Background: an optimization exercise with open tools, aiming at small area. Do not read the settings as production practice. Function was checked by simulation only, so behaviour that the tests miss may differ from the original. The series may have gaps, and a smaller design here may also do less where the tests do not look. The clock cells of runs 9 to 11 come from the design's own scripts or RTL, not from TritonCTS. The clock input has no modelled driver; a real chip could not lean on it and would need a root buffer or a full tree.

### flow/run.sh
#!/bin/bash
# synth_recipe.tcl (not shown) runs the flow's synth.tcl, then flattens the netlist and writes it again
# the make line also repeats each setting of config.mk as NAME=value (left out here)
make -C /OpenROAD-flow-scripts/flow DESIGN_CONFIG=/design/flow/config.mk WORK_HOME=/design/flow/orfs CLKGATE_MAP_FILE= SYNTH_SCRIPT=/design/flow/synth_recipe.tcl finish
### flow/config.mk
export PLATFORM = sky130hd
export DESIGN_NAME = robot_arm_controller
export DESIGN_NICKNAME = robot_arm_controller
export VERILOG_FILES = /design/flow/design.v
export SDC_FILE = /design/flow/constraint.sdc
export NUM_CORES = 4
export LEC_CHECK = 0
export CAP_MARGIN = 20
export CORE_MARGIN = 2
export CORE_UTILIZATION = 40
export SLEW_MARGIN = 20
### flow/constraint.sdc
create_clock -name core_clock -period 10.0 [get_ports {CLOCK_50}]
set_input_delay 2.0000 -clock core_clock [delete_from_list [all_inputs] [get_ports {CLOCK_50}]]
set_output_delay 2.0000 -clock core_clock [all_outputs]
set_load 0.01 [all_outputs]
### flow/design.v
module PWM_Generator_Verilog (
  input  wire       clk,
  input  wire       rst_n,
  input  wire [2:0] level,
  output reg        clk_out
);
  localparam [14:0] R = 15'b100110000100000;
  localparam [14:0] S = 15'b010011000010000;
  reg [14:0] r;
  reg [5:0]  q;
  wire det = ~r[0] & ~r[2] & ~r[3] & r[4] & ~r[5] & ~r[6] & ~r[7] & ~r[8] &
             r[9] & r[10] & ~r[12] & r[13] & ~r[14];
  wire [5:0] qn  = q + {5'd0, det};
  wire [5:0] lim = clk_out ? {3'd0, level} : (6'd40 - {3'd0, level});
  wire       done = (qn >= lim);
  always @(posedge clk or negedge rst_n) begin
    if (!rst_n) begin
      r <= R;
      q <= 6'd0;
      clk_out <= 1'b1;
    end else begin
      if (done) begin
        r <= R;
        q <= 6'd0;
        clk_out <= ~clk_out;
      end else begin
        r <= {r[13:0], ~(r[14] ^ r[6]) ^ det};
        q <= qn;
      end
    end
  end
endmodule
module robot_arm_controller (
  input         CLOCK_50,
  input         RESET_N,
  input  [3:0]  KEY,
  output [35:0] GPIO_0
);
  localparam [12:0] FR = 13'b0000111011111;
  localparam [12:0] FS = 13'b0000011101111;
  reg [12:0] a;
  reg [7:0]  b;
  wire adet = a[1] & a[2] & a[3] & ~a[4] & a[5] & a[6] & a[7] & ~a[8] &
              ~a[9] & ~a[11];
  always @(posedge CLOCK_50 or negedge RESET_N) begin
    if (!RESET_N) begin
      a <= FR;
      b <= 8'd0;
    end else begin
      a <= {a[11:0], ~(a[12] ^ a[2]) ^ adet};
      if (adet) b <= (b == 8'd199) ? 8'd0 : b + 8'd1;
    end
  end
  assign GPIO_0[0]  = b < 8'd20;
  assign GPIO_0[1]  = b < 8'd19;
  assign GPIO_0[2]  = b < 8'd18;
  assign GPIO_0[3]  = b < 8'd17;
  assign GPIO_0[4]  = b < 8'd16;
  assign GPIO_0[5]  = b < 8'd15;
  assign GPIO_0[6]  = b < 8'd14;
  assign GPIO_0[7]  = b < 8'd13;
  assign GPIO_0[8]  = b < 8'd12;
  assign GPIO_0[9]  = b < 8'd11;
  assign GPIO_0[10] = b < 8'd10;
  assign GPIO_0[11] = b < 8'd25;
  assign GPIO_0[12] = 1'b0;
  assign GPIO_0[14] = 1'b0;
  assign GPIO_0[35:16] = 20'd0;
  reg [3:0] kp;
  always @(posedge CLOCK_50) kp <= KEY;
  wire [3:0] pr = ~KEY & kp;
  reg [2:0] lk, lg;
  wire inc_k = pr[0] & (lk != 3'd5);
  wire dec_k = pr[1] & (lk != 3'd1);
  wire inc_g = pr[2] & (lg != 3'd5);
  wire dec_g = pr[3] & (lg != 3'd1);
  always @(posedge CLOCK_50) begin
    if (!RESET_N) begin
      lk <= 3'd3;
      lg <= 3'd3;
    end else if (inc_k) lk <= lk + 3'd1;
    else if (dec_k) lk <= lk - 3'd1;
    else if (inc_g) lg <= lg + 3'd1;
    else if (dec_g) lg <= lg - 3'd1;
  end
  PWM_Generator_Verilog gen_key  (.clk(CLOCK_50), .rst_n(RESET_N), .level(lk), .clk_out(GPIO_0[13]));
  PWM_Generator_Verilog gen_grip (.clk(CLOCK_50), .rst_n(RESET_N), .level(lg), .clk_out(GPIO_0[15]));
endmodule
### Routed metal per tile, run 1

Drawn at 4 px/um. 20 x 20 tiles, from dark blue (low) to red (high), scaled to the fullest tile. Values are wire area over tile area, all layers added.
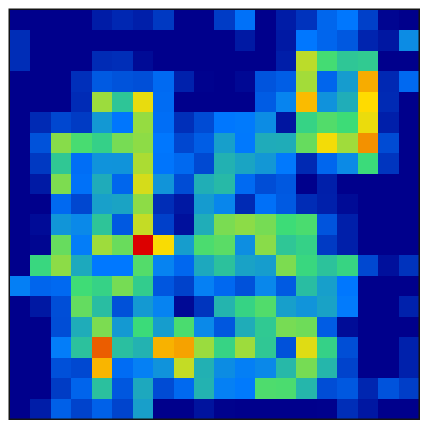
tiles over half the peak: 15%
nearly empty tiles: 26%
mean over tiles: 0.098
fullest tile: 0.42
emptiest ninth of the die: north
drt wl/cell: 12.7 um
GRT Util Overall: 14.2%
Via Count: 2625
Post-Route WL: 6630 um

### Register map, names as in the netlist, run 1

Drawn at 6 px/um. Other sequential cells in the stronger gray, the rest of the logic in the fainter gray.
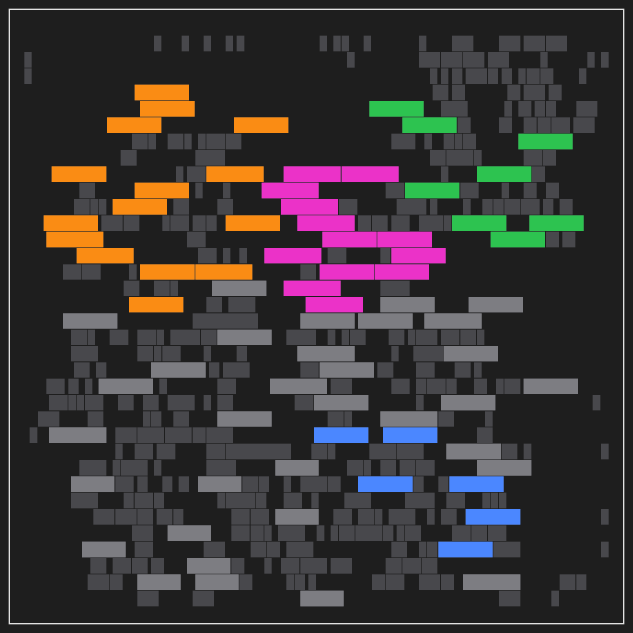
legend:
  `gen_key.q`:
    color: blue
    flops: 6
  `b`:
    color: green
    flops: 8
    where: north-east
  `gen_grip.r`:
    color: orange
    flops: 15
  `a`:
    color: magenta
    flops: 13
Seq/total area: 43.2%
Seq. cell area: 1850 um^2
Layout Utilization: 46.1%

### Met3 routing, run 1

Drawn at 6 px/um.
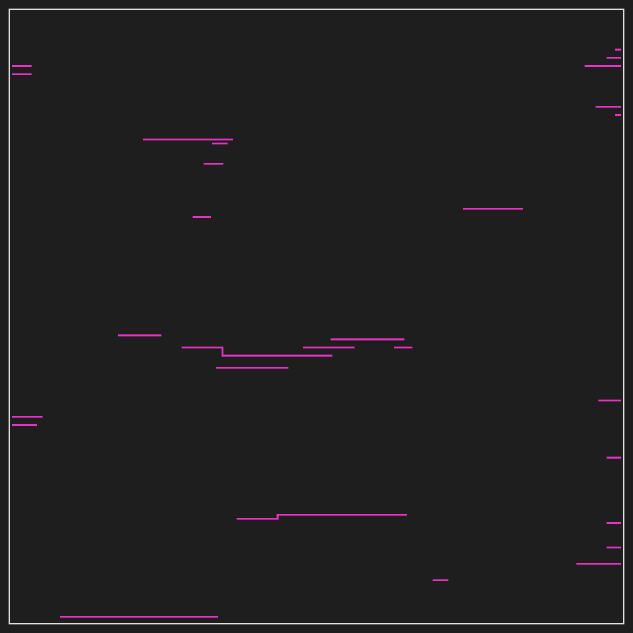
wire length on this layer: 202 um
main direction: horizontal
nets with wire on the layer: 24
share of all routed wire: 3.1%
met3 Use GR: 4.31%

==> flow_summary.json, run 1 <==
{
  "final-instance-count-excl-fill": 521,
  "slowest_delay_ns": 0.56,
  "relSlewSlack_pct": 42.4,
  "synthAdderAreaFrac_pct": 7.14,
  "wl_met1_um": 3320,
  "dr.first_iter.drc_count": 56,
  "hold_viol_final": 0,
  "status": "timing/DRC/antenna clean",
  "cts_sinks": 75,
  "grt.met2_usage_pct": 21.1,
  "fin_crit_sh_pct": 43.0,
  "nClkBuffers": 10,
  "synth_compound_area_share_pct": 16.8,
  "port-buffer-count": 19,
  "initial_core_util_pct": 41.5,
  "drive_gt1_share_pct": 10.7,
  "hold-path-cell-count": 0,
  "hold_path_class": "flop to flop",
  "cts_root_buffer": "clkbuf_8",
  "viasPerCell": 5.04,
  "die_w_um": 102,
  "antenna_found_initial": 0,
  "wl_met3_um": 201,
  "cts_buffers": 9,
  "area.growth.synth_to_final_pct": 11.0,
  "first_global_vias": 2529,
  "buffers": 23,
  "syn_area_um2": 3850,
  "critPathMaxFanout": 9,
  "grt_max_degree": 71,
  "cp_data_arrival_time_ns": 2.30,
  "r2r_start": "gen_key.r[10]",
  "maxSlewViolCount": 0,
  "crit_buf_inv": 1,
  "post_cts_resized": 0,
  "grt-ovfl-total": 0,
  "synth_warnings": 2,
  "reg2reg_slack_ns": 6.68,
  "startpoint_type": "flop",
  "fin_area_um2": 4280,
  "pin_count": 42,
  "htree_levels": 3,
  "n_antenna_cell": 0,
  "dpl.cell_count": 505,
  "multi_input_area_um2": 1660,
  "yosys.area_share.simple_pct": 11.2,
  "place.gp.congestion": 0.767,
  "postCtsSetupBuffers": 0,
  "core_area_um2": 9280,
  "synthTopCellsByCount": "dfrtp_1, inv_1, a211oi_1",
  "ys_async_sr_fraction_pct": 86.7,
  "top_usage_layer": "met2",
  "synth_xor_area_share_pct": 4.09,
  "first_pass_iters": 4,
  "period_minus_slack_ns": 4.30,
  "synth_edf_count": 0,
  "placed_cell_area_um2": 4060,
  "synth_top_family_by_area": "compound AO/OA/AOI/OAI gates",
  "nets": 415,
  "r2r-end": "gen_key.clk_out",
  "synthDistinctLibCells": 50,
  "synth.area.top_cells": "dfrtp_1, dfstp_2, ha_1",
  "synth_cells": 374,
  "die_area_um2": 10400,
  "syn_avg_cell_area_um2": 10.3,
  "hold_start": "a[10]",
  "grt_first_pass_wirelength_um": 11800,
  "top_layer": "met4",
  "path_clk_slew_ns": 0.08,
  "end_kind": "output pin",
  "die_y_um": 102,
  "cts_buffer_depth": 2,
  "yosys_register_bits": 75,
  "clk_share_pct": 5.09,
  "cp-endpoint": "GPIO_0[6]",
  "seq_cell_count": 75,
  "cp.depth": 4,
  "taps": 129,
  "route.met2.wl_um": 3010,
  "cts_hold_buf": 0,
  "path_class": "flop to output pin",
  "timing.hold.ws_ns": 0.349,
  "largest_class": "registers",
  "n_all_inverters": 47,
  "layout_common_cells": "inv_1, dfrtp_1, a211oi_1",
  "rr_worst_depth": 12,
  "muxShareOfSynthArea_pct": 1.62,
  "dpl_worst_slack_ns": 6.08,
  "yosys.area.top_type": "dfrtp_1",
  "slowest_stage": "clkdlybuf4s50_1",
  "worstMarginPinSlew_ns": 0.864,
  "finalSetupTns_ns": 0,
  "fmax_ghz": 0.232,
  "cts_tree": "yes",
  "buf_share_pct": 5.03,
  "finClkSkew_ns": 0.00825,
  "ys.flop_type": "dfrtp_1",
  "hpwlAfterDp_um": 4140,
  "worstPathRequired_ns": 8.00,
  "fillers": 885,
  "cp_top_family": "simple AND/OR/NAND/NOR gates",
  "min_to": "a[11]",
  "maxCapViolations": 0,
  "clk_latency_ns": 0.36,
  "placementRows": 35,
  "netlist.area_leader.share_pct": 30.5,
  "gr-usage-met1_pct": 20.0,
  "setup_viol": 0,
  "multi_input_cells": 231,
  "rsz0062_at_grt": "false",
  "finalWorstSetupSlack_ns": 5.70,
  "top_regs": "gen_grip.r x15, gen_key.r x15, a x13",
  "worstSetupStartpoint": "b[5]",
  "postRouteAntennaNets": 0,
  "ys_seq_area_share_pct": 48.0,
  "crit_chain": "or3_1 -> or2_2 -> a31oi_1 -> clkdlybuf4s50_1",
  "multi_input_area_share_pct": 38.8,
  "remaining_drc_errors": 0
}
==> inputs of run 2 (changes only) <==
--- a/flow/config.mk
+++ b/flow/config.mk
@@ -9,3 +9,5 @@
 export CORE_MARGIN = 2
 export CORE_UTILIZATION = 40
+export CTS_CLUSTER_DIAMETER = 100
+export CTS_CLUSTER_SIZE = 50
 export SLEW_MARGIN = 20
### Finished layout with every layer on, run 2

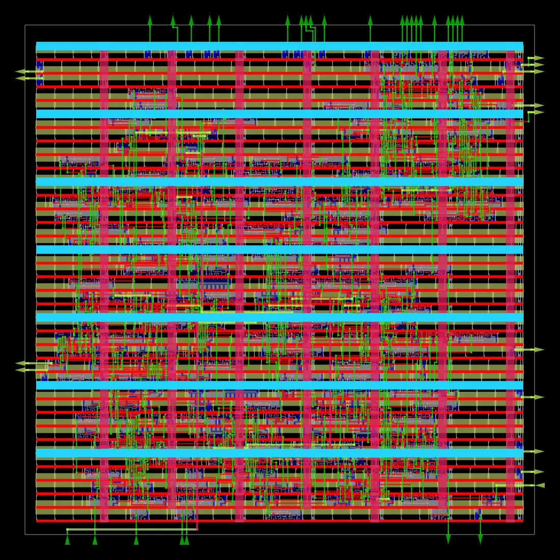
fin area: 4280 um^2
num ports: 42
num rows: 35
die height: 102 um
die area: 10400 um^2

### Sizing map, run 2

Drawn at 6 px/um.
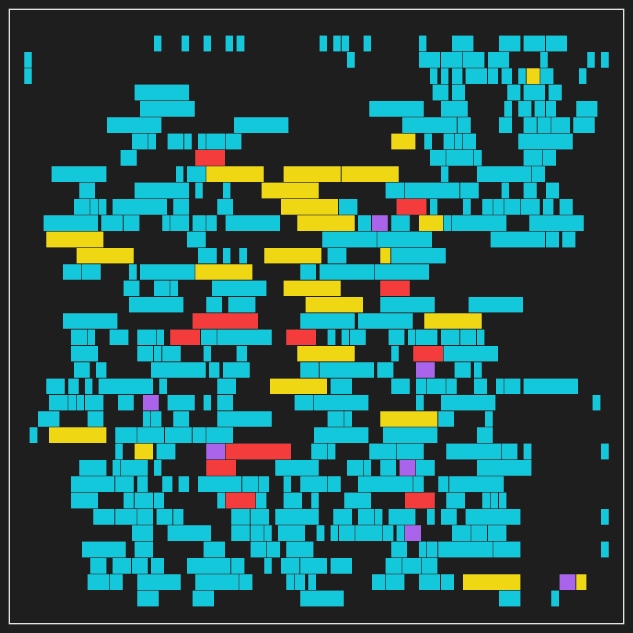
legend:
  drive 1 or less:
    color: cyan
    cells: 350
    share: 89%
  drive 2:
    color: yellow
    cells: 24
    share: 6.1%
  drive 6 and up:
    color: red
    cells: 11
    share: 2.8%
  drive 3 to 4:
    color: purple
    cells: 7
    share: 1.8%
non-clock buffer total of the final layout: 23
Setup WS post-layout: 5.70 ns
area grow syn2layout: 11.0%

==> run 2 against run 1 <==
Critical path depth is the same. Sequential share of layout area stayed put. First-iteration DRC count unchanged. Worst hold slack unchanged. Synthesized cell count is the same. Maximum frequency unchanged. Still clean. Flip-flop and latch count stayed put. Clock-buffer cell count did not move. Register-to-register slack hardly changed.
==> flow_summary.json, run 2 <==
{
  "multi_input_cells": 231,
  "seq_share_pct": 43.2,
  "synthAdderAreaFrac_pct": 7.14,
  "cts_hold_buf": 0,
  "hold_viol_final": 0,
  "ys_seq_area_share_pct": 48.0,
  "path_clk_slew_ns": 0.08,
  "n_all_inverters": 47,
  "seq_cell_count": 75,
  "path_class": "flop to output pin",
  "multi_input_area_share_pct": 38.8,
  "fin_crit_sh_pct": 43.0,
  "yosys_register_bits": 75,
  "drive_gt1_share_pct": 10.7,
  "hold_path_class": "flop to flop",
  "synth_edf_count": 0,
  "first_global_vias": 2529,
  "synth_xor_area_share_pct": 4.09,
  "cts_sinks": 75,
  "worstSetupStartpoint": "b[5]",
  "gr-usage-met1_pct": 20.0,
  "grt_first_pass_wirelength_um": 11800,
  "end_kind": "output pin",
  "min_to": "a[11]",
  "rsz0062_at_grt": "false",
  "yosys.area_share.simple_pct": 11.2,
  "place.gp.congestion": 0.767,
  "grt.met2_usage_pct": 21.1,
  "clk_share_pct": 5.09,
  "routedWlPerCell_um": 12.7,
  "taps": 129,
  "first_pass_iters": 4,
  "remaining_drc_errors": 0,
  "timing.hold.ws_ns": 0.349,
  "netlist.area_leader.share_pct": 30.5,
  "synth.area.top_cells": "dfrtp_1, dfstp_2, ha_1",
  "syn_avg_cell_area_um2": 10.3,
  "synth_compound_area_share_pct": 16.8,
  "cp_data_arrival_time_ns": 2.30,
  "cts_root_buffer": "clkbuf_8",
  "fmax_ghz": 0.232,
  "finalSetupTns_ns": 0,
  "grt-ovfl-total": 0,
  "crit_chain": "or3_1 -> or2_2 -> a31oi_1 -> clkdlybuf4s50_1",
  "synth_cells": 374,
  "r2r-end": "gen_key.clk_out",
  "ys_async_sr_fraction_pct": 86.7,
  "htree_levels": 3,
  "dpl_worst_slack_ns": 6.08,
  "slowest_delay_ns": 0.56,
  "cts_buffer_depth": 2,
  "num_vias": 2625,
  "hold-path-cell-count": 0,
  "cp_top_family": "simple AND/OR/NAND/NOR gates",
  "wl_met1_um": 3320,
  "postRouteAntennaNets": 0,
  "final-instance-count-excl-fill": 521,
  "grt_util_all_layers_pct": 14.2,
  "nets": 415,
  "top_usage_layer": "met2",
  "relSlewSlack_pct": 42.4,
  "rr_worst_depth": 12,
  "routed_wl_um": 6630,
  "dpl.cell_count": 505,
  "hpwlAfterDp_um": 4140,
  "wl_met3_um": 201,
  "ff_latch_area_um2": 1850,
  "yosys.area.top_type": "dfrtp_1",
  "synthDistinctLibCells": 50,
  "worstMarginPinSlew_ns": 0.864,
  "top_regs": "gen_grip.r x15, gen_key.r x15, a x13",
  "layout_common_cells": "inv_1, dfrtp_1, a211oi_1",
  "top_layer": "met4",
  "synth_top_family_by_area": "compound AO/OA/AOI/OAI gates",
  "initial_core_util_pct": 41.5,
  "worstPathRequired_ns": 8.00,
  "die_w_um": 102,
  "use_met3_pct": 4.31,
  "port-buffer-count": 19,
  "cp.depth": 4,
  "postCtsSetupBuffers": 0,
  "period_minus_slack_ns": 4.30,
  "startpoint_type": "flop",
  "fillers": 885,
  "synth_warnings": 2,
  "placed_cell_area_um2": 4060,
  "clk_latency_ns": 0.36,
  "antenna_found_initial": 0,
  "post_cts_resized": 0,
  "route.met2.wl_um": 3010,
  "core_area_um2": 9280,
  "n_antenna_cell": 0,
  "r2r_start": "gen_key.r[10]",
  "grt_max_degree": 71,
  "finClkSkew_ns": 0.00825,
  "maxSlewViolCount": 0,
  "setup_viol": 0,
  "status": "timing/DRC/antenna clean",
  "cp-endpoint": "GPIO_0[6]",
  "muxShareOfSynthArea_pct": 1.62,
  "syn_area_um2": 3850,
  "hold_start": "a[10]",
  "crit_buf_inv": 1,
  "maxCapViolations": 0
}
==> inputs of run 3 (changes only) <==
==> flow/flow/run.sh (new file) <==
#!/bin/bash
# Own layout flow: the standard flow (standard.sh) with
#  - synthesis by flow/mysynth.tcl (area-oriented abc, see there),
#  - port buffers of the smallest buffer cell,
#  - clock tree synthesis without dummy loads.
set -euo pipefail
W=$(pwd)
export MY_ABC_SCRIPT=$W/flow/area.abc
export BUFFER_PORTS_ARGS="-buffer_cell sky130_fd_sc_hd__buf_1"
export CTS_ARGS="-sink_clustering_enable -repair_clock_nets -dont_use_dummy_load"
bash standard.sh SYNTH_SCRIPT=$W/flow/mysynth.tcl finish > $W/standard_flow.log 2>&1
==> flow/flow/area.abc (new file) <==
strash
&get -n
&deepsyn -T 20
&put
dch -f
amap
strash
dch -f
amap
topo
==> flow/flow/mysynth.tcl (new file) <==
# The standard synthesis (synth_recipe.tcl) with two changes to the
# combinational mapping only: Yosys's extract_fa is skipped (no ha/fa cells)
# and abc runs flow/area.abc, an area-oriented script, in place of ORFS's.
# Registers, their names and cell types are as in the standard synthesis.
proc synth {args} { yosys synth -nofsm -noshare {*}$args }
proc abc {args} {
  set i [lsearch -exact $args -script]
  if {$i >= 0} { set args [lreplace $args $i [expr {$i + 1}] -script $::env(MY_ABC_SCRIPT)] }
  yosys abc {*}$args
}
proc extract_fa {args} {}
source $::env(SCRIPTS_DIR)/synth.tcl
# left out here: clear keep_hierarchy, flatten, clean up, hide names made inside functions, write 1_2_yosys.v
==> flow/standard.sh (new file) <==
#!/bin/bash
# synth_recipe.tcl (not shown) runs the flow's synth.tcl, then flattens the netlist and writes it again
# the make line also repeats each setting of config.mk as NAME=value (left out here)
make -C /OpenROAD-flow-scripts/flow DESIGN_CONFIG=/design/flow/config.mk WORK_HOME=/design/flow/orfs CLKGATE_MAP_FILE= SYNTH_SCRIPT=/design/flow/synth_recipe.tcl "${@:-finish}"
--- a/flow/config.mk
+++ b/flow/config.mk
@@ -9,5 +9,3 @@
 export CORE_MARGIN = 2
 export CORE_UTILIZATION = 40
-export CTS_CLUSTER_DIAMETER = 100
-export CTS_CLUSTER_SIZE = 50
 export SLEW_MARGIN = 20
removed: flow/run.sh
==> run 3 against run 2 <==
Highest routed layer unchanged. Sequential share of layout area increased by 11 points. Area after synthesis decreased by 18%. Wire length decreased by 24%. Non-clock buffer count decreased by 2. Via count decreased by 20%. Cell count decreased by 12%. First-iteration DRC count increased by 43%. Register-to-register slack improved by 0.09 ns.
==> flow_summary.json, run 3 <==
{
  "status": "timing/DRC/antenna clean",
  "path_class": "flop to output pin",
  "cp-endpoint": "GPIO_0[9]",
  "top_regs": "gen_grip.r x15, gen_key.r x15, a x13",
  "taps": 102,
  "fin_crit_sh_pct": 38.9,
  "drive_gt1_share_pct": 8.71,
  "cts_hold_buf": 0,
  "grt.met2_usage_pct": 20.5,
  "ys.flop_type": "dfrtp_1",
  "die_w_um": 92.7,
  "worstMarginPinSlew_ns": 0.847,
  "slowest_delay_ns": 0.42,
  "nets": 364,
  "synth.area.top_cells": "dfrtp_1, dfstp_2, nor2_1",
  "hpwlAfterDp_um": 3450,
  "antenna_found_initial": 0,
  "ys_async_sr_fraction_pct": 86.7,
  "crit_buf_inv": 1,
  "synth_edf_count": 0,
  "viasPerCell": 4.59,
  "r2r_start": "gen_grip.r[8]",
  "post_cts_resized": 0,
  "netlist.area_leader.share_pct": 37.4,
  "cts_buffers": 9,
  "final_common_cell": "nor2_1",
  "worstPathRequired_ns": 8.00,
  "placed_cell_area_um2": 3260,
  "dr.first_iter.drc_count": 80,
  "grt_max_degree": 69,
  "initial_core_util_pct": 40.9,
  "synth_warnings": 2,
  "startpoint_type": "flop",
  "first_global_vias": 2031,
  "synth_compound_area_share_pct": 11.6,
  "multi_input_cells": 209,
  "maxSlewViolCount": 0,
  "pin_count": 42,
  "period_minus_slack_ns": 3.89,
  "first_pass_iters": 4,
  "grt_first_pass_wirelength_um": 8870,
  "reg2reg_slack_ns": 6.77,
  "critPathMaxFanout": 4,
  "maxCapViolations": 0,
  "cts_buffer_depth": 2,
  "synth.most_common_cell": "nor2_1",
  "wl_met3_um": 234,
  "postCtsSetupBuffers": 0,
  "ff_latch_area_um2": 1850,
  "hold_path_class": "flop to flop",
  "route.met2.wl_um": 2200,
  "cp_data_arrival_time_ns": 1.89,
  "crit_chain": "or3_1 -> nor2_1 -> o21ai_0 -> a31oi_1 -> buf_1",
  "grt-ovfl-total": 0,
  "remaining_drc_errors": 0,
  "rsz0062_at_grt": "false",
  "synthDistinctLibCells": 34,
  "syn_area_um2": 3150,
  "final-instance-count-excl-fill": 458,
  "nClkBuffers": 9,
  "synth_xor_area_share_pct": 0,
  "seq_cell_count": 75,
  "dpl_worst_slack_ns": 6.27,
  "postRouteAntennaNets": 0,
  "path_clk_slew_ns": 0.07,
  "finalSetupTns_ns": 0,
  "use_met3_pct": 5.13,
  "dpl.cell_count": 449,
  "largest_class": "registers",
  "finClkSkew_ns": 0.0163,
  "n_antenna_cell": 0,
  "worstSetupStartpoint": "b[5]",
  "synthTopCellsByCount": "nor2_1, dfrtp_1, clkinv_1",
  "yosys_register_bits": 75,
  "n_all_inverters": 42,
  "cts_root_buffer": "clkbuf_8",
  "synth_cells": 329,
  "setup_viol": 0,
  "cts_tree": "yes",
  "hold-path-cell-count": 0,
  "cp_top_family": "simple AND/OR/NAND/NOR gates",
  "place.gp.congestion": 0.813,
  "timing.hold.ws_ns": 0.359,
  "top_usage_layer": "met2",
  "end_kind": "output pin",
  "clk_latency_ns": 0.34,
  "r2r-end": "gen_grip.q[4]",
  "synth_top_family_by_area": "simple AND/OR/NAND/NOR gates",
  "min_to": "a[2]",
  "htree_levels": 3,
  "port-buffer-count": 19,
  "wl_met1_um": 2520,
  "clk_share_pct": 3.66,
  "rr_worst_depth": 17,
  "fmax_ghz": 0.257,
  "hold_viol_final": 0,
  "multi_input_area_share_pct": 30.7,
  "slowest_stage": "or3_1",
  "buf_share_pct": 2.59,
  "cts_sinks": 75,
  "layout_common_cells": "nor2_1, dfrtp_1, clkinv_1",
  "cp.depth": 5,
  "multi_input_area_um2": 1040,
  "syn_avg_cell_area_um2": 9.56,
  "yosys.area.top_type": "dfrtp_1",
  "relSlewSlack_pct": 43.5,
  "hold_start": "a[1]",
  "die_area_um2": 8590,
  "yosys.area_share.simple_pct": 18.7,
  "top_layer": "met4",
  "core_area_um2": 7690,
  "gr-usage-met1_pct": 16.8,
  "muxShareOfSynthArea_pct": 0,
  "ys_seq_area_share_pct": 58.8,
  "synthAdderAreaFrac_pct": 0,
  "fillers": 741
}
### Finished layout with every layer on, run 3

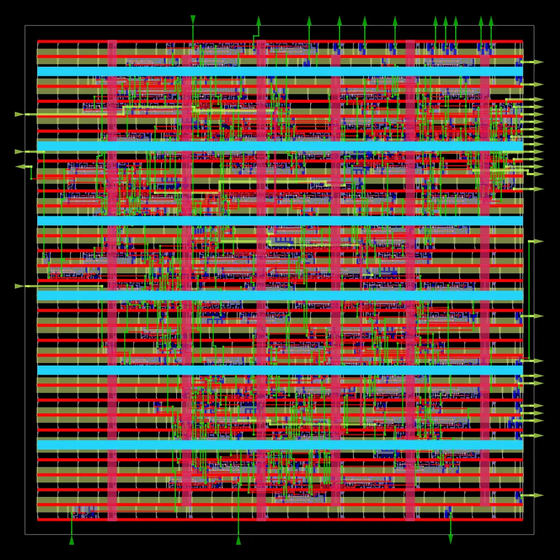
die height: 92.7 um
num rows: 32
Post-Route WL: 5030 um

### Register map, names as in the netlist, run 3

Drawn at 8 px/um. Other sequential cells in the stronger gray, the rest of the logic in the fainter gray.
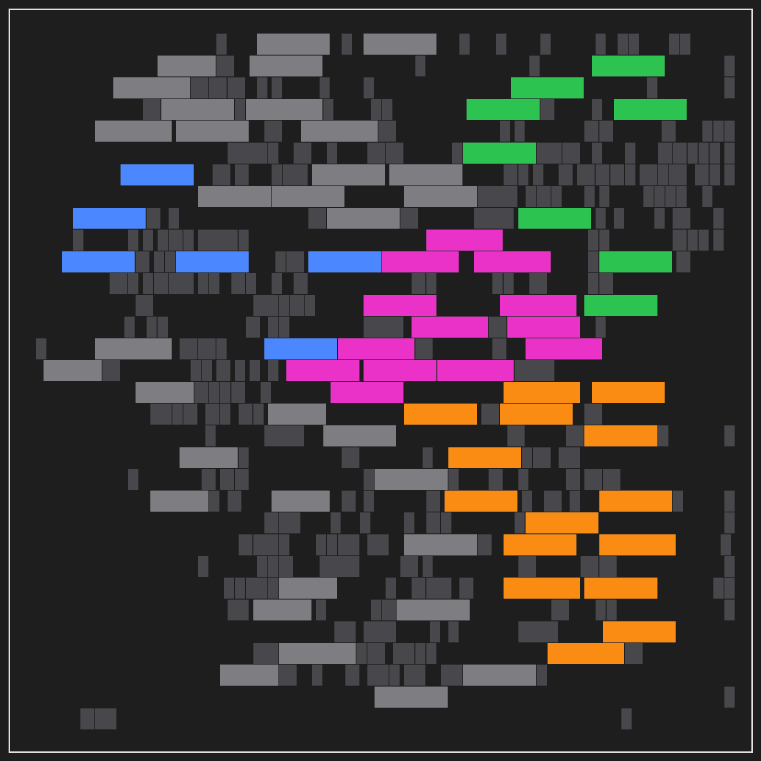
Seq/total area: 54.6%
Layout Utilization: 44.0%

### Routed metal per tile, run 3

Drawn at 4 px/um. 19 x 19 tiles, from dark blue (low) to red (high), scaled to the fullest tile. Values are wire area over tile area, all layers added.
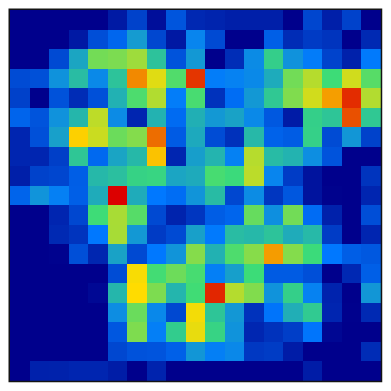
GRT Util Overall: 13.2%
Via Count: 2104
drt wl/cell: 11.0 um

### Sizing map, run 3

Drawn at 6 px/um.
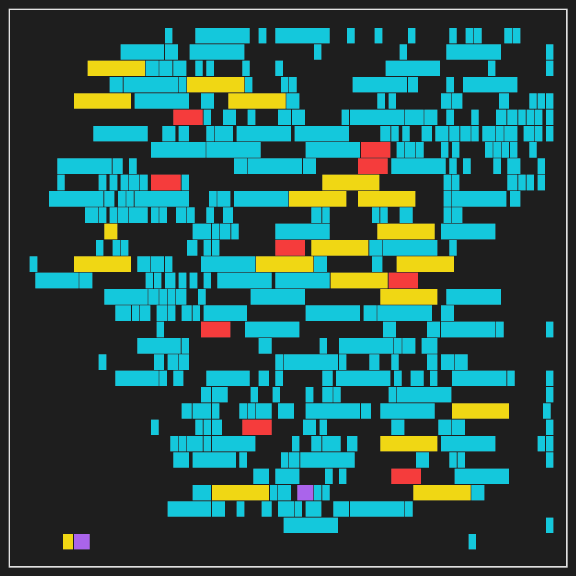
legend:
  drive 1 or less:
    color: cyan
    cells: 325
    share: 91%
  drive 3 to 4:
    color: purple
    cells: 2
    share: 0.56%
  drive 6 and up:
    color: red
    cells: 9
    share: 2.5%
  drive 2:
    color: yellow
    cells: 20
    share: 5.6%
area grow syn2layout: 7.64%
fin area: 3390 um^2
Setup WS post-layout: 6.11 ns
non-clock buffer total of the final layout: 21

==> run 4: a larger rewrite; changed files in full <==
==> flow/design.v <==
module PWM_Generator_Verilog (
  input  wire       clk,
  input  wire       rst_n,
  input  wire [2:0] level,    
  output reg        clk_out
);
  localparam [255:0] DONE = 256'b0100111101001111010011110100111101001111010011110100111100001111000011110000101100001011000000110000001100000001000000010000000001001111010011110100111101001110010011100100110001001100010001000100010001000000010000000000000000000000000000000000000000000000;
  reg [14:0] s;
  reg [5:0]  q;
  wire det  = s[0] & ~s[1] & ~s[3] & ~s[4] & ~s[5] & ~s[6] & s[7] & ~s[8] & ~s[9] & ~s[10] & ~s[11] & s[12] & s[13];
  wire done = (clk_out | q[5]) & DONE[{clk_out, q[2:0], det, level}];
  wire clr  = det | done;
  always @(posedge clk or negedge rst_n) begin
    if (!rst_n) begin
      s <= 15'd0;
      q <= 6'd0;
      clk_out <= 1'b1;
    end else begin
      s <= clr ? 15'd0 : {~s[13:0], ~(s[14] ^ s[7])};
      q <= done ? 6'd0 : q + {5'd0, det};
      if (done) clk_out <= ~clk_out;
    end
  end
endmodule
module robot_arm_controller (
  input         CLOCK_50,
  input         RESET_N,
  input  [3:0]  KEY,
  output [35:0] GPIO_0
);
  localparam [12:0] FR = 13'b0000111011111;
  reg [12:0] a;
  reg [4:0]  b1;
  reg [2:0]  b2;
  wire adet = a[1] & a[2] & a[3] & ~a[4] & a[5] & a[6] & a[7] & ~a[8] & ~a[9] & ~a[11];
  wire bw   = b1[4] & b1[3];    
  always @(posedge CLOCK_50 or negedge RESET_N) begin
    if (!RESET_N) begin
      a  <= FR;
      b1 <= 5'd0;
      b2 <= 3'd0;
    end else begin
      a <= {a[11:0], ~(a[12] ^ a[2]) ^ adet};
      if (adet) begin
        b1 <= bw ? 5'd0 : b1 + 5'd1;
        if (bw) b2 <= b2 + 3'd1;
      end
    end
  end
  localparam [31:0] LT10 = 32'b00000000000000000000001111111111;
  localparam [31:0] LT11 = 32'b00000000000000000000011111111111;
  localparam [31:0] LT12 = 32'b00000000000000000000111111111111;
  localparam [31:0] LT13 = 32'b00000000000000000001111111111111;
  localparam [31:0] LT14 = 32'b00000000000000000011111111111111;
  localparam [31:0] LT15 = 32'b00000000000000000111111111111111;
  localparam [31:0] LT16 = 32'b00000000000000001111111111111111;
  localparam [31:0] LT17 = 32'b00000000000000011111111111111111;
  localparam [31:0] LT18 = 32'b00000000000000111111111111111111;
  localparam [31:0] LT19 = 32'b00000000000001111111111111111111;
  localparam [31:0] LT20 = 32'b00000000000011111111111111111111;
  wire sb0 = (b2 == 3'd0);
  assign GPIO_0[0] = sb0 & LT20[b1];
  assign GPIO_0[1] = sb0 & LT19[b1];
  assign GPIO_0[2] = sb0 & LT18[b1];
  assign GPIO_0[3] = sb0 & LT17[b1];
  assign GPIO_0[4] = sb0 & LT16[b1];
  assign GPIO_0[5] = sb0 & LT15[b1];
  assign GPIO_0[6] = sb0 & LT14[b1];
  assign GPIO_0[7] = sb0 & LT13[b1];
  assign GPIO_0[8] = sb0 & LT12[b1];
  assign GPIO_0[9] = sb0 & LT11[b1];
  assign GPIO_0[10] = sb0 & LT10[b1];
  assign GPIO_0[11] = sb0;
  assign GPIO_0[12] = 1'b0;
  assign GPIO_0[14] = 1'b0;
  assign GPIO_0[35:16] = 20'd0;
  localparam [7:0] IS5 = 8'b01000000;
  localparam [7:0] IS1 = 8'b00000001;
  localparam [23:0] INC = {3'd0, 3'd6, 3'd0, 3'd0, 3'd2, 3'd6, 3'd3, 3'd1};
  localparam [23:0] DEC = {3'd0, 3'd2, 3'd0, 3'd0, 3'd1, 3'd3, 3'd0, 3'd0};
  reg [3:0] kp;
  always @(posedge CLOCK_50) kp <= KEY;
  wire [3:0] pr = ~KEY & kp;
  reg [2:0] lk, lg;
  wire inc_k = pr[0] & ~IS5[lk];
  wire dec_k = pr[1] & ~IS1[lk];
  wire inc_g = pr[2] & ~IS5[lg];
  wire dec_g = pr[3] & ~IS1[lg];
  always @(posedge CLOCK_50) begin
    if (!RESET_N) begin
      lk <= 3'd3;
      lg <= 3'd3;
    end else if (inc_k) lk <= INC[lk*3 +: 3];
    else if (dec_k) lk <= DEC[lk*3 +: 3];
    else if (inc_g) lg <= INC[lg*3 +: 3];
    else if (dec_g) lg <= DEC[lg*3 +: 3];
  end
  PWM_Generator_Verilog gen_key  (.clk(CLOCK_50), .rst_n(RESET_N), .level(lk), .clk_out(GPIO_0[13]));
  PWM_Generator_Verilog gen_grip (.clk(CLOCK_50), .rst_n(RESET_N), .level(lg), .clk_out(GPIO_0[15]));
endmodule
==> flow/flow/run.sh <==
#!/bin/bash
# Own layout flow: the standard flow (standard.sh) with
#  - synthesis by flow/mysynth.tcl (area-oriented abc, see there),
#  - port buffers of the smallest buffer cell,
#  - clock tree synthesis without dummy loads.
set -euo pipefail
W=$(pwd)
export MY_ABC_SCRIPT=$W/flow/area.abc
export BUFFER_PORTS_ARGS="-buffer_cell sky130_fd_sc_hd__buf_1"
export CTS_ARGS="-sink_clustering_enable -repair_clock_nets -dont_use_dummy_load -buf_list sky130_fd_sc_hd__clkbuf_4"
bash standard.sh SYNTH_SCRIPT=$W/flow/mysynth.tcl finish > $W/standard_flow.log 2>&1
### Routed metal per tile, run 4

Drawn at 4 px/um. 18 x 18 tiles, from dark blue (low) to red (high), scaled to the fullest tile. Values are wire area over tile area, all layers added.
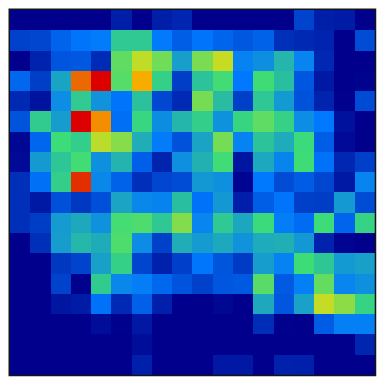
nearly empty tiles: 24%
fullest tile: 0.41
mean over tiles: 0.090
tiles over half the peak: 9.6%
Via Count: 2053
drt wl/cell: 10.6 um
GRT Util Overall: 12.7%

### Register map, names as in the netlist, run 4

Drawn at 8 px/um. Other sequential cells in the stronger gray, the rest of the logic in the fainter gray.
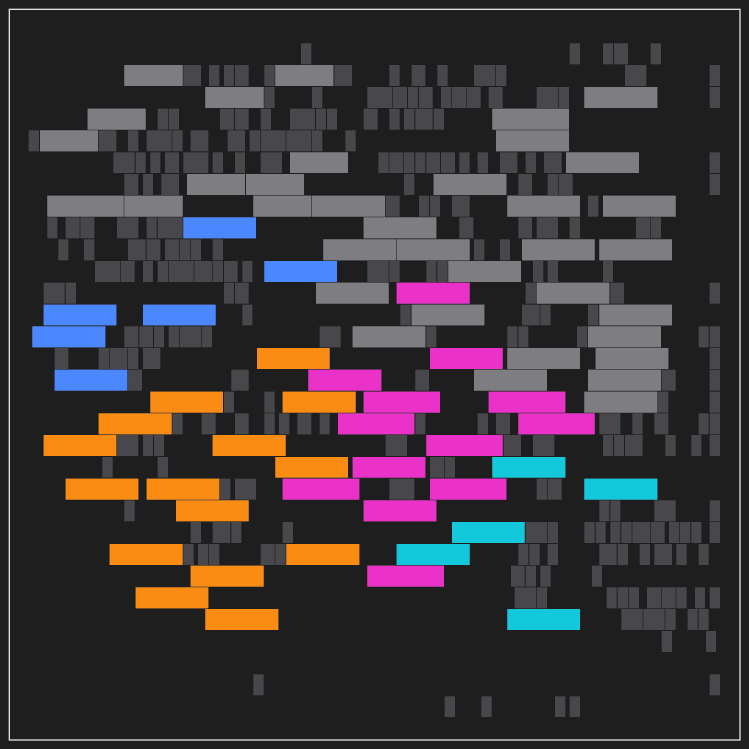
Seq/total area: 57.4%
Layout Utilization: 43.9%

==> run 4 against run 3 <==
Wire length down 7.1%. Core utilization decreased by 0.13 points. Largest cell class unchanged. Design area is 5.4% lower. Register-to-register slack worse by 0.23 ns. Still clean on timing, DRC and antenna. Area after synthesis shrank 3.4%. Clock skew rose by 0.013 ns.
==> flow_summary.json, run 4 <==
{
  "dpl.cell_count": 430,
  "first_pass_iters": 4,
  "grt_first_pass_wirelength_um": 8410,
  "yosys.area_share.simple_pct": 20.3,
  "r2r-end": "gen_key.s[0]",
  "routed_wl_um": 4670,
  "cts_tree": "yes",
  "area.growth.synth_to_final_pct": 5.35,
  "relSlewSlack_pct": 45.1,
  "critPathMaxFanout": 8,
  "yosys_register_bits": 75,
  "reg2reg_slack_ns": 6.54,
  "fin_crit_sh_pct": 40.3,
  "top_layer": "met4",
  "use_met3_pct": 5.31,
  "rsz0062_at_grt": "false",
  "setup_viol": 0,
  "worstMarginPinSlew_ns": 0.823,
  "ff_latch_area_um2": 1840,
  "yosys.area.top_type": "dfrtp_1",
  "worstPathRequired_ns": 8.00,
  "clk_share_pct": 2.11,
  "grt-ovfl-total": 0,
  "startpoint_type": "flop",
  "period_minus_slack_ns": 4.03,
  "cp.depth": 7,
  "slowest_stage": "dfrtp_1",
  "synth.area.top_cells": "dfrtp_1, nor2_1, dfstp_2",
  "place.gp.congestion": 0.787,
  "viasPerCell": 4.68,
  "end_kind": "output pin",
  "ys.flop_type": "dfrtp_1",
  "postCtsSetupBuffers": 0,
  "post_cts_resized": 0,
  "cts_buffer_depth": 2,
  "crit_chain": "nor3_1 -> nand2_1 -> clkinv_1 -> a31oi_1 -> a21oi_1 -> o21a_1 -> buf_1",
  "synth_cells": 315,
  "final-instance-count-excl-fill": 439,
  "cp-endpoint": "GPIO_0[3]",
  "antenna_found_initial": 0,
  "buf_share_pct": 2.50,
  "n_all_inverters": 28,
  "crit_buf_inv": 2,
  "first_global_vias": 1887,
  "htree_levels": 3,
  "nClkBuffers": 9,
  "clk_latency_ns": 0.40,
  "gr-usage-met1_pct": 17.8,
  "min_to": "a[1]",
  "wl_met1_um": 2410,
  "muxShareOfSynthArea_pct": 0,
  "final_common_cell": "nor2_1",
  "multi_input_area_share_pct": 30.8,
  "taps": 99,
  "postRouteAntennaNets": 0,
  "grt.met2_usage_pct": 17.9,
  "fillers": 729,
  "initial_core_util_pct": 41.7,
  "top_regs": "gen_grip.s x15, gen_key.s x15, a x13",
  "hold_viol_final": 0,
  "hold_start": "a[0]",
  "r2r_start": "gen_key.s[9]",
  "layout_common_cells": "nor2_1, dfrtp_1, clkinv_1",
  "syn_avg_cell_area_um2": 9.65,
  "grt_max_degree": 70,
  "multi_input_cells": 208,
  "finalSetupTns_ns": 0,
  "synthTopCellsByCount": "nor2_1, dfrtp_1, clkinv_1",
  "placed_cell_area_um2": 3130,
  "dr.first_iter.drc_count": 90,
  "maxCapViolations": 0,
  "synth_compound_area_share_pct": 9.47,
  "netlist.area_leader.share_pct": 45.3,
  "seq_cell_count": 75,
  "wl_met3_um": 289,
  "status": "timing/DRC/antenna clean",
  "synthAdderAreaFrac_pct": 0,
  "drive_gt1_share_pct": 6.18,
  "maxSlewViolCount": 0,
  "hold-path-cell-count": 0,
  "hpwlAfterDp_um": 3280,
  "syn_area_um2": 3040,
  "rr_worst_depth": 10,
  "route.met2.wl_um": 1940,
  "cp_data_arrival_time_ns": 2.03,
  "die_area_um2": 8310,
  "n_antenna_cell": 0,
  "cp_top_family": "simple AND/OR/NAND/NOR gates",
  "multi_input_area_um2": 986,
  "finClkSkew_ns": 0.0291,
  "remaining_drc_errors": 0,
  "core_area_um2": 7290,
  "fmax_ghz": 0.248
}
### Finished layout with every layer on, run 4

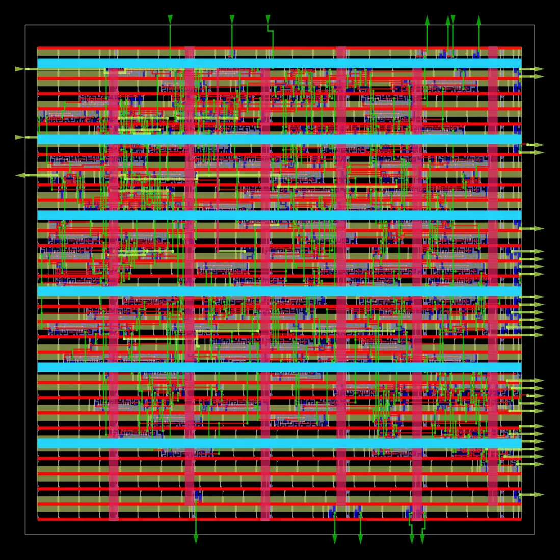
DIE WIDTH: 91.2 um
num rows: 31

### Sizing map, run 4

Drawn at 6 px/um.
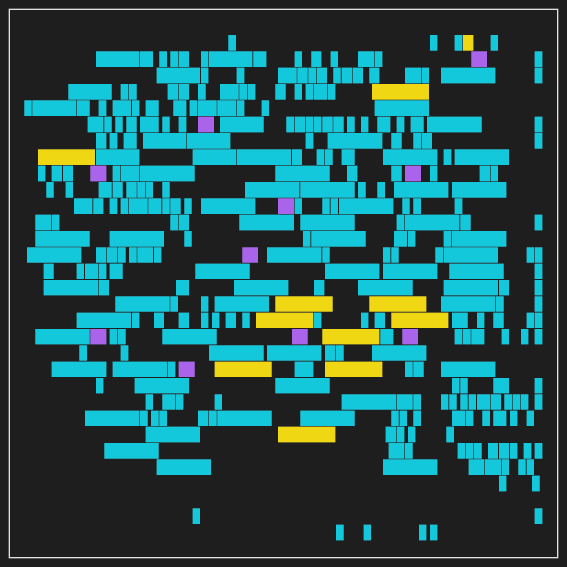
non-clock buffer total of the final layout: 20
Setup WS post-layout: 5.97 ns

==> inputs of run 5 (changes only) <==
--- a/flow/flow/run.sh
+++ b/flow/flow/run.sh
@@ -8,4 +8,5 @@
 export MY_ABC_SCRIPT=$W/flow/area.abc
 export BUFFER_PORTS_ARGS="-buffer_cell sky130_fd_sc_hd__buf_1"
-export CTS_ARGS="-sink_clustering_enable -repair_clock_nets -dont_use_dummy_load -buf_list sky130_fd_sc_hd__clkbuf_4"
+export CTS_ARGS="-sink_clustering_enable -repair_clock_nets -dont_use_dummy_load -buf_list sky130_fd_sc_hd__clkbuf_4 -root_buf sky130_fd_sc_hd__clkbuf_8 -sink_clustering_size 6 -sink_clustering_max_diameter 30"
+export SKIP_REPAIR_TIE_FANOUT=1
 bash standard.sh SYNTH_SCRIPT=$W/flow/mysynth.tcl finish > $W/standard_flow.log 2>&1
==> run 5 against run 4 <==
Setup slack improved by 0.031 ns. Critical path depth did not move. Global-route usage rose by 0.11 points. Die area did not move. Worst hold slack got worse by 0.012 ns. Sequential share of layout area rose by 0.41 points. Clock-buffer cell count did not move. Design area fell by 0.70%. Area after synthesis did not move. Critical path type unchanged. Critical endpoint unchanged.
==> flow_summary.json, run 5 <==
{
  "status": "timing/DRC/antenna clean",
  "multi_input_area_um2": 907,
  "final_common_cell": "nor2_1",
  "ys_async_sr_fraction_pct": 86.7,
  "wl_met3_um": 259,
  "slowest_stage": "dfrtp_1",
  "hold_viol_final": 0,
  "n_all_inverters": 28,
  "remaining_drc_errors": 0,
  "grt.met2_usage_pct": 18.6,
  "first_pass_iters": 4,
  "routedWlPerCell_um": 11.0,
  "route.met2.wl_um": 1920,
  "relSlewSlack_pct": 44.9,
  "cp-endpoint": "GPIO_0[3]",
  "fillers": 732,
  "post_cts_resized": 0,
  "rsz0062_at_grt": "false",
  "clk_latency_ns": 0.34,
  "yosys.area_share.simple_pct": 20.3,
  "buffers": 20,
  "cts_tree": "yes",
  "finalSetupTns_ns": 0,
  "end_kind": "output pin",
  "syn_avg_cell_area_um2": 9.65,
  "dpl.cell_count": 409,
  "antenna_found_initial": 0,
  "first_global_vias": 1899,
  "place.gp.congestion": 0.782,
  "finClkSkew_ns": 0.0252,
  "layout_common_cells": "nor2_1, dfrtp_1, clkinv_1",
  "cp.depth": 7,
  "crit_buf_inv": 2,
  "rr_worst_depth": 10,
  "hpwlAfterDp_um": 3150,
  "htree_levels": 3,
  "placementRows": 31,
  "period_minus_slack_ns": 4.00,
  "critPathMaxFanout": 8,
  "fmax_ghz": 0.250,
  "wl_met1_um": 2380,
  "postRouteAntennaNets": 0,
  "postCtsSetupBuffers": 0,
  "startpoint_type": "flop",
  "cp_data_arrival_time_ns": 2.00,
  "cts_buffer_depth": 2,
  "nClkBuffers": 9,
  "taps": 99,
  "worstPathRequired_ns": 8.00,
  "netlist.area_leader.share_pct": 45.3,
  "synth.area.top_cells": "dfrtp_1, nor2_1, dfstp_2",
  "hold_path_class": "flop to flop",
  "setup_viol": 0,
  "maxSlewViolCount": 0,
  "ff_latch_area_um2": 1840,
  "clk_share_pct": 3.90,
  "grt_first_pass_wirelength_um": 8510,
  "synth_cells": 315,
  "synthTopCellsByCount": "nor2_1, dfrtp_1, clkinv_1",
  "top_layer": "met4",
  "initial_core_util_pct": 41.7,
  "num_vias": 1984,
  "cp_top_family": "simple AND/OR/NAND/NOR gates",
  "dr.first_iter.drc_count": 102,
  "fin_crit_sh_pct": 40.0,
  "buf_share_pct": 2.52,
  "maxCapViolations": 0,
  "r2r_start": "gen_key.s[11]",
  "grt-ovfl-total": 0,
  "yosys.area.top_type": "dfrtp_1",
  "ys.flop_type": "dfrtp_1",
  "muxShareOfSynthArea_pct": 0,
  "grt_util_all_layers_pct": 12.8,
  "r2r-end": "gen_key.s[0]",
  "reg2reg_slack_ns": 6.59,
  "worstMarginPinSlew_ns": 0.826,
  "yosys_register_bits": 75,
  "viasPerCell": 4.75,
  "multi_input_cells": 187,
  "gr-usage-met1_pct": 17.7,
  "timing.hold.ws_ns": 0.351,
  "seq_cell_count": 75,
  "top_regs": "gen_grip.s x15, gen_key.s x15, a x13",
  "n_antenna_cell": 0
}
### Register map, names as in the netlist, run 5

Drawn at 8 px/um. Other sequential cells in the stronger gray, the rest of the logic in the fainter gray.
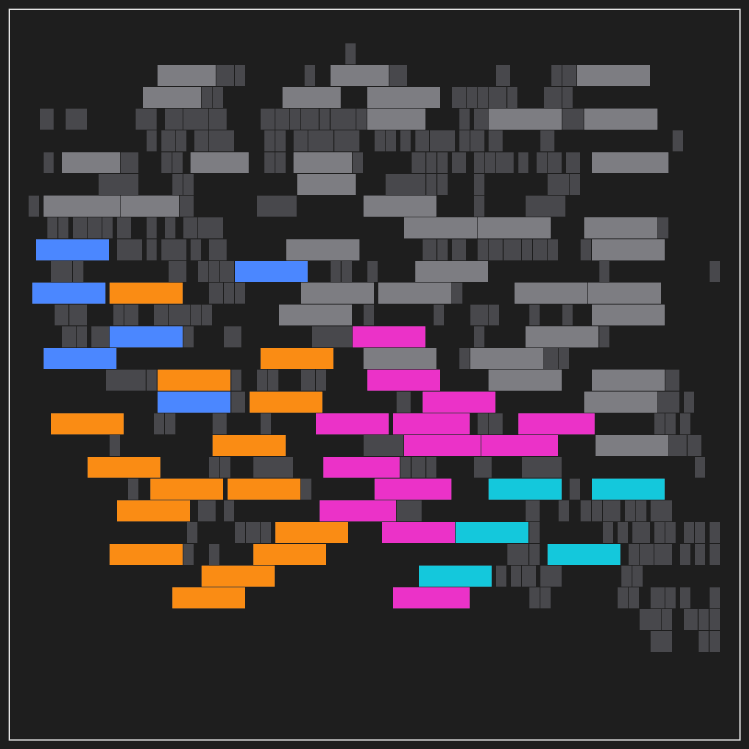
Seq/total area: 57.9%
Layout Utilization: 43.6%

### Met3 routing, run 5

Drawn at 6 px/um.
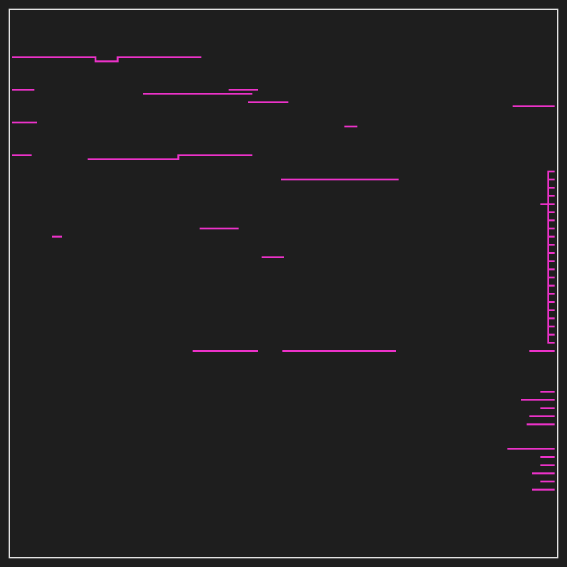
wire length on this layer: 260 um
main direction: horizontal
Post-Route WL: 4620 um
met3 Use GR: 4.48%

### Sizing map, run 5

Drawn at 6 px/um.
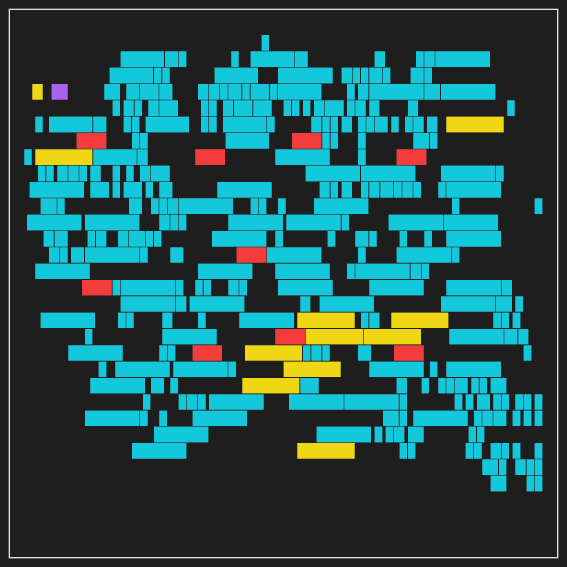
area grow syn2layout: 4.61%
Setup WS post-layout: 6.00 ns
fin area: 3180 um^2

### Finished layout with every layer on, run 5

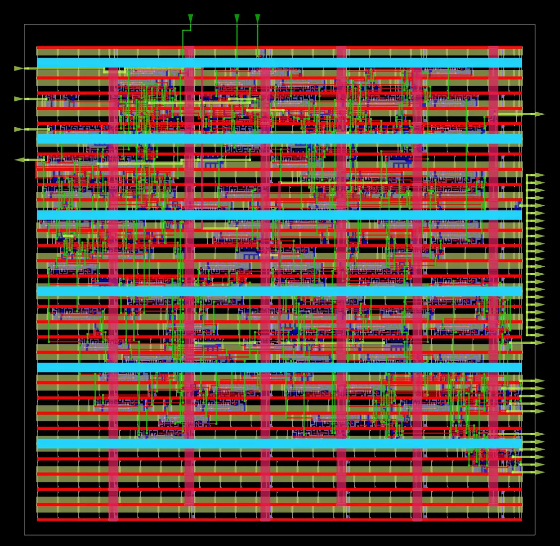
Non-Filler Instances: 418
die area: 8310 um^2
die height: 91.2 um

### Routed metal per tile, run 5

Drawn at 4 px/um. 18 x 18 tiles, from dark blue (low) to red (high), scaled to the fullest tile. Values are wire area over tile area, all layers added.
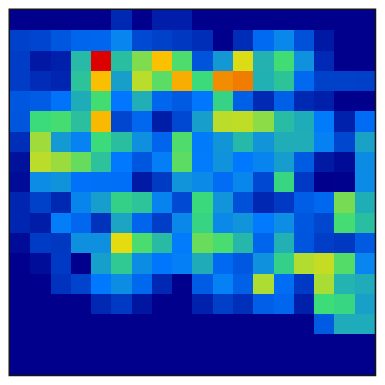

==> inputs of run 6 (changes only) <==
==> flow/flow/run.sh (replaced) <==
#!/bin/bash
# Own layout flow: the standard flow (standard.sh) with
#  - synthesis by flow/mysynth.tcl: the standard synthesis script with an
#    area-oriented abc script (flow/area.abc) and without Yosys's extract_fa;
#    registers are those of the standard synthesis, which also runs here
#    (refsyn/) so that flow/regnames.py can give every register the
#    standard synthesis's instance name;
#  - port buffers of the smallest buffer cell (buf_1);
#  - clock tree synthesis without dummy loads;
#  - no splitting of the constant-0 driver (one tie cell for the 0 outputs).
set -euo pipefail
W=$(pwd)
R=orfs/results/sky130hd/robot_arm_controller/base
export MY_ABC_SCRIPT=$W/flow/area.abc
export BUFFER_PORTS_ARGS="-buffer_cell sky130_fd_sc_hd__buf_1"
export CTS_ARGS="-sink_clustering_enable -repair_clock_nets -dont_use_dummy_load -buf_list sky130_fd_sc_hd__clkbuf_16 -root_buf sky130_fd_sc_hd__clkbuf_16"
export SKIP_REPAIR_TIE_FANOUT=1
bash standard.sh WORK_HOME=$W/refsyn synth > $W/refsyn.log 2>&1
bash standard.sh SYNTH_SCRIPT=$W/flow/mysynth.tcl synth > $W/synth.log 2>&1
python3 flow/regnames.py refsyn/results/sky130hd/robot_arm_controller/base/1_2_yosys.v $R/1_2_yosys.v $W/renamed.v > $W/regnames.log 2>&1
mv $W/renamed.v $R/1_2_yosys.v
rm -f $R/1_synth.odb $R/1_synth.sdc
bash standard.sh SYNTH_SCRIPT=$W/flow/mysynth.tcl finish > $W/layout.log 2>&1
==> flow/flow/regnames.py (new file) <==
#!/usr/bin/env python3
"""Give the registers of a synthesized netlist the instance names that the
standard synthesis gave them, pairing each register with the standard one
that drives the same output net (Q). Registers Yosys could not name after
their Verilog register get numbered names (_123_) that depend on how many
cells synthesis made before them, so a different combinational mapping
renumbers them. The cell types and Q nets must match one to one.
usage: regnames.py REF.v MINE.v OUT.v"""
import re, sys

inst_re = re.compile(r'^\s*(sky130_fd_sc_hd__\w+)\s+(\\\S+|\S+)\s*\($')
pin_re = re.compile(r'^\s*\.(\w+)\((.*)\),?\s*$')

def parse(path):
    lines = open(path).read().split('\n')
    insts = []  # (line index, type, name, pins)
    i = 0
    while i < len(lines):
        m = inst_re.match(lines[i])
        if m:
            t, n = m.group(1), m.group(2)
            pins = {}
            j = i + 1
            while not lines[j].strip().startswith(');'):
                pm = pin_re.match(lines[j])
                if pm: pins[pm.group(1)] = pm.group(2).strip()
                j += 1
            insts.append((i, t, n, pins))
            i = j
        i += 1
    return lines, insts

def is_reg(t):
    return re.match(r'sky130_fd_sc_hd__(df|sdf|edf|sedf)', t) is not None

def base(t):
    return re.sub(r'_\d+$', '', t)

ref_lines, ref = parse(sys.argv[1])
lines, mine = parse(sys.argv[2])
ref_q = {r[3]['Q']: (r[1], r[2]) for r in ref if is_reg(r[1])}
my_regs = [r for r in mine if is_reg(r[1])]
assert len(ref_q) == len([r for r in ref if is_reg(r[1])]), "ref: Q nets not unique"
assert len(my_regs) == len(ref_q), f"register count {len(my_regs)} != {len(ref_q)}"
names = {r[2] for r in mine}
renames = {}
for (i, t, n, pins) in my_regs:
    q = pins.get('Q')
    assert q in ref_q, f"no standard register drives {q}"
    rt, rn = ref_q[q]
    assert base(rt) == base(t), f"{q}: cell {t} != {rt}"
    if rn != n: renames[i] = rn
targets = set(renames.values())
fresh = 0
for (i, t, n, pins) in mine:
    if n in targets and i not in renames:
        # a non-register cell holds a name a register needs: rename it
        while f"_rn{fresh}_" in names: fresh += 1
        renames[i] = f"_rn{fresh}_"; names.add(renames[i])
for i, new in renames.items():
    m = inst_re.match(lines[i])
    lines[i] = lines[i].replace(m.group(2), new, 1)
    print(f"renamed {m.group(2)} -> {new}")
open(sys.argv[3], 'w').write('\n'.join(lines))
### Routed metal per tile, run 6

Drawn at 4 px/um. 18 x 18 tiles, from dark blue (low) to red (high), scaled to the fullest tile. Values are wire area over tile area, all layers added.
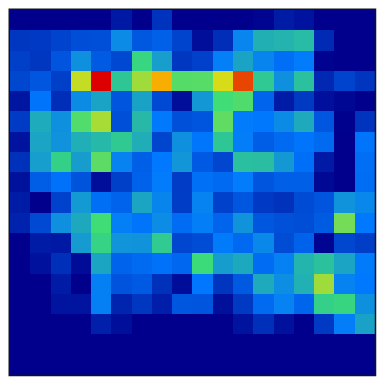
nearly empty tiles: 25%
fullest tile: 0.49
mean over tiles: 0.092
emptiest ninth of the die: south-west
densest ninth of the die: north
GRT Util Overall: 12.9%
Via Count: 2020

### Finished layout with every layer on, run 6

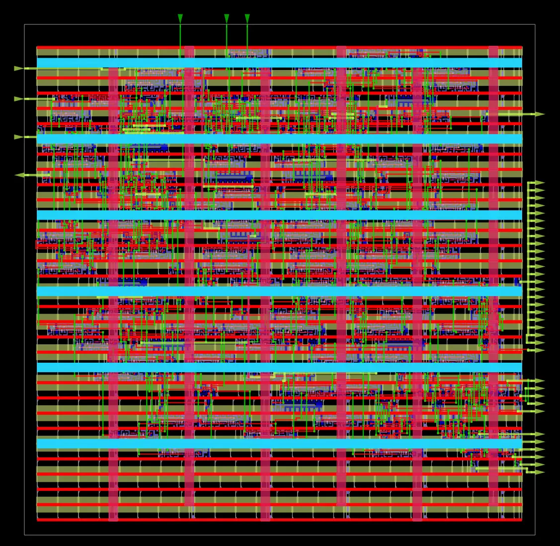
Post-Route WL: 4740 um
Layout Utilization: 45.0%
fin area: 3280 um^2

==> run 6 against run 5 <==
Clock skew decreased by 0.011 ns. First-iteration DRC count down 2.9%. Maximum frequency increased by 0.85%. Global-route usage grew 0.078 points. Die area unchanged. Critical path depth unchanged. Critical path type unchanged.
==> flow_summary.json, run 6 <==
{
  "antenna_found_initial": 0,
  "clk_latency_ns": 0.33,
  "initial_core_util_pct": 41.7,
  "worstPathRequired_ns": 8.00,
  "slowest_stage": "dfrtp_1",
  "min_to": "a[1]",
  "r2r_start": "gen_key.s[11]",
  "cts_buffer_depth": 2,
  "rsz0062_at_grt": "false",
  "end_kind": "output pin",
  "cts_buffers": 9,
  "remaining_drc_errors": 0,
  "die_area_um2": 8310,
  "die_y_um": 91.2,
  "multi_input_area_um2": 907,
  "multi_input_cells": 187,
  "grt-ovfl-total": 0,
  "seq_cell_count": 75,
  "cp_top_family": "simple AND/OR/NAND/NOR gates",
  "ys.flop_type": "dfrtp_1",
  "hold_path_class": "flop to flop",
  "rr_worst_depth": 10,
  "ff_latch_area_um2": 1840,
  "clk_share_pct": 6.86,
  "cp_data_arrival_time_ns": 1.97,
  "yosys.area.top_type": "dfrtp_1",
  "port-buffer-count": 19,
  "setup_viol": 0,
  "first_global_vias": 1887,
  "netlist.area_leader.share_pct": 45.3,
  "worstMarginPinSlew_ns": 0.836,
  "finalSetupTns_ns": 0,
  "path_class": "flop to output pin",
  "crit_buf_inv": 2,
  "viasPerCell": 4.83,
  "yosys_register_bits": 75,
  "top_usage_layer": "met2",
  "synth.area.top_cells": "dfrtp_1, nor2_1, dfstp_2",
  "multi_input_area_share_pct": 27.7,
  "period_minus_slack_ns": 3.97,
  "top_regs": "gen_grip.s x15, gen_key.s x15, a x13",
  "core_area_um2": 7290,
  "htree_levels": 3,
  "post_cts_resized": 0,
  "yosys.area_share.simple_pct": 20.3,
  "muxShareOfSynthArea_pct": 0,
  "synth_cells": 315,
  "syn_avg_cell_area_um2": 9.65,
  "critPathMaxFanout": 8,
  "buffers": 20,
  "dr.first_iter.drc_count": 99,
  "finClkSkew_ns": 0.0138,
  "syn_area_um2": 3040,
  "fin_crit_sh_pct": 39.7,
  "first_pass_iters": 4,
  "buf_share_pct": 2.44,
  "maxSlewViolCount": 0,
  "nClkBuffers": 9,
  "layout_common_cells": "nor2_1, dfrtp_1, clkinv_1",
  "dpl_worst_slack_ns": 6.36,
  "cp-endpoint": "GPIO_0[3]",
  "postCtsSetupBuffers": 0,
  "taps": 99,
  "worstSetupStartpoint": "b2[0]",
  "timing.hold.ws_ns": 0.355,
  "top_layer": "met4",
  "hpwlAfterDp_um": 3230,
  "fmax_ghz": 0.252,
  "maxCapViolations": 0,
  "status": "timing/DRC/antenna clean",
  "final-instance-count-excl-fill": 418,
  "final_common_cell": "nor2_1",
  "placementRows": 31,
  "grt.met2_usage_pct": 19.0,
  "routedWlPerCell_um": 11.3,
  "synthTopCellsByCount": "nor2_1, dfrtp_1, clkinv_1",
  "postRouteAntennaNets": 0,
  "dpl.cell_count": 409,
  "place.gp.congestion": 0.784,
  "ys_async_sr_fraction_pct": 86.7,
  "n_antenna_cell": 0,
  "grt_first_pass_wirelength_um": 8420,
  "cts_tree": "yes",
  "startpoint_type": "flop",
  "wl_met3_um": 277,
  "cp.depth": 7,
  "hold_viol_final": 0,
  "fillers": 720,
  "n_all_inverters": 28,
  "seq_share_pct": 56.1,
  "route.met2.wl_um": 2040,
  "hold-path-cell-count": 0,
  "reg2reg_slack_ns": 6.55,
  "r2r-end": "gen_key.s[0]",
  "relSlewSlack_pct": 44.3,
  "gr-usage-met1_pct": 16.8,
  "wl_met1_um": 2370
}
### Sizing map, run 6

Drawn at 6 px/um.
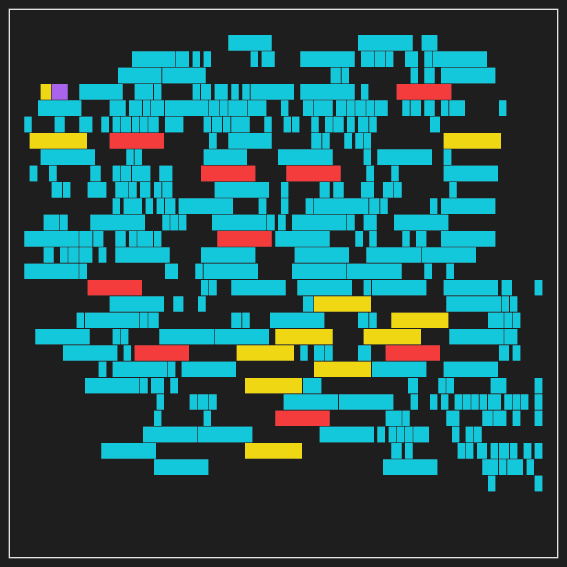
legend:
  drive 3 to 4:
    color: purple
    cells: 1
    share: 0.31%
  drive 6 and up:
    color: red
    cells: 9
    share: 2.8%
  drive 2:
    color: yellow
    cells: 11
    share: 3.4%
  drive 1 or less:
    color: cyan
    cells: 298
    share: 93%
area grow syn2layout: 7.95%
Setup WS post-layout: 6.03 ns

### Met3 routing, run 6

Drawn at 6 px/um.
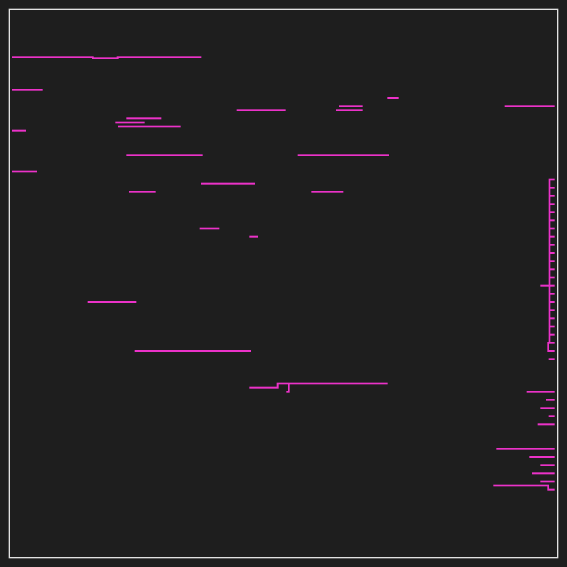
main direction: horizontal
nets with wire on the layer: 26
met3 Use GR: 5.73%

### Register map, names as in the netlist, run 6

Drawn at 8 px/um. Other sequential cells in the stronger gray, the rest of the logic in the fainter gray.
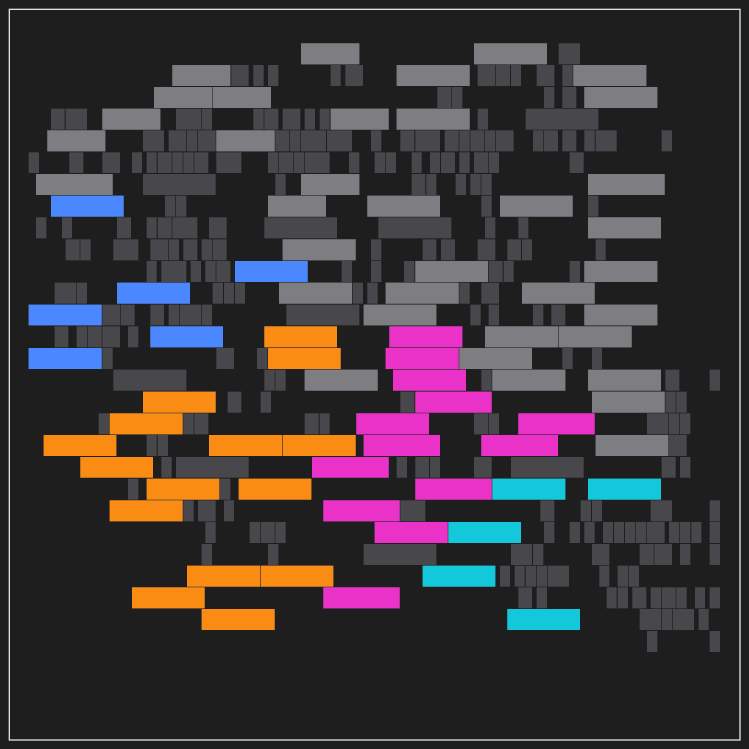

==> inputs of run 7 (changes only) <==
--- a/flow/flow/run.sh
+++ b/flow/flow/run.sh
@@ -14,5 +14,5 @@
 export MY_ABC_SCRIPT=$W/flow/area.abc
 export BUFFER_PORTS_ARGS="-buffer_cell sky130_fd_sc_hd__buf_1"
-export CTS_ARGS="-sink_clustering_enable -repair_clock_nets -dont_use_dummy_load -buf_list sky130_fd_sc_hd__clkbuf_16 -root_buf sky130_fd_sc_hd__clkbuf_16"
+export CTS_ARGS="-sink_clustering_enable -repair_clock_nets -dont_use_dummy_load"
 export SKIP_REPAIR_TIE_FANOUT=1
 bash standard.sh WORK_HOME=$W/refsyn synth > $W/refsyn.log 2>&1
### Register map, names as in the netlist, run 7

Drawn at 8 px/um. Other sequential cells in the stronger gray, the rest of the logic in the fainter gray.
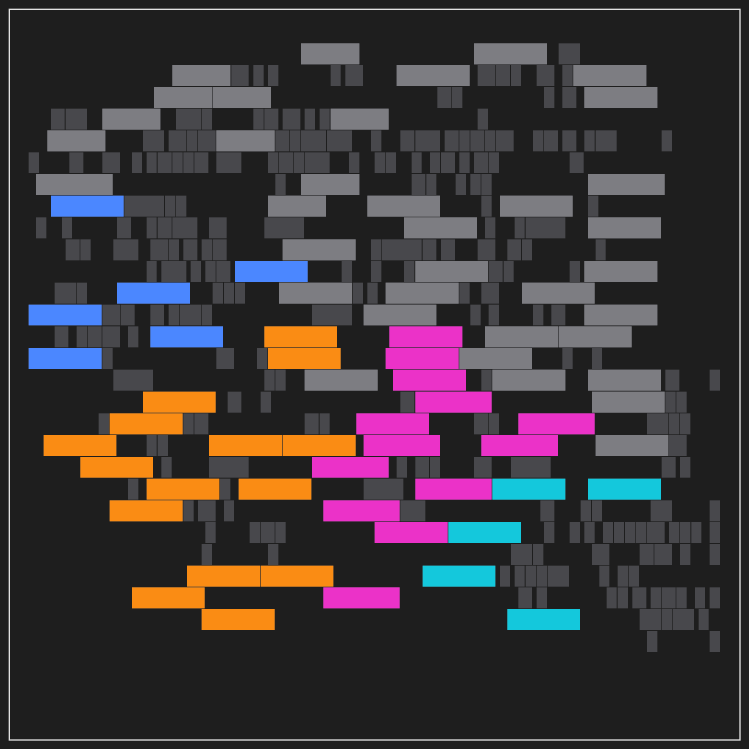
legend:
  `gen_key.s`:
    color: orange
    flops: 15
  `gen_key.q`:
    color: blue
    flops: 6
    where: west
  `a`:
    color: magenta
    flops: 13
    where: center
  `b1`:
    color: cyan
    flops: 5
not colored: 36
Layout Utilization: 43.6%
Seq. cell area: 1840 um^2

### Met3 routing, run 7

Drawn at 6 px/um.
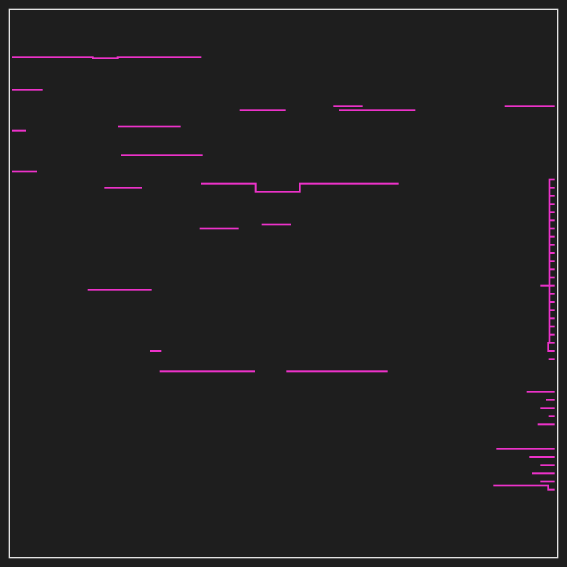
wire length on this layer: 283 um
longest straight run: 27.2 um
Post-Route WL: 4670 um
Via Count: 2012

### Finished layout with every layer on, run 7

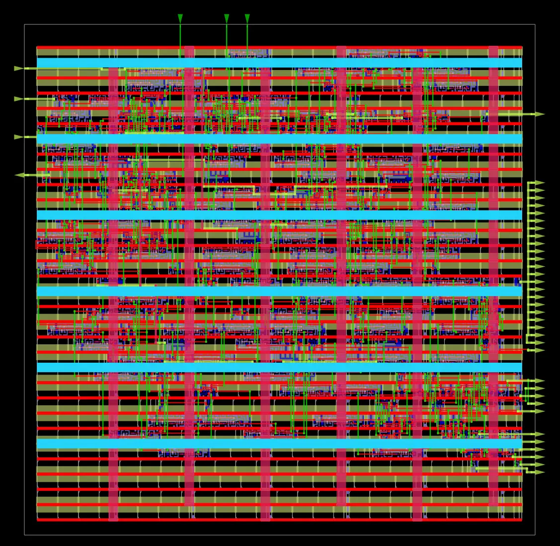
fin area: 3180 um^2

### Sizing map, run 7

Drawn at 6 px/um.
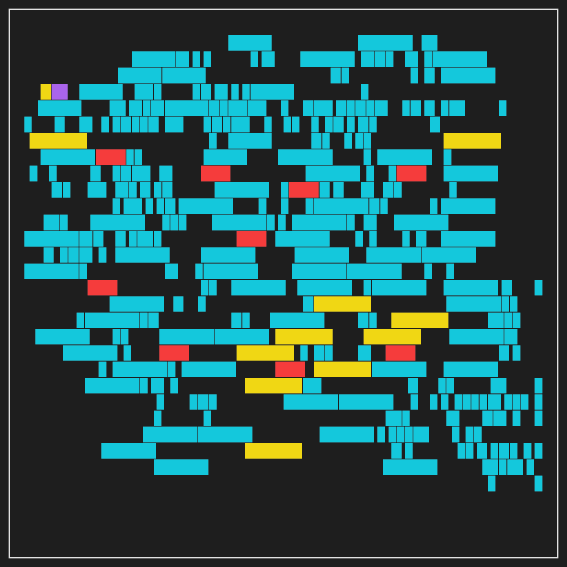
legend:
  drive 6 and up:
    color: red
    cells: 9
    share: 2.8%
  drive 3 to 4:
    color: purple
    cells: 1
    share: 0.31%
  drive 1 or less:
    color: cyan
    cells: 298
    share: 93%
  drive 2:
    color: yellow
    cells: 11
    share: 3.4%
area grow syn2layout: 4.61%
Setup WS post-layout: 6.00 ns

==> run 7 against run 6 <==
Core utilization decreased by 1.4 points. Die area is the same. Via count is 0.40% lower. Register-to-register slack about the same. Design area fell by 3.1%. Global-route usage fell by 0.24 points. Clock-buffer cell count did not move. Area after synthesis is the same.
==> flow_summary.json, run 7 <==
{
  "status": "timing/DRC/antenna clean",
  "finClkSkew_ns": 0.0206,
  "wl_met3_um": 283,
  "path_class": "flop to output pin",
  "top_regs": "gen_grip.s x15, gen_key.s x15, a x13",
  "drive_gt1_share_pct": 6.58,
  "maxCapViolations": 0,
  "slowest_delay_ns": 0.39,
  "first_pass_iters": 4,
  "viasPerCell": 4.81,
  "buf_share_pct": 2.52,
  "dr.first_iter.drc_count": 86,
  "slowest_stage": "dfrtp_1",
  "yosys.area_share.simple_pct": 20.3,
  "cp.depth": 7,
  "final-instance-count-excl-fill": 418,
  "die_area_um2": 8310,
  "rsz0062_at_grt": "false",
  "fin_crit_sh_pct": 40.0,
  "crit_buf_inv": 2,
  "top_layer": "met4",
  "seq_share_pct": 57.9,
  "hpwlAfterDp_um": 3230,
  "netlist.area_leader.share_pct": 45.3,
  "synth_cells": 315,
  "die_y_um": 91.2,
  "critPathMaxFanout": 8,
  "grt_max_degree": 70,
  "r2r_start": "gen_key.s[11]",
  "synth_edf_count": 0,
  "cts_buffers": 9,
  "nClkBuffers": 9,
  "remaining_drc_errors": 0,
  "synth_warnings": 2,
  "die_w_um": 91.2,
  "postCtsSetupBuffers": 0,
  "cts_root_buffer": "clkbuf_8",
  "crit_chain": "nor3_1 -> nand2_1 -> clkinv_1 -> a31oi_1 -> a21oi_1 -> o21a_1 -> buf_1",
  "grt_util_all_layers_pct": 12.7,
  "htree_levels": 3,
  "hold_start": "a[0]",
  "ys.flop_type": "dfrtp_1",
  "placed_cell_area_um2": 3060,
  "n_all_inverters": 28,
  "hold-path-cell-count": 0,
  "min_to": "a[1]",
  "wl_met1_um": 2380,
  "end_kind": "output pin",
  "placementRows": 31,
  "reg2reg_slack_ns": 6.55,
  "ys_async_sr_fraction_pct": 86.7,
  "maxSlewViolCount": 0,
  "cts_hold_buf": 0,
  "cts_sinks": 75,
  "routedWlPerCell_um": 11.2,
  "synthAdderAreaFrac_pct": 0,
  "cts_buffer_depth": 2,
  "port-buffer-count": 19,
  "cp_data_arrival_time_ns": 2.00,
  "synth.most_common_cell": "nor2_1",
  "syn_area_um2": 3040,
  "startpoint_type": "flop",
  "r2r-end": "gen_key.s[0]",
  "fillers": 729,
  "grt_first_pass_wirelength_um": 8340,
  "synth_top_family_by_area": "simple AND/OR/NAND/NOR gates",
  "synthTopCellsByCount": "nor2_1, dfrtp_1, clkinv_1",
  "finalSetupTns_ns": 0,
  "nets": 327,
  "hold_viol_final": 0,
  "synth.area.top_cells": "dfrtp_1, nor2_1, dfstp_2",
  "synthDistinctLibCells": 29,
  "layout_common_cells": "nor2_1, dfrtp_1, clkinv_1",
  "post_cts_resized": 0,
  "n_antenna_cell": 0,
  "relSlewSlack_pct": 44.8,
  "taps": 99,
  "pin_count": 42,
  "rr_worst_depth": 10,
  "buffers": 20,
  "syn_avg_cell_area_um2": 9.65,
  "initial_core_util_pct": 41.7,
  "use_met3_pct": 5.23,
  "worstMarginPinSlew_ns": 0.828,
  "timing.hold.ws_ns": 0.359,
  "grt.met2_usage_pct": 18.6,
  "final_common_cell": "nor2_1",
  "synth_xor_area_share_pct": 0,
  "worstSetupStartpoint": "b2[0]",
  "cp-endpoint": "GPIO_0[3]",
  "yosys_register_bits": 75,
  "clk_share_pct": 3.90,
  "largest_class": "registers",
  "first_global_vias": 1876,
  "setup_viol": 0,
  "yosys.area.top_type": "dfrtp_1",
  "worstPathRequired_ns": 8.00,
  "antenna_found_initial": 0,
  "seq_cell_count": 75,
  "cp_top_family": "simple AND/OR/NAND/NOR gates",
  "muxShareOfSynthArea_pct": 0,
  "path_clk_slew_ns": 0.08,
  "grt-ovfl-total": 0,
  "multi_input_area_um2": 907,
  "postRouteAntennaNets": 0,
  "multi_input_cells": 187,
  "period_minus_slack_ns": 4.00,
  "core_area_um2": 7290,
  "gr-usage-met1_pct": 16.8,
  "top_usage_layer": "met2",
  "dpl.cell_count": 409,
  "clk_latency_ns": 0.34,
  "ys_seq_area_share_pct": 60.5,
  "route.met2.wl_um": 1940,
  "synth_compound_area_share_pct": 9.47,
  "cts_tree": "yes",
  "multi_input_area_share_pct": 28.5,
  "hold_path_class": "flop to flop",
  "dpl_worst_slack_ns": 6.36,
  "fmax_ghz": 0.250,
  "place.gp.congestion": 0.784
}
### Routed metal per tile, run 7

Drawn at 4 px/um. 18 x 18 tiles, from dark blue (low) to red (high), scaled to the fullest tile. Values are wire area over tile area, all layers added.
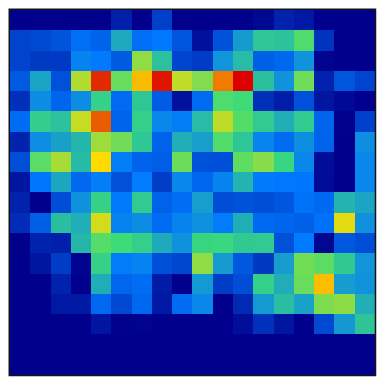

==> inputs of run 8 (changes only) <==
--- a/flow/design.v
+++ b/flow/design.v
@@ -5,5 +5,5 @@
   output reg        clk_out
 );
-  localparam [255:0] DONE = 256'b0100111101001111010011110100111101001111010011110100111100001111000011110000101100001011000000110000001100000001000000010000000001001111010011110100111101001110010011100100110001001100010001000100010001000000010000000000000000000000000000000000000000000000;
+  localparam [255:0] DONE = 256'b1111111111111111111111111111111111111111111111111111111100001111000011110000101100001011000000110000001100000001000000010000000011111111111111111111111111111110111111101111110011111100111101001111010011110000111100000000000000000000000000000000000000000000;
   reg [14:0] s;
   reg [5:0]  q;
==> flow/flow/area.abc (replaced) <==
strash
&get -n
&deepsyn -T 20
&put
dch -f
amap
strash
&get -n
&dch -f
&nf -a -R 1000
&put
topo
### Routed metal per tile, run 8

Drawn at 4 px/um. 18 x 18 tiles, from dark blue (low) to red (high), scaled to the fullest tile. Values are wire area over tile area, all layers added.
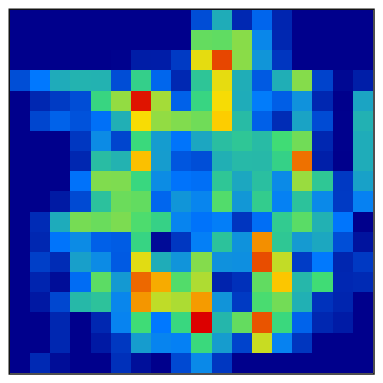
mean over tiles: 0.089
fullest tile: 0.35
tiles over half the peak: 17%
nearly empty tiles: 25%
drt wl/cell: 11.9 um
GRT Util Overall: 13.0%
Post-Route WL: 4700 um
Via Count: 1934

### Register map, names as in the netlist, run 8

Drawn at 8 px/um. Other sequential cells in the stronger gray, the rest of the logic in the fainter gray.
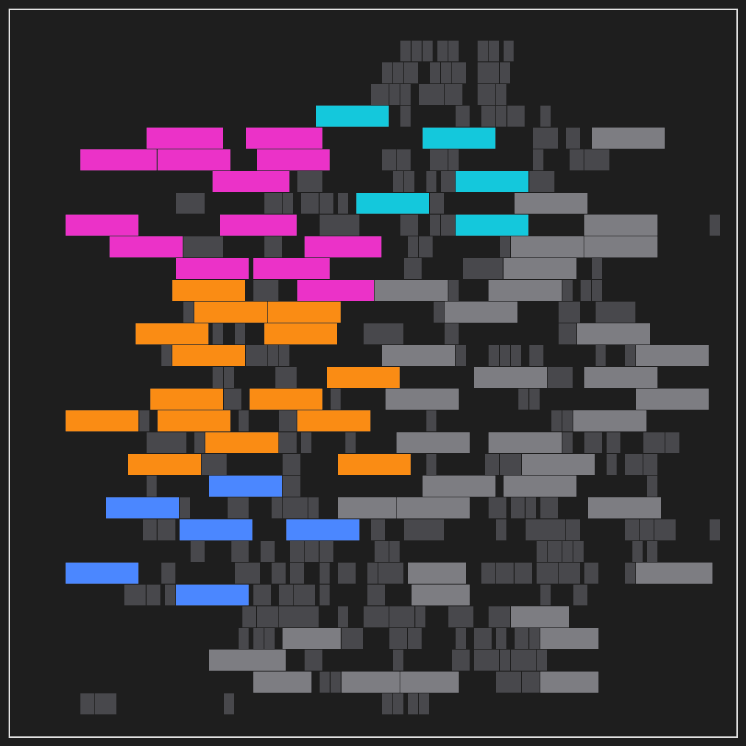
legend:
  `b1`:
    color: cyan
    flops: 5
  `gen_key.q`:
    color: blue
    flops: 6
  `a`:
    color: magenta
    flops: 13
  `gen_key.s`:
    color: orange
    flops: 15
not colored: 36
Layout Utilization: 43.5%
Seq/total area: 58.0%

==> run 8 against run 7 <==
Wire length rose by 0.79%. Design area down 0.31%. Global-route usage grew 0.31 points. Non-clock buffer count rose by 2. Clock-buffer cell count stayed put. Synthesized cell count shrank 7.9%.
==> flow_summary.json, run 8 <==
{
  "status": "timing/DRC/antenna clean",
  "rr_worst_depth": 11,
  "buffers": 22,
  "n_all_inverters": 12,
  "path_clk_slew_ns": 0.07,
  "synth_compound_area_share_pct": 8.76,
  "yosys.area.top_type": "dfrtp_1",
  "seq_cell_count": 75,
  "top_regs": "gen_grip.s x15, gen_key.s x15, a x13",
  "cp-endpoint": "GPIO_0[3]",
  "placed_cell_area_um2": 3050,
  "path_class": "flop to output pin",
  "ys_async_sr_fraction_pct": 86.7,
  "ys_seq_area_share_pct": 61.0,
  "initial_core_util_pct": 41.3,
  "setup_viol": 0,
  "top_usage_layer": "met2",
  "period_minus_slack_ns": 3.71,
  "slowest_delay_ns": 0.42,
  "cts_buffer_depth": 2,
  "rsz0062_at_grt": "false",
  "maxCapViolations": 0,
  "first_pass_iters": 4,
  "hold_start": "a[10]",
  "dpl_worst_slack_ns": 6.44,
  "core_area_um2": 7290,
  "grt_max_degree": 72,
  "drive_gt1_share_pct": 7.77,
  "hold-path-cell-count": 0,
  "maxSlewViolCount": 0,
  "muxShareOfSynthArea_pct": 0,
  "syn_area_um2": 3010,
  "cp.depth": 5,
  "slowest_stage": "dfrtp_1",
  "wl_met3_um": 187,
  "hold_path_class": "flop to flop",
  "worstPathRequired_ns": 8.00,
  "remaining_drc_errors": 0,
  "dpl.cell_count": 386,
  "syn_avg_cell_area_um2": 10.4,
  "cp_data_arrival_time_ns": 1.71,
  "yosys.area_share.simple_pct": 20.0,
  "fillers": 742,
  "buf_share_pct": 3.00,
  "grt.met2_usage_pct": 19.2,
  "layout_common_cells": "dfrtp_1, nor2_1, nand2_1, buf_1, a21oi_1",
  "cts_root_buffer": "clkbuf_8",
  "die_area_um2": 8250,
  "ys.flop_type": "dfrtp_1",
  "port-buffer-count": 19,
  "antenna_found_initial": 0,
  "synth.area.top_cells": "dfrtp_1, dfstp_2, dfxtp_1",
  "worstSetupStartpoint": "b2[0]",
  "crit_buf_inv": 1,
  "pin_count": 42,
  "crit_chain": "nor3_1 -> nand2_1 -> a21oi_1 -> a21boi_0 -> buf_1",
  "r2r-end": "gen_key.s[0]",
  "multi_input_area_um2": 942,
  "gr-usage-met1_pct": 16.9,
  "largest_class": "registers",
  "relSlewSlack_pct": 43.3,
  "n_antenna_cell": 0,
  "timing.hold.ws_ns": 0.352
}
### Met3 routing, run 8

Drawn at 6 px/um.
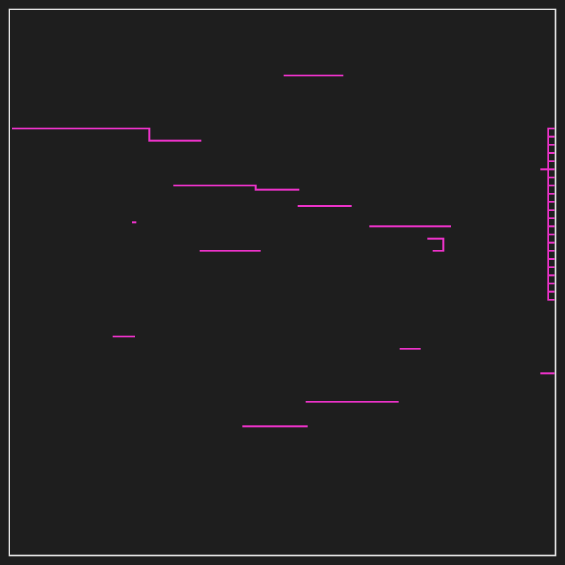
met3 Use GR: 6.01%

### Finished layout with every layer on, run 8

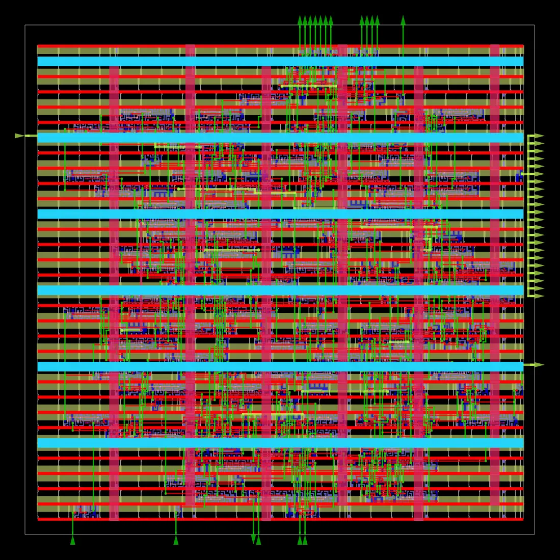
fin area: 3170 um^2
die height: 90.8 um
DIE WIDTH: 90.8 um

==> inputs of run 9 (changes only) <==
--- a/flow/flow/run.sh
+++ b/flow/flow/run.sh
@@ -14,5 +14,8 @@
 export MY_ABC_SCRIPT=$W/flow/area.abc
 export BUFFER_PORTS_ARGS="-buffer_cell sky130_fd_sc_hd__buf_1"
-export CTS_ARGS="-sink_clustering_enable -repair_clock_nets -dont_use_dummy_load"
+export PRE_CTS_TCL=$W/flow/manual_cts.tcl
+export MANUAL_CTS_GROUPS=4
+export MANUAL_CTS_BUF=sky130_fd_sc_hd__clkbuf_8
+export MANUAL_CTS_PORT=CLOCK_50
 export SKIP_REPAIR_TIE_FANOUT=1
 bash standard.sh WORK_HOME=$W/refsyn synth > $W/refsyn.log 2>&1
==> flow/flow/manual_cts.tcl (new file) <==
# Sourced before ORFS's CTS step (PRE_CTS_TCL). Builds the clock tree by hand:
# the registers are split into NGROUPS regions by placement (halves by x, then
# by y), and one clock buffer placed at each region's centre drives the clock
# pins of that region; the clock port drives only these buffers. Then ORFS's
# clock_tree_synthesis call becomes a no-op; the rest of the CTS step
# (legalization, timing repair) runs as usual.
set ngroups $::env(MANUAL_CTS_GROUPS)
set bufcell $::env(MANUAL_CTS_BUF)
set block [ord::get_db_block]
set db [ord::get_db]
set clk_net [$block findNet $::env(MANUAL_CTS_PORT)]
set master [$db findMaster $bufcell]

set sinks {}
foreach it [$clk_net getITerms] {
  set inst [$it getInst]
  set loc [$inst getLocation]
  lappend sinks [list $it [lindex $loc 0] [lindex $loc 1]]
}
proc split_groups {items n axis} {
  if {$n <= 1} { return [list $items] }
  set sorted [lsort -integer -index $axis $items]
  set n1 [expr {$n / 2}]
  set k [expr {int(round(double([llength $sorted]) * $n1 / $n))}]
  set a [lrange $sorted 0 [expr {$k - 1}]]
  set b [lrange $sorted $k end]
  set next [expr {$axis == 1 ? 2 : 1}]
  return [concat [split_groups $a $n1 $next] [split_groups $b [expr {$n - $n1}] $next]]
}
set groups [split_groups $sinks $ngroups 1]
set g 0
foreach grp $groups {
  set sx 0; set sy 0
  foreach s $grp { incr sx [lindex $s 1]; incr sy [lindex $s 2] }
  set cx [expr {$sx / [llength $grp]}]
  set cy [expr {$sy / [llength $grp]}]
  set buf [odb::dbInst_create $block $master "clkbuf_manual_$g"]
  set net [odb::dbNet_create $block "clknet_manual_$g"]
  $net setSigType CLOCK
  [$buf findITerm A] connect $clk_net
  [$buf findITerm X] connect $net
  foreach s $grp {
    set it [lindex $s 0]
    $it disconnect
    $it connect $net
  }
  $buf setLocation $cx $cy
  $buf setPlacementStatus PLACED
  puts "manual CTS: buffer $g at ($cx, $cy) drives [llength $grp] clock pins"
  incr g
}
set_propagated_clock [all_clocks]
proc clock_tree_synthesis {args} { puts "clock_tree_synthesis skipped: manual clock tree built by flow/manual_cts.tcl" }
### Met3 routing, run 9

Drawn at 6 px/um.
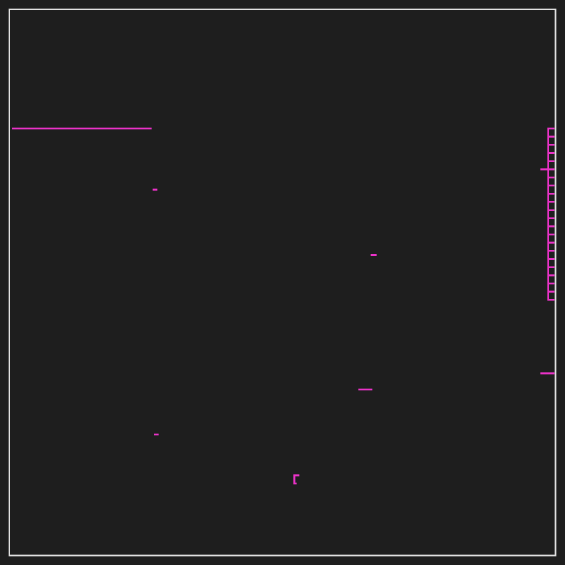
wire length on this layer: 80.5 um
longest straight run: 28.6 um
share of all routed wire: 1.8%
Post-Route WL: 4600 um
met3 Use GR: 0.668%

### Finished layout with every layer on, run 9

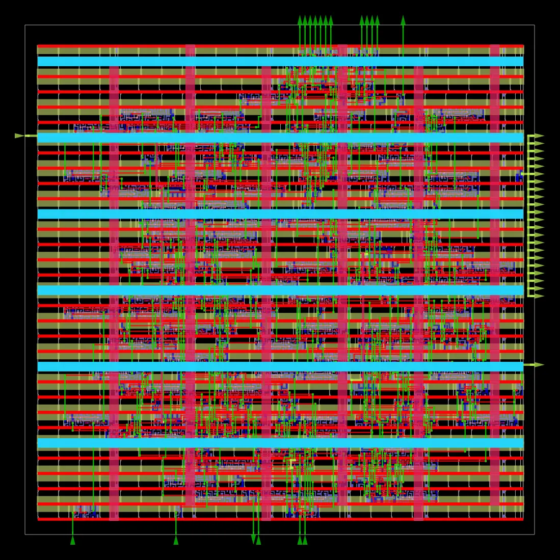
die area: 8250 um^2
fin area: 3100 um^2
Layout Utilization: 42.5%
Non-Filler Instances: 390

### Register map, names as in the netlist, run 9

Drawn at 8 px/um. Other sequential cells in the stronger gray, the rest of the logic in the fainter gray.
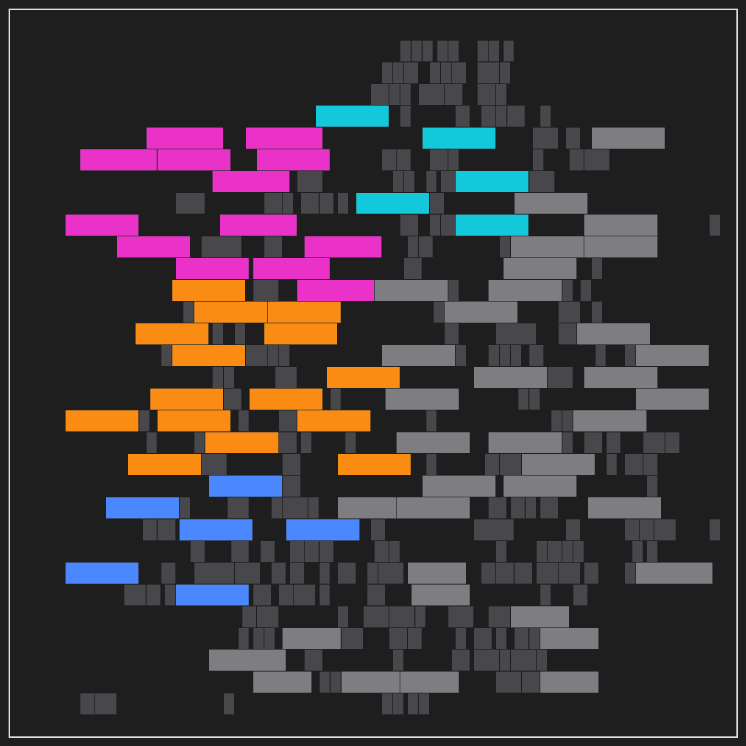
legend:
  `gen_key.q`:
    color: blue
    flops: 6
  `gen_key.s`:
    color: orange
    flops: 15
  `b1`:
    color: cyan
    flops: 5
  `a`:
    color: magenta
    flops: 13
not colored: 36
Seq/total area: 59.3%

### Sizing map, run 9

Drawn at 6 px/um.
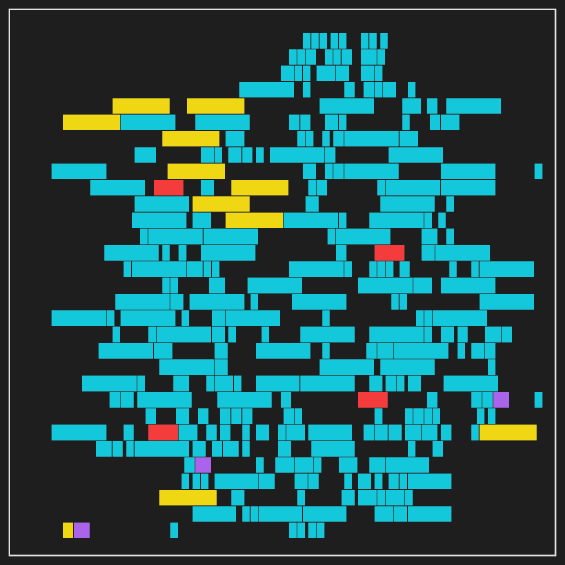
Setup WS post-layout: 6.45 ns
area grow syn2layout: 2.86%

==> run 9 against run 8 <==
Synthesized cell count stayed put. Sequential share of layout area rose by 1.3 points. Die area unchanged. Design area is 2.2% lower.
==> flow_summary.json, run 9 <==
{
  "gr-usage-met1_pct": 17.3,
  "synth.most_common_cell": "dfrtp_1",
  "synthTopCellsByCount": "dfrtp_1, nor2_1, buf_4",
  "fillers": 740,
  "crit_buf_inv": 1,
  "cp-endpoint": "GPIO_0[3]",
  "hold_start": "a[10]",
  "maxSlewViolCount": 0,
  "cp.depth": 5,
  "synthAdderAreaFrac_pct": 0,
  "reg2reg_slack_ns": 6.88,
  "postRouteAntennaNets": 0,
  "drive_gt1_share_pct": 6.19,
  "postCtsSetupBuffers": 0,
  "ys.flop_type": "dfrtp_1",
  "setup_viol": 0,
  "worstSetupStartpoint": "b2[0]",
  "worstMarginPinSlew_ns": 0.851,
  "hold-path-cell-count": 0,
  "rr_worst_depth": 13,
  "synth_xor_area_share_pct": 2.32,
  "finClkSkew_ns": 0.00853,
  "ff_latch_area_um2": 1840,
  "clk_latency_ns": 0.17,
  "netlist.area_leader.share_pct": 45.7,
  "synthDistinctLibCells": 38,
  "startpoint_type": "flop",
  "min_to": "a[11]",
  "worstPathRequired_ns": 8.00,
  "grt-ovfl-total": 0,
  "post_cts_resized": 0,
  "grt.met2_usage_pct": 18.7,
  "syn_area_um2": 3010,
  "remaining_drc_errors": 0,
  "largest_class": "registers",
  "top_regs": "gen_grip.s x15, gen_key.s x15, a x13",
  "r2r-end": "gen_grip.s[0]",
  "taps": 99,
  "top_layer": "met4",
  "yosys_register_bits": 75,
  "layout_common_cells": "dfrtp_1, nor2_1, nand2_1, buf_1, a21oi_1",
  "viasPerCell": 4.91,
  "synth_edf_count": 0,
  "grt_first_pass_wirelength_um": 8320,
  "period_minus_slack_ns": 3.55,
  "die_y_um": 90.8,
  "final_common_cell": "dfrtp_1",
  "ys_seq_area_share_pct": 61.0,
  "synth_top_family_by_area": "simple AND/OR/NAND/NOR gates",
  "critPathMaxFanout": 4,
  "muxShareOfSynthArea_pct": 0,
  "ys_async_sr_fraction_pct": 86.7,
  "rsz0062_at_grt": "false",
  "dpl.cell_count": 386,
  "end_kind": "output pin",
  "path_class": "flop to output pin",
  "path_clk_slew_ns": 0.11,
  "synth_cells": 290,
  "hpwlAfterDp_um": 3080,
  "n_antenna_cell": 0,
  "first_global_vias": 1845,
  "finalSetupTns_ns": 0,
  "route.met2.wl_um": 2060,
  "cp_top_family": "simple AND/OR/NAND/NOR gates",
  "yosys.area_share.simple_pct": 20.0,
  "crit_chain": "nor3_1 -> nand2_1 -> a21oi_1 -> a21boi_0 -> buf_1",
  "yosys.area.top_type": "dfrtp_1",
  "pin_count": 42,
  "grt_util_all_layers_pct": 11.4,
  "multi_input_area_um2": 942,
  "nets": 299,
  "fmax_ghz": 0.281,
  "initial_core_util_pct": 41.3,
  "num_vias": 1916,
  "timing.hold.ws_ns": 0.362,
  "first_pass_iters": 4,
  "multi_input_cells": 178,
  "maxCapViolations": 0,
  "seq_cell_count": 75,
  "wl_met1_um": 2390,
  "wl_met3_um": 80,
  "synth.area.top_cells": "dfrtp_1, dfstp_2, dfxtp_1",
  "dpl_worst_slack_ns": 6.44,
  "relSlewSlack_pct": 43.3,
  "routedWlPerCell_um": 11.8,
  "placementRows": 31,
  "antenna_found_initial": 0,
  "slowest_stage": "dfrtp_1",
  "slowest_delay_ns": 0.43,
  "synth_warnings": 2,
  "grt_max_degree": 72,
  "hold_path_class": "flop to flop",
  "cp_data_arrival_time_ns": 1.55,
  "syn_avg_cell_area_um2": 10.4,
  "core_area_um2": 7290,
  "die_w_um": 90.8,
  "port-buffer-count": 19,
  "top_usage_layer": "met2",
  "synth_compound_area_share_pct": 8.76,
  "place.gp.congestion": 0.742,
  "n_all_inverters": 12,
  "cts_hold_buf": 0,
  "multi_input_area_share_pct": 30.4,
  "hold_viol_final": 0,
  "placed_cell_area_um2": 3050,
  "status": "timing/DRC/antenna clean",
  "dr.first_iter.drc_count": 63
}
==> inputs of run 10 (changes only) <==
--- a/flow/flow/run.sh
+++ b/flow/flow/run.sh
@@ -7,5 +7,6 @@
 #    standard synthesis's instance name;
 #  - port buffers of the smallest buffer cell (buf_1);
-#  - clock tree synthesis without dummy loads;
+#  - a hand-built clock tree (flow/manual_cts.tcl): four clkbuf_8, each
+#    driving the registers of one quarter of the placement;
 #  - no splitting of the constant-0 driver (one tie cell for the 0 outputs).
 set -euo pipefail
### Routed metal per tile, run 10

Drawn at 4 px/um. 18 x 18 tiles, from dark blue (low) to red (high), scaled to the fullest tile. Values are wire area over tile area, all layers added.
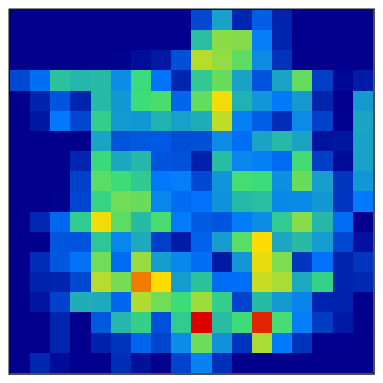
nearly empty tiles: 26%
densest ninth of the die: south
tiles over half the peak: 13%
fullest tile: 0.37
drt wl/cell: 11.8 um
Via Count: 1916
GRT Util Overall: 11.4%

==> run 10 against run 9 <==
Setup slack unchanged. Synthesized cell count stayed put. Via count stayed put. Critical path type unchanged. Critical endpoint unchanged.
==> flow_summary.json, run 10 <==
{
  "status": "timing/DRC/antenna clean",
  "hold_viol_final": 0,
  "core_area_um2": 7290,
  "path_clk_slew_ns": 0.11,
  "cp-endpoint": "GPIO_0[3]",
  "top_usage_layer": "met2",
  "syn_avg_cell_area_um2": 10.4,
  "crit_buf_inv": 1,
  "drive_gt1_share_pct": 6.19,
  "die_y_um": 90.8,
  "use_met3_pct": 0.668,
  "final_common_cell": "dfrtp_1",
  "placementRows": 31,
  "wl_met3_um": 80,
  "synth_xor_area_share_pct": 2.32,
  "routed_wl_um": 4600,
  "finClkSkew_ns": 0.00853,
  "finalWorstSetupSlack_ns": 6.45,
  "dpl.cell_count": 386,
  "maxCapViolations": 0,
  "multi_input_cells": 178,
  "fin_area_um2": 3100,
  "ys_async_sr_fraction_pct": 86.7,
  "first_pass_iters": 4,
  "route.met2.wl_um": 2060,
  "n_all_inverters": 12,
  "nets": 299,
  "postRouteAntennaNets": 0,
  "hpwlAfterDp_um": 3080,
  "synthDistinctLibCells": 38,
  "slowest_stage": "dfrtp_1",
  "netlist.area_leader.share_pct": 45.7,
  "layout_common_cells": "dfrtp_1, nor2_1, nand2_1, buf_1, a21oi_1",
  "setup_viol": 0,
  "placed_cell_area_um2": 3050,
  "worstMarginPinSlew_ns": 0.851,
  "maxSlewViolCount": 0,
  "antenna_found_initial": 0,
  "cts_hold_buf": 0,
  "grt_first_pass_wirelength_um": 8320,
  "port-buffer-count": 19,
  "seq_share_pct": 59.3,
  "synth_top_family_by_area": "simple AND/OR/NAND/NOR gates",
  "crit_chain": "nor3_1 -> nand2_1 -> a21oi_1 -> a21boi_0 -> buf_1",
  "die_w_um": 90.8,
  "critPathMaxFanout": 4,
  "worstSetupStartpoint": "b2[0]",
  "ys_seq_area_share_pct": 61.0,
  "startpoint_type": "flop",
  "timing.hold.ws_ns": 0.362,
  "synth_edf_count": 0,
  "cp_top_family": "simple AND/OR/NAND/NOR gates",
  "ys.flop_type": "dfrtp_1",
  "viasPerCell": 4.91,
  "taps": 99,
  "muxShareOfSynthArea_pct": 0,
  "rsz0062_at_grt": "false",
  "synth.area.top_cells": "dfrtp_1, dfstp_2, dfxtp_1",
  "synthTopCellsByCount": "dfrtp_1, nor2_1, buf_4",
  "fillers": 740,
  "area.growth.synth_to_final_pct": 2.86,
  "multi_input_area_share_pct": 30.4,
  "first_global_vias": 1845,
  "finalSetupTns_ns": 0,
  "wl_met1_um": 2390,
  "fmax_ghz": 0.281,
  "die_area_um2": 8250,
  "synth_compound_area_share_pct": 8.76,
  "ff_latch_area_um2": 1840,
  "top_regs": "gen_grip.s x15, gen_key.s x15, a x13",
  "reg2reg_slack_ns": 6.88,
  "initial_core_util_pct": 41.3
}
==> inputs of run 11 (changes only) <==
--- a/flow/design.v
+++ b/flow/design.v
@@ -3,5 +3,5 @@
   input  wire       rst_n,
   input  wire [2:0] level,    
-  output reg        clk_out
+  output wire       clk_out
 );
   localparam [255:0] DONE = 256'b1111111111111111111111111111111111111111111111111111111100001111000011110000101100001011000000110000001100000001000000010000000011111111111111111111111111111110111111101111110011111100111101001111010011110000111100000000000000000000000000000000000000000000;
@@ -9,15 +9,14 @@
   reg [5:0]  q;
   wire det  = s[0] & ~s[1] & ~s[3] & ~s[4] & ~s[5] & ~s[6] & s[7] & ~s[8] & ~s[9] & ~s[10] & ~s[11] & s[12] & s[13];
-  wire done = (clk_out | q[5]) & DONE[{clk_out, q[2:0], det, level}];
+  wire done = q[5] & DONE[{q[4], q[2:0], det, level}];
   wire clr  = det | done;
+  assign clk_out = q[5] & q[4];
   always @(posedge clk or negedge rst_n) begin
     if (!rst_n) begin
       s <= 15'd0;
-      q <= 6'd0;
-      clk_out <= 1'b1;
+      q <= 6'd56;
     end else begin
       s <= clr ? 15'd0 : {~s[13:0], ~(s[14] ^ s[7])};
-      q <= done ? 6'd0 : q + {5'd0, det};
-      if (done) clk_out <= ~clk_out;
+      q <= done ? {{3{~q[4]}}, 3'd0} : q + {5'd0, det};
     end
   end
--- a/flow/config.mk
+++ b/flow/config.mk
@@ -8,4 +8,4 @@
 export CAP_MARGIN = 20
 export CORE_MARGIN = 2
-export CORE_UTILIZATION = 40
+export CORE_UTILIZATION = 65
 export SLEW_MARGIN = 20
==> run 11 against run 10 <==
First-iteration DRC count is 32% higher. Cell count is 16% lower. Still clean on timing, DRC and antenna. Maximum frequency is 0.78% lower. Highest routed layer unchanged. Critical endpoint unchanged.
==> flow_summary.json, run 11 <==
{
  "status": "timing/DRC/antenna clean",
  "synth_edf_count": 0,
  "multi_input_cells": 172,
  "top_usage_layer": "met2",
  "ys.flop_type": "dfrtp_1",
  "core_area_um2": 4350,
  "wl_met3_um": 111,
  "hold_path_class": "flop to flop",
  "largest_class": "registers",
  "muxShareOfSynthArea_pct": 0,
  "path_class": "flop to output pin",
  "die_w_um": 71.5,
  "use_met3_pct": 1.13,
  "die_y_um": 71.5,
  "hpwlAfterDp_um": 2960,
  "synth.area.top_cells": "dfrtp_1, dfstp_2, dfxtp_1",
  "critPathMaxFanout": 4,
  "syn_avg_cell_area_um2": 10.6,
  "seq_cell_count": 73,
  "cts_hold_buf": 0,
  "initial_core_util_pct": 67.9,
  "crit_buf_inv": 1,
  "reg2reg_slack_ns": 6.78,
  "top_layer": "met4",
  "place.gp.congestion": 0.809,
  "syn_area_um2": 2960,
  "startpoint_type": "flop",
  "viasPerCell": 5.56,
  "route.met2.wl_um": 2010,
  "ys_seq_area_share_pct": 60.7,
  "ys_async_sr_fraction_pct": 86.3,
  "n_all_inverters": 8,
  "worstMarginPinSlew_ns": 0.784,
  "dpl.cell_count": 325,
  "yosys_register_bits": 73,
  "synth_compound_area_share_pct": 9.48,
  "synthDistinctLibCells": 38,
  "maxCapViolations": 0,
  "fmax_ghz": 0.279,
  "synth_warnings": 2,
  "grt_first_pass_wirelength_um": 7390,
  "cp-endpoint": "GPIO_0[3]",
  "antenna_found_initial": 0,
  "min_to": "a[1]",
  "synth_cells": 278,
  "taps": 52,
  "synth_xor_area_share_pct": 2.66,
  "gr-usage-met1_pct": 26.2,
  "crit_chain": "nor3_1 -> nand2_1 -> a21oi_1 -> a21boi_0 -> buf_1",
  "fillers": 338,
  "path_clk_slew_ns": 0.10,
  "drive_gt1_share_pct": 7.22,
  "synth_top_family_by_area": "simple AND/OR/NAND/NOR gates",
  "n_antenna_cell": 0,
  "wl_met1_um": 2120,
  "timing.hold.ws_ns": 0.363,
  "layout_common_cells": "dfrtp_1, nor2_1, buf_1",
  "dr.first_iter.drc_count": 83,
  "first_pass_iters": 4,
  "hold_start": "a[0]",
  "port-buffer-count": 19,
  "final_common_cell": "dfrtp_1",
  "yosys.area_share.simple_pct": 19.7,
  "placed_cell_area_um2": 2920,
  "postCtsSetupBuffers": 0,
  "slowest_stage": "dfrtp_1",
  "rsz0062_at_grt": "false",
  "finClkSkew_ns": 0.0115,
  "synth.most_common_cell": "dfrtp_1",
  "multi_input_area_um2": 946,
  "top_regs": "gen_grip.s x15, gen_key.s x15, a x13",
  "worstPathRequired_ns": 8.00,
  "nets": 285,
  "post_cts_resized": 0,
  "finalSetupTns_ns": 0,
  "first_global_vias": 1700,
  "setup_viol": 0,
  "fin_crit_sh_pct": 35.8,
  "postRouteAntennaNets": 0,
  "netlist.area_leader.share_pct": 41.5,
  "maxSlewViolCount": 0,
  "worstSetupStartpoint": "b2[0]",
  "cp_top_family": "simple AND/OR/NAND/NOR gates",
  "synthTopCellsByCount": "dfrtp_1, nor2_1, buf_4",
  "remaining_drc_errors": 0,
  "num_vias": 1830,
  "hold_viol_final": 0,
  "multi_input_area_share_pct": 31.8,
  "relSlewSlack_pct": 47.7
}
### Finished layout with every layer on, run 11

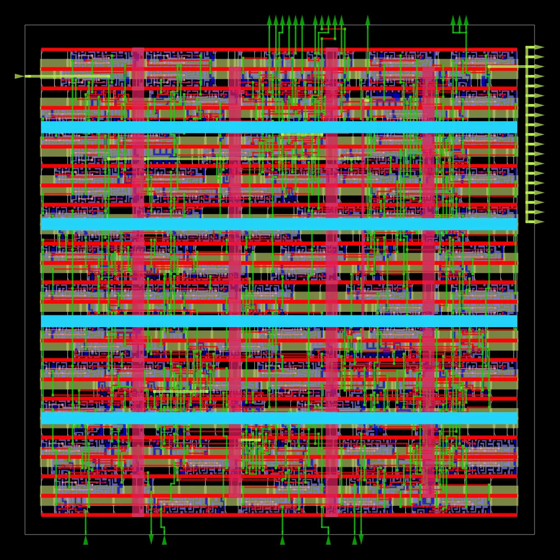
num rows: 24
die area: 5110 um^2

### Register map, names as in the netlist, run 11

Drawn at 10 px/um. Other sequential cells in the stronger gray, the rest of the logic in the fainter gray.
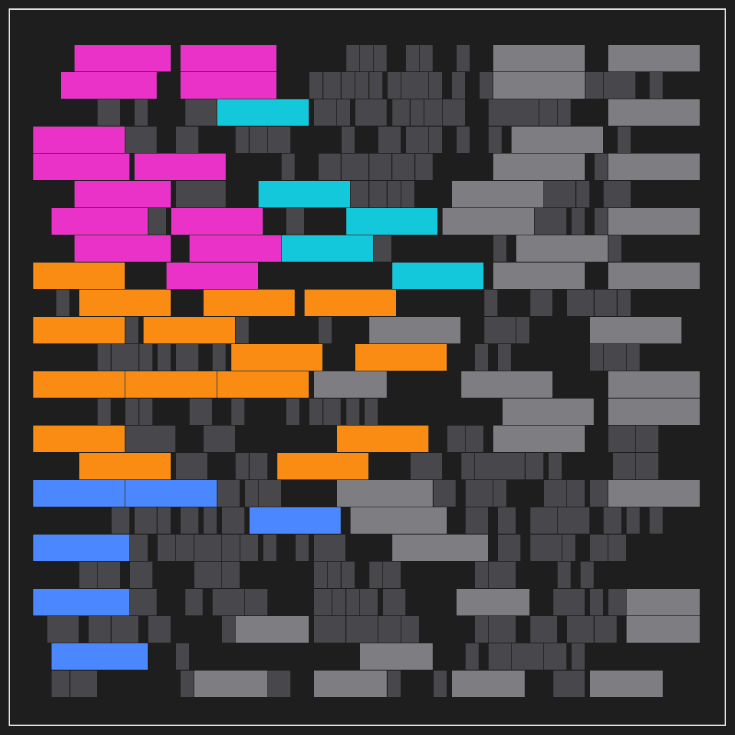
legend:
  `b1`:
    color: cyan
    flops: 5
  `gen_key.q`:
    color: blue
    flops: 6
    where: south-west
  `a`:
    color: magenta
    flops: 13
    where: north-west
  `gen_key.s`:
    color: orange
    flops: 15
not colored: 34
Seq. cell area: 1790 um^2
Seq/total area: 60.4%
Layout Utilization: 68.2%

### Sizing map, run 11

Drawn at 8 px/um.
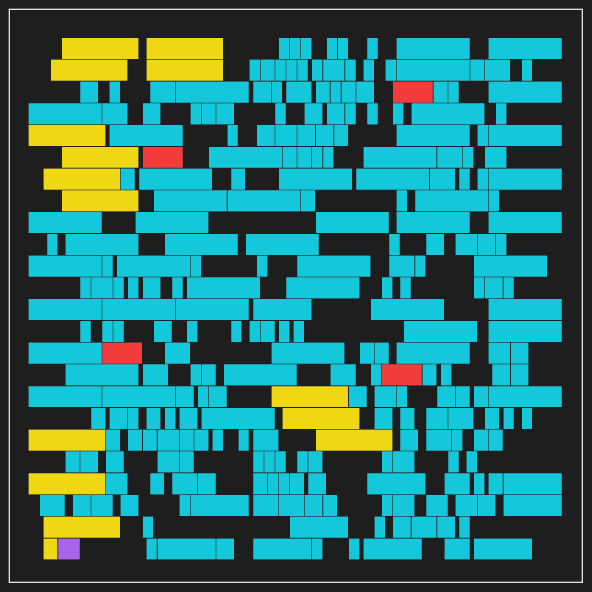
legend:
  drive 6 and up:
    color: red
    cells: 4
    share: 1.4%
  drive 2:
    color: yellow
    cells: 15
    share: 5.4%
  drive 1 or less:
    color: cyan
    cells: 257
    share: 93%
  drive 3 to 4:
    color: purple
    cells: 1
    share: 0.36%
fin area: 2970 um^2
area grow syn2layout: 0.423%
Setup WS post-layout: 6.42 ns

### Routed metal per tile, run 11

Drawn at 4 px/um. 14 x 14 tiles, from dark blue (low) to red (high), scaled to the fullest tile. Values are wire area over tile area, all layers added.
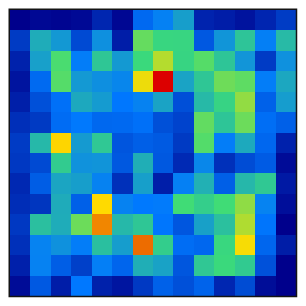
Post-Route WL: 4270 um
drt wl/cell: 13.0 um
GRT Util Overall: 17.1%


==> notes/layouts.md <==
Pictures saved along the way, in no particular order.

Met3 routing.
Drawn at 6 px/um.
image #1
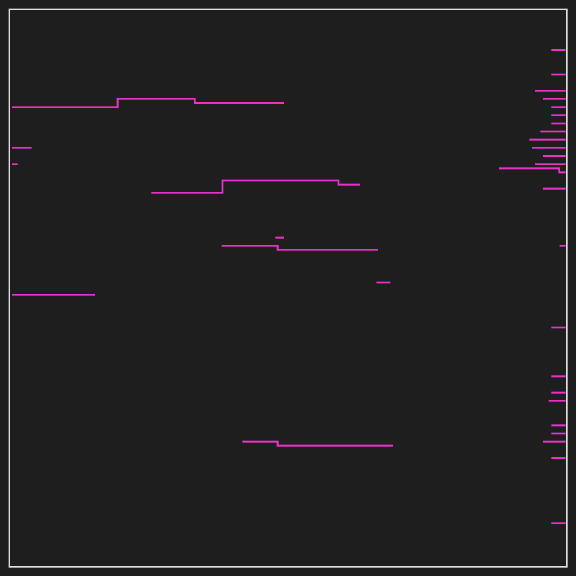
image #2
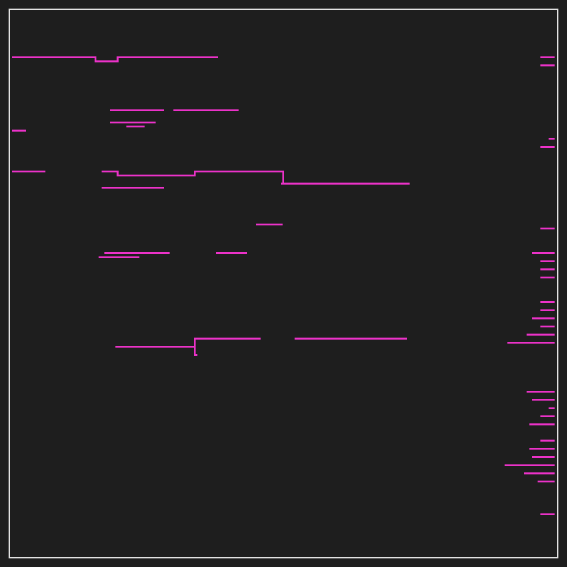
- image #1 = run 3
- image #2 = run 4

Key to image #2:
main direction: horizontal
longest straight run: 21.2 um
share of all routed wire: 6.2%
wire length on this layer: 290 um

-- separate check: timing with driven ports --
How much do the figures lean on ideal ports? The routed layouts below were timed once more, with nothing changed but the port constraints. Step 1 (the two cells are an assumption about what drives the block):
set clk [get_ports {CLOCK_50}]
set_driving_cell -lib_cell sky130_fd_sc_hd__clkbuf_16 $clk
set_driving_cell -lib_cell sky130_fd_sc_hd__buf_2 [delete_from_list [all_inputs] $clk]
Step 2 adds t to the input delays and takes it off the output delays; t is the mean of the earliest and latest rising clock arrival at the registers after step 1. Input paths then give back, and output paths get back, about the clock's delay inside the block. a / b / c = no drivers / after step 1 / after step 2; a / b = the first two.
run	t, ns	slack for setup (ns)	hold WS [ns]	latest minus earliest clock arrival (ns)	cell pins on the clock port's net
run 1	0.381	5.696 / 5.666 / 6.047	0.349 / 0.349 / 0.349	0.010 / 0.009	1
run 2	0.381	5.696 / 5.666 / 6.047	0.349 / 0.349 / 0.349	0.010 / 0.009	1
run 3	0.360	6.105 / 6.076 / 6.270	0.359 / 0.359 / 0.359	0.017 / 0.017	1
run 4	0.411	5.970 / 5.945 / 6.327	0.362 / 0.362 / 0.362	0.033 / 0.032	1
run 5	0.358	6.001 / 5.973 / 6.331	0.351 / 0.351 / 0.351	0.026 / 0.026	1
run 6	0.350	6.035 / 6.003 / 6.334	0.355 / 0.355 / 0.355	0.016 / 0.016	1
run 7	0.358	6.005 / 5.977 / 6.335	0.359 / 0.359 / 0.359	0.023 / 0.023	1
run 8	0.356	6.287 / 6.259 / 6.486	0.352 / 0.352 / 0.352	0.021 / 0.021	1
run 9	0.221	6.445 / 6.387 / 6.508	0.362 / 0.362 / 0.362	0.009 / 0.009	4
run 10	0.221	6.445 / 6.387 / 6.508	0.362 / 0.362 / 0.362	0.009 / 0.009	4
run 11	0.210	6.417 / 6.365 / 6.575	0.363 / 0.363 / 0.363	0.012 / 0.013	4
After both steps every run listed still meets setup and hold.
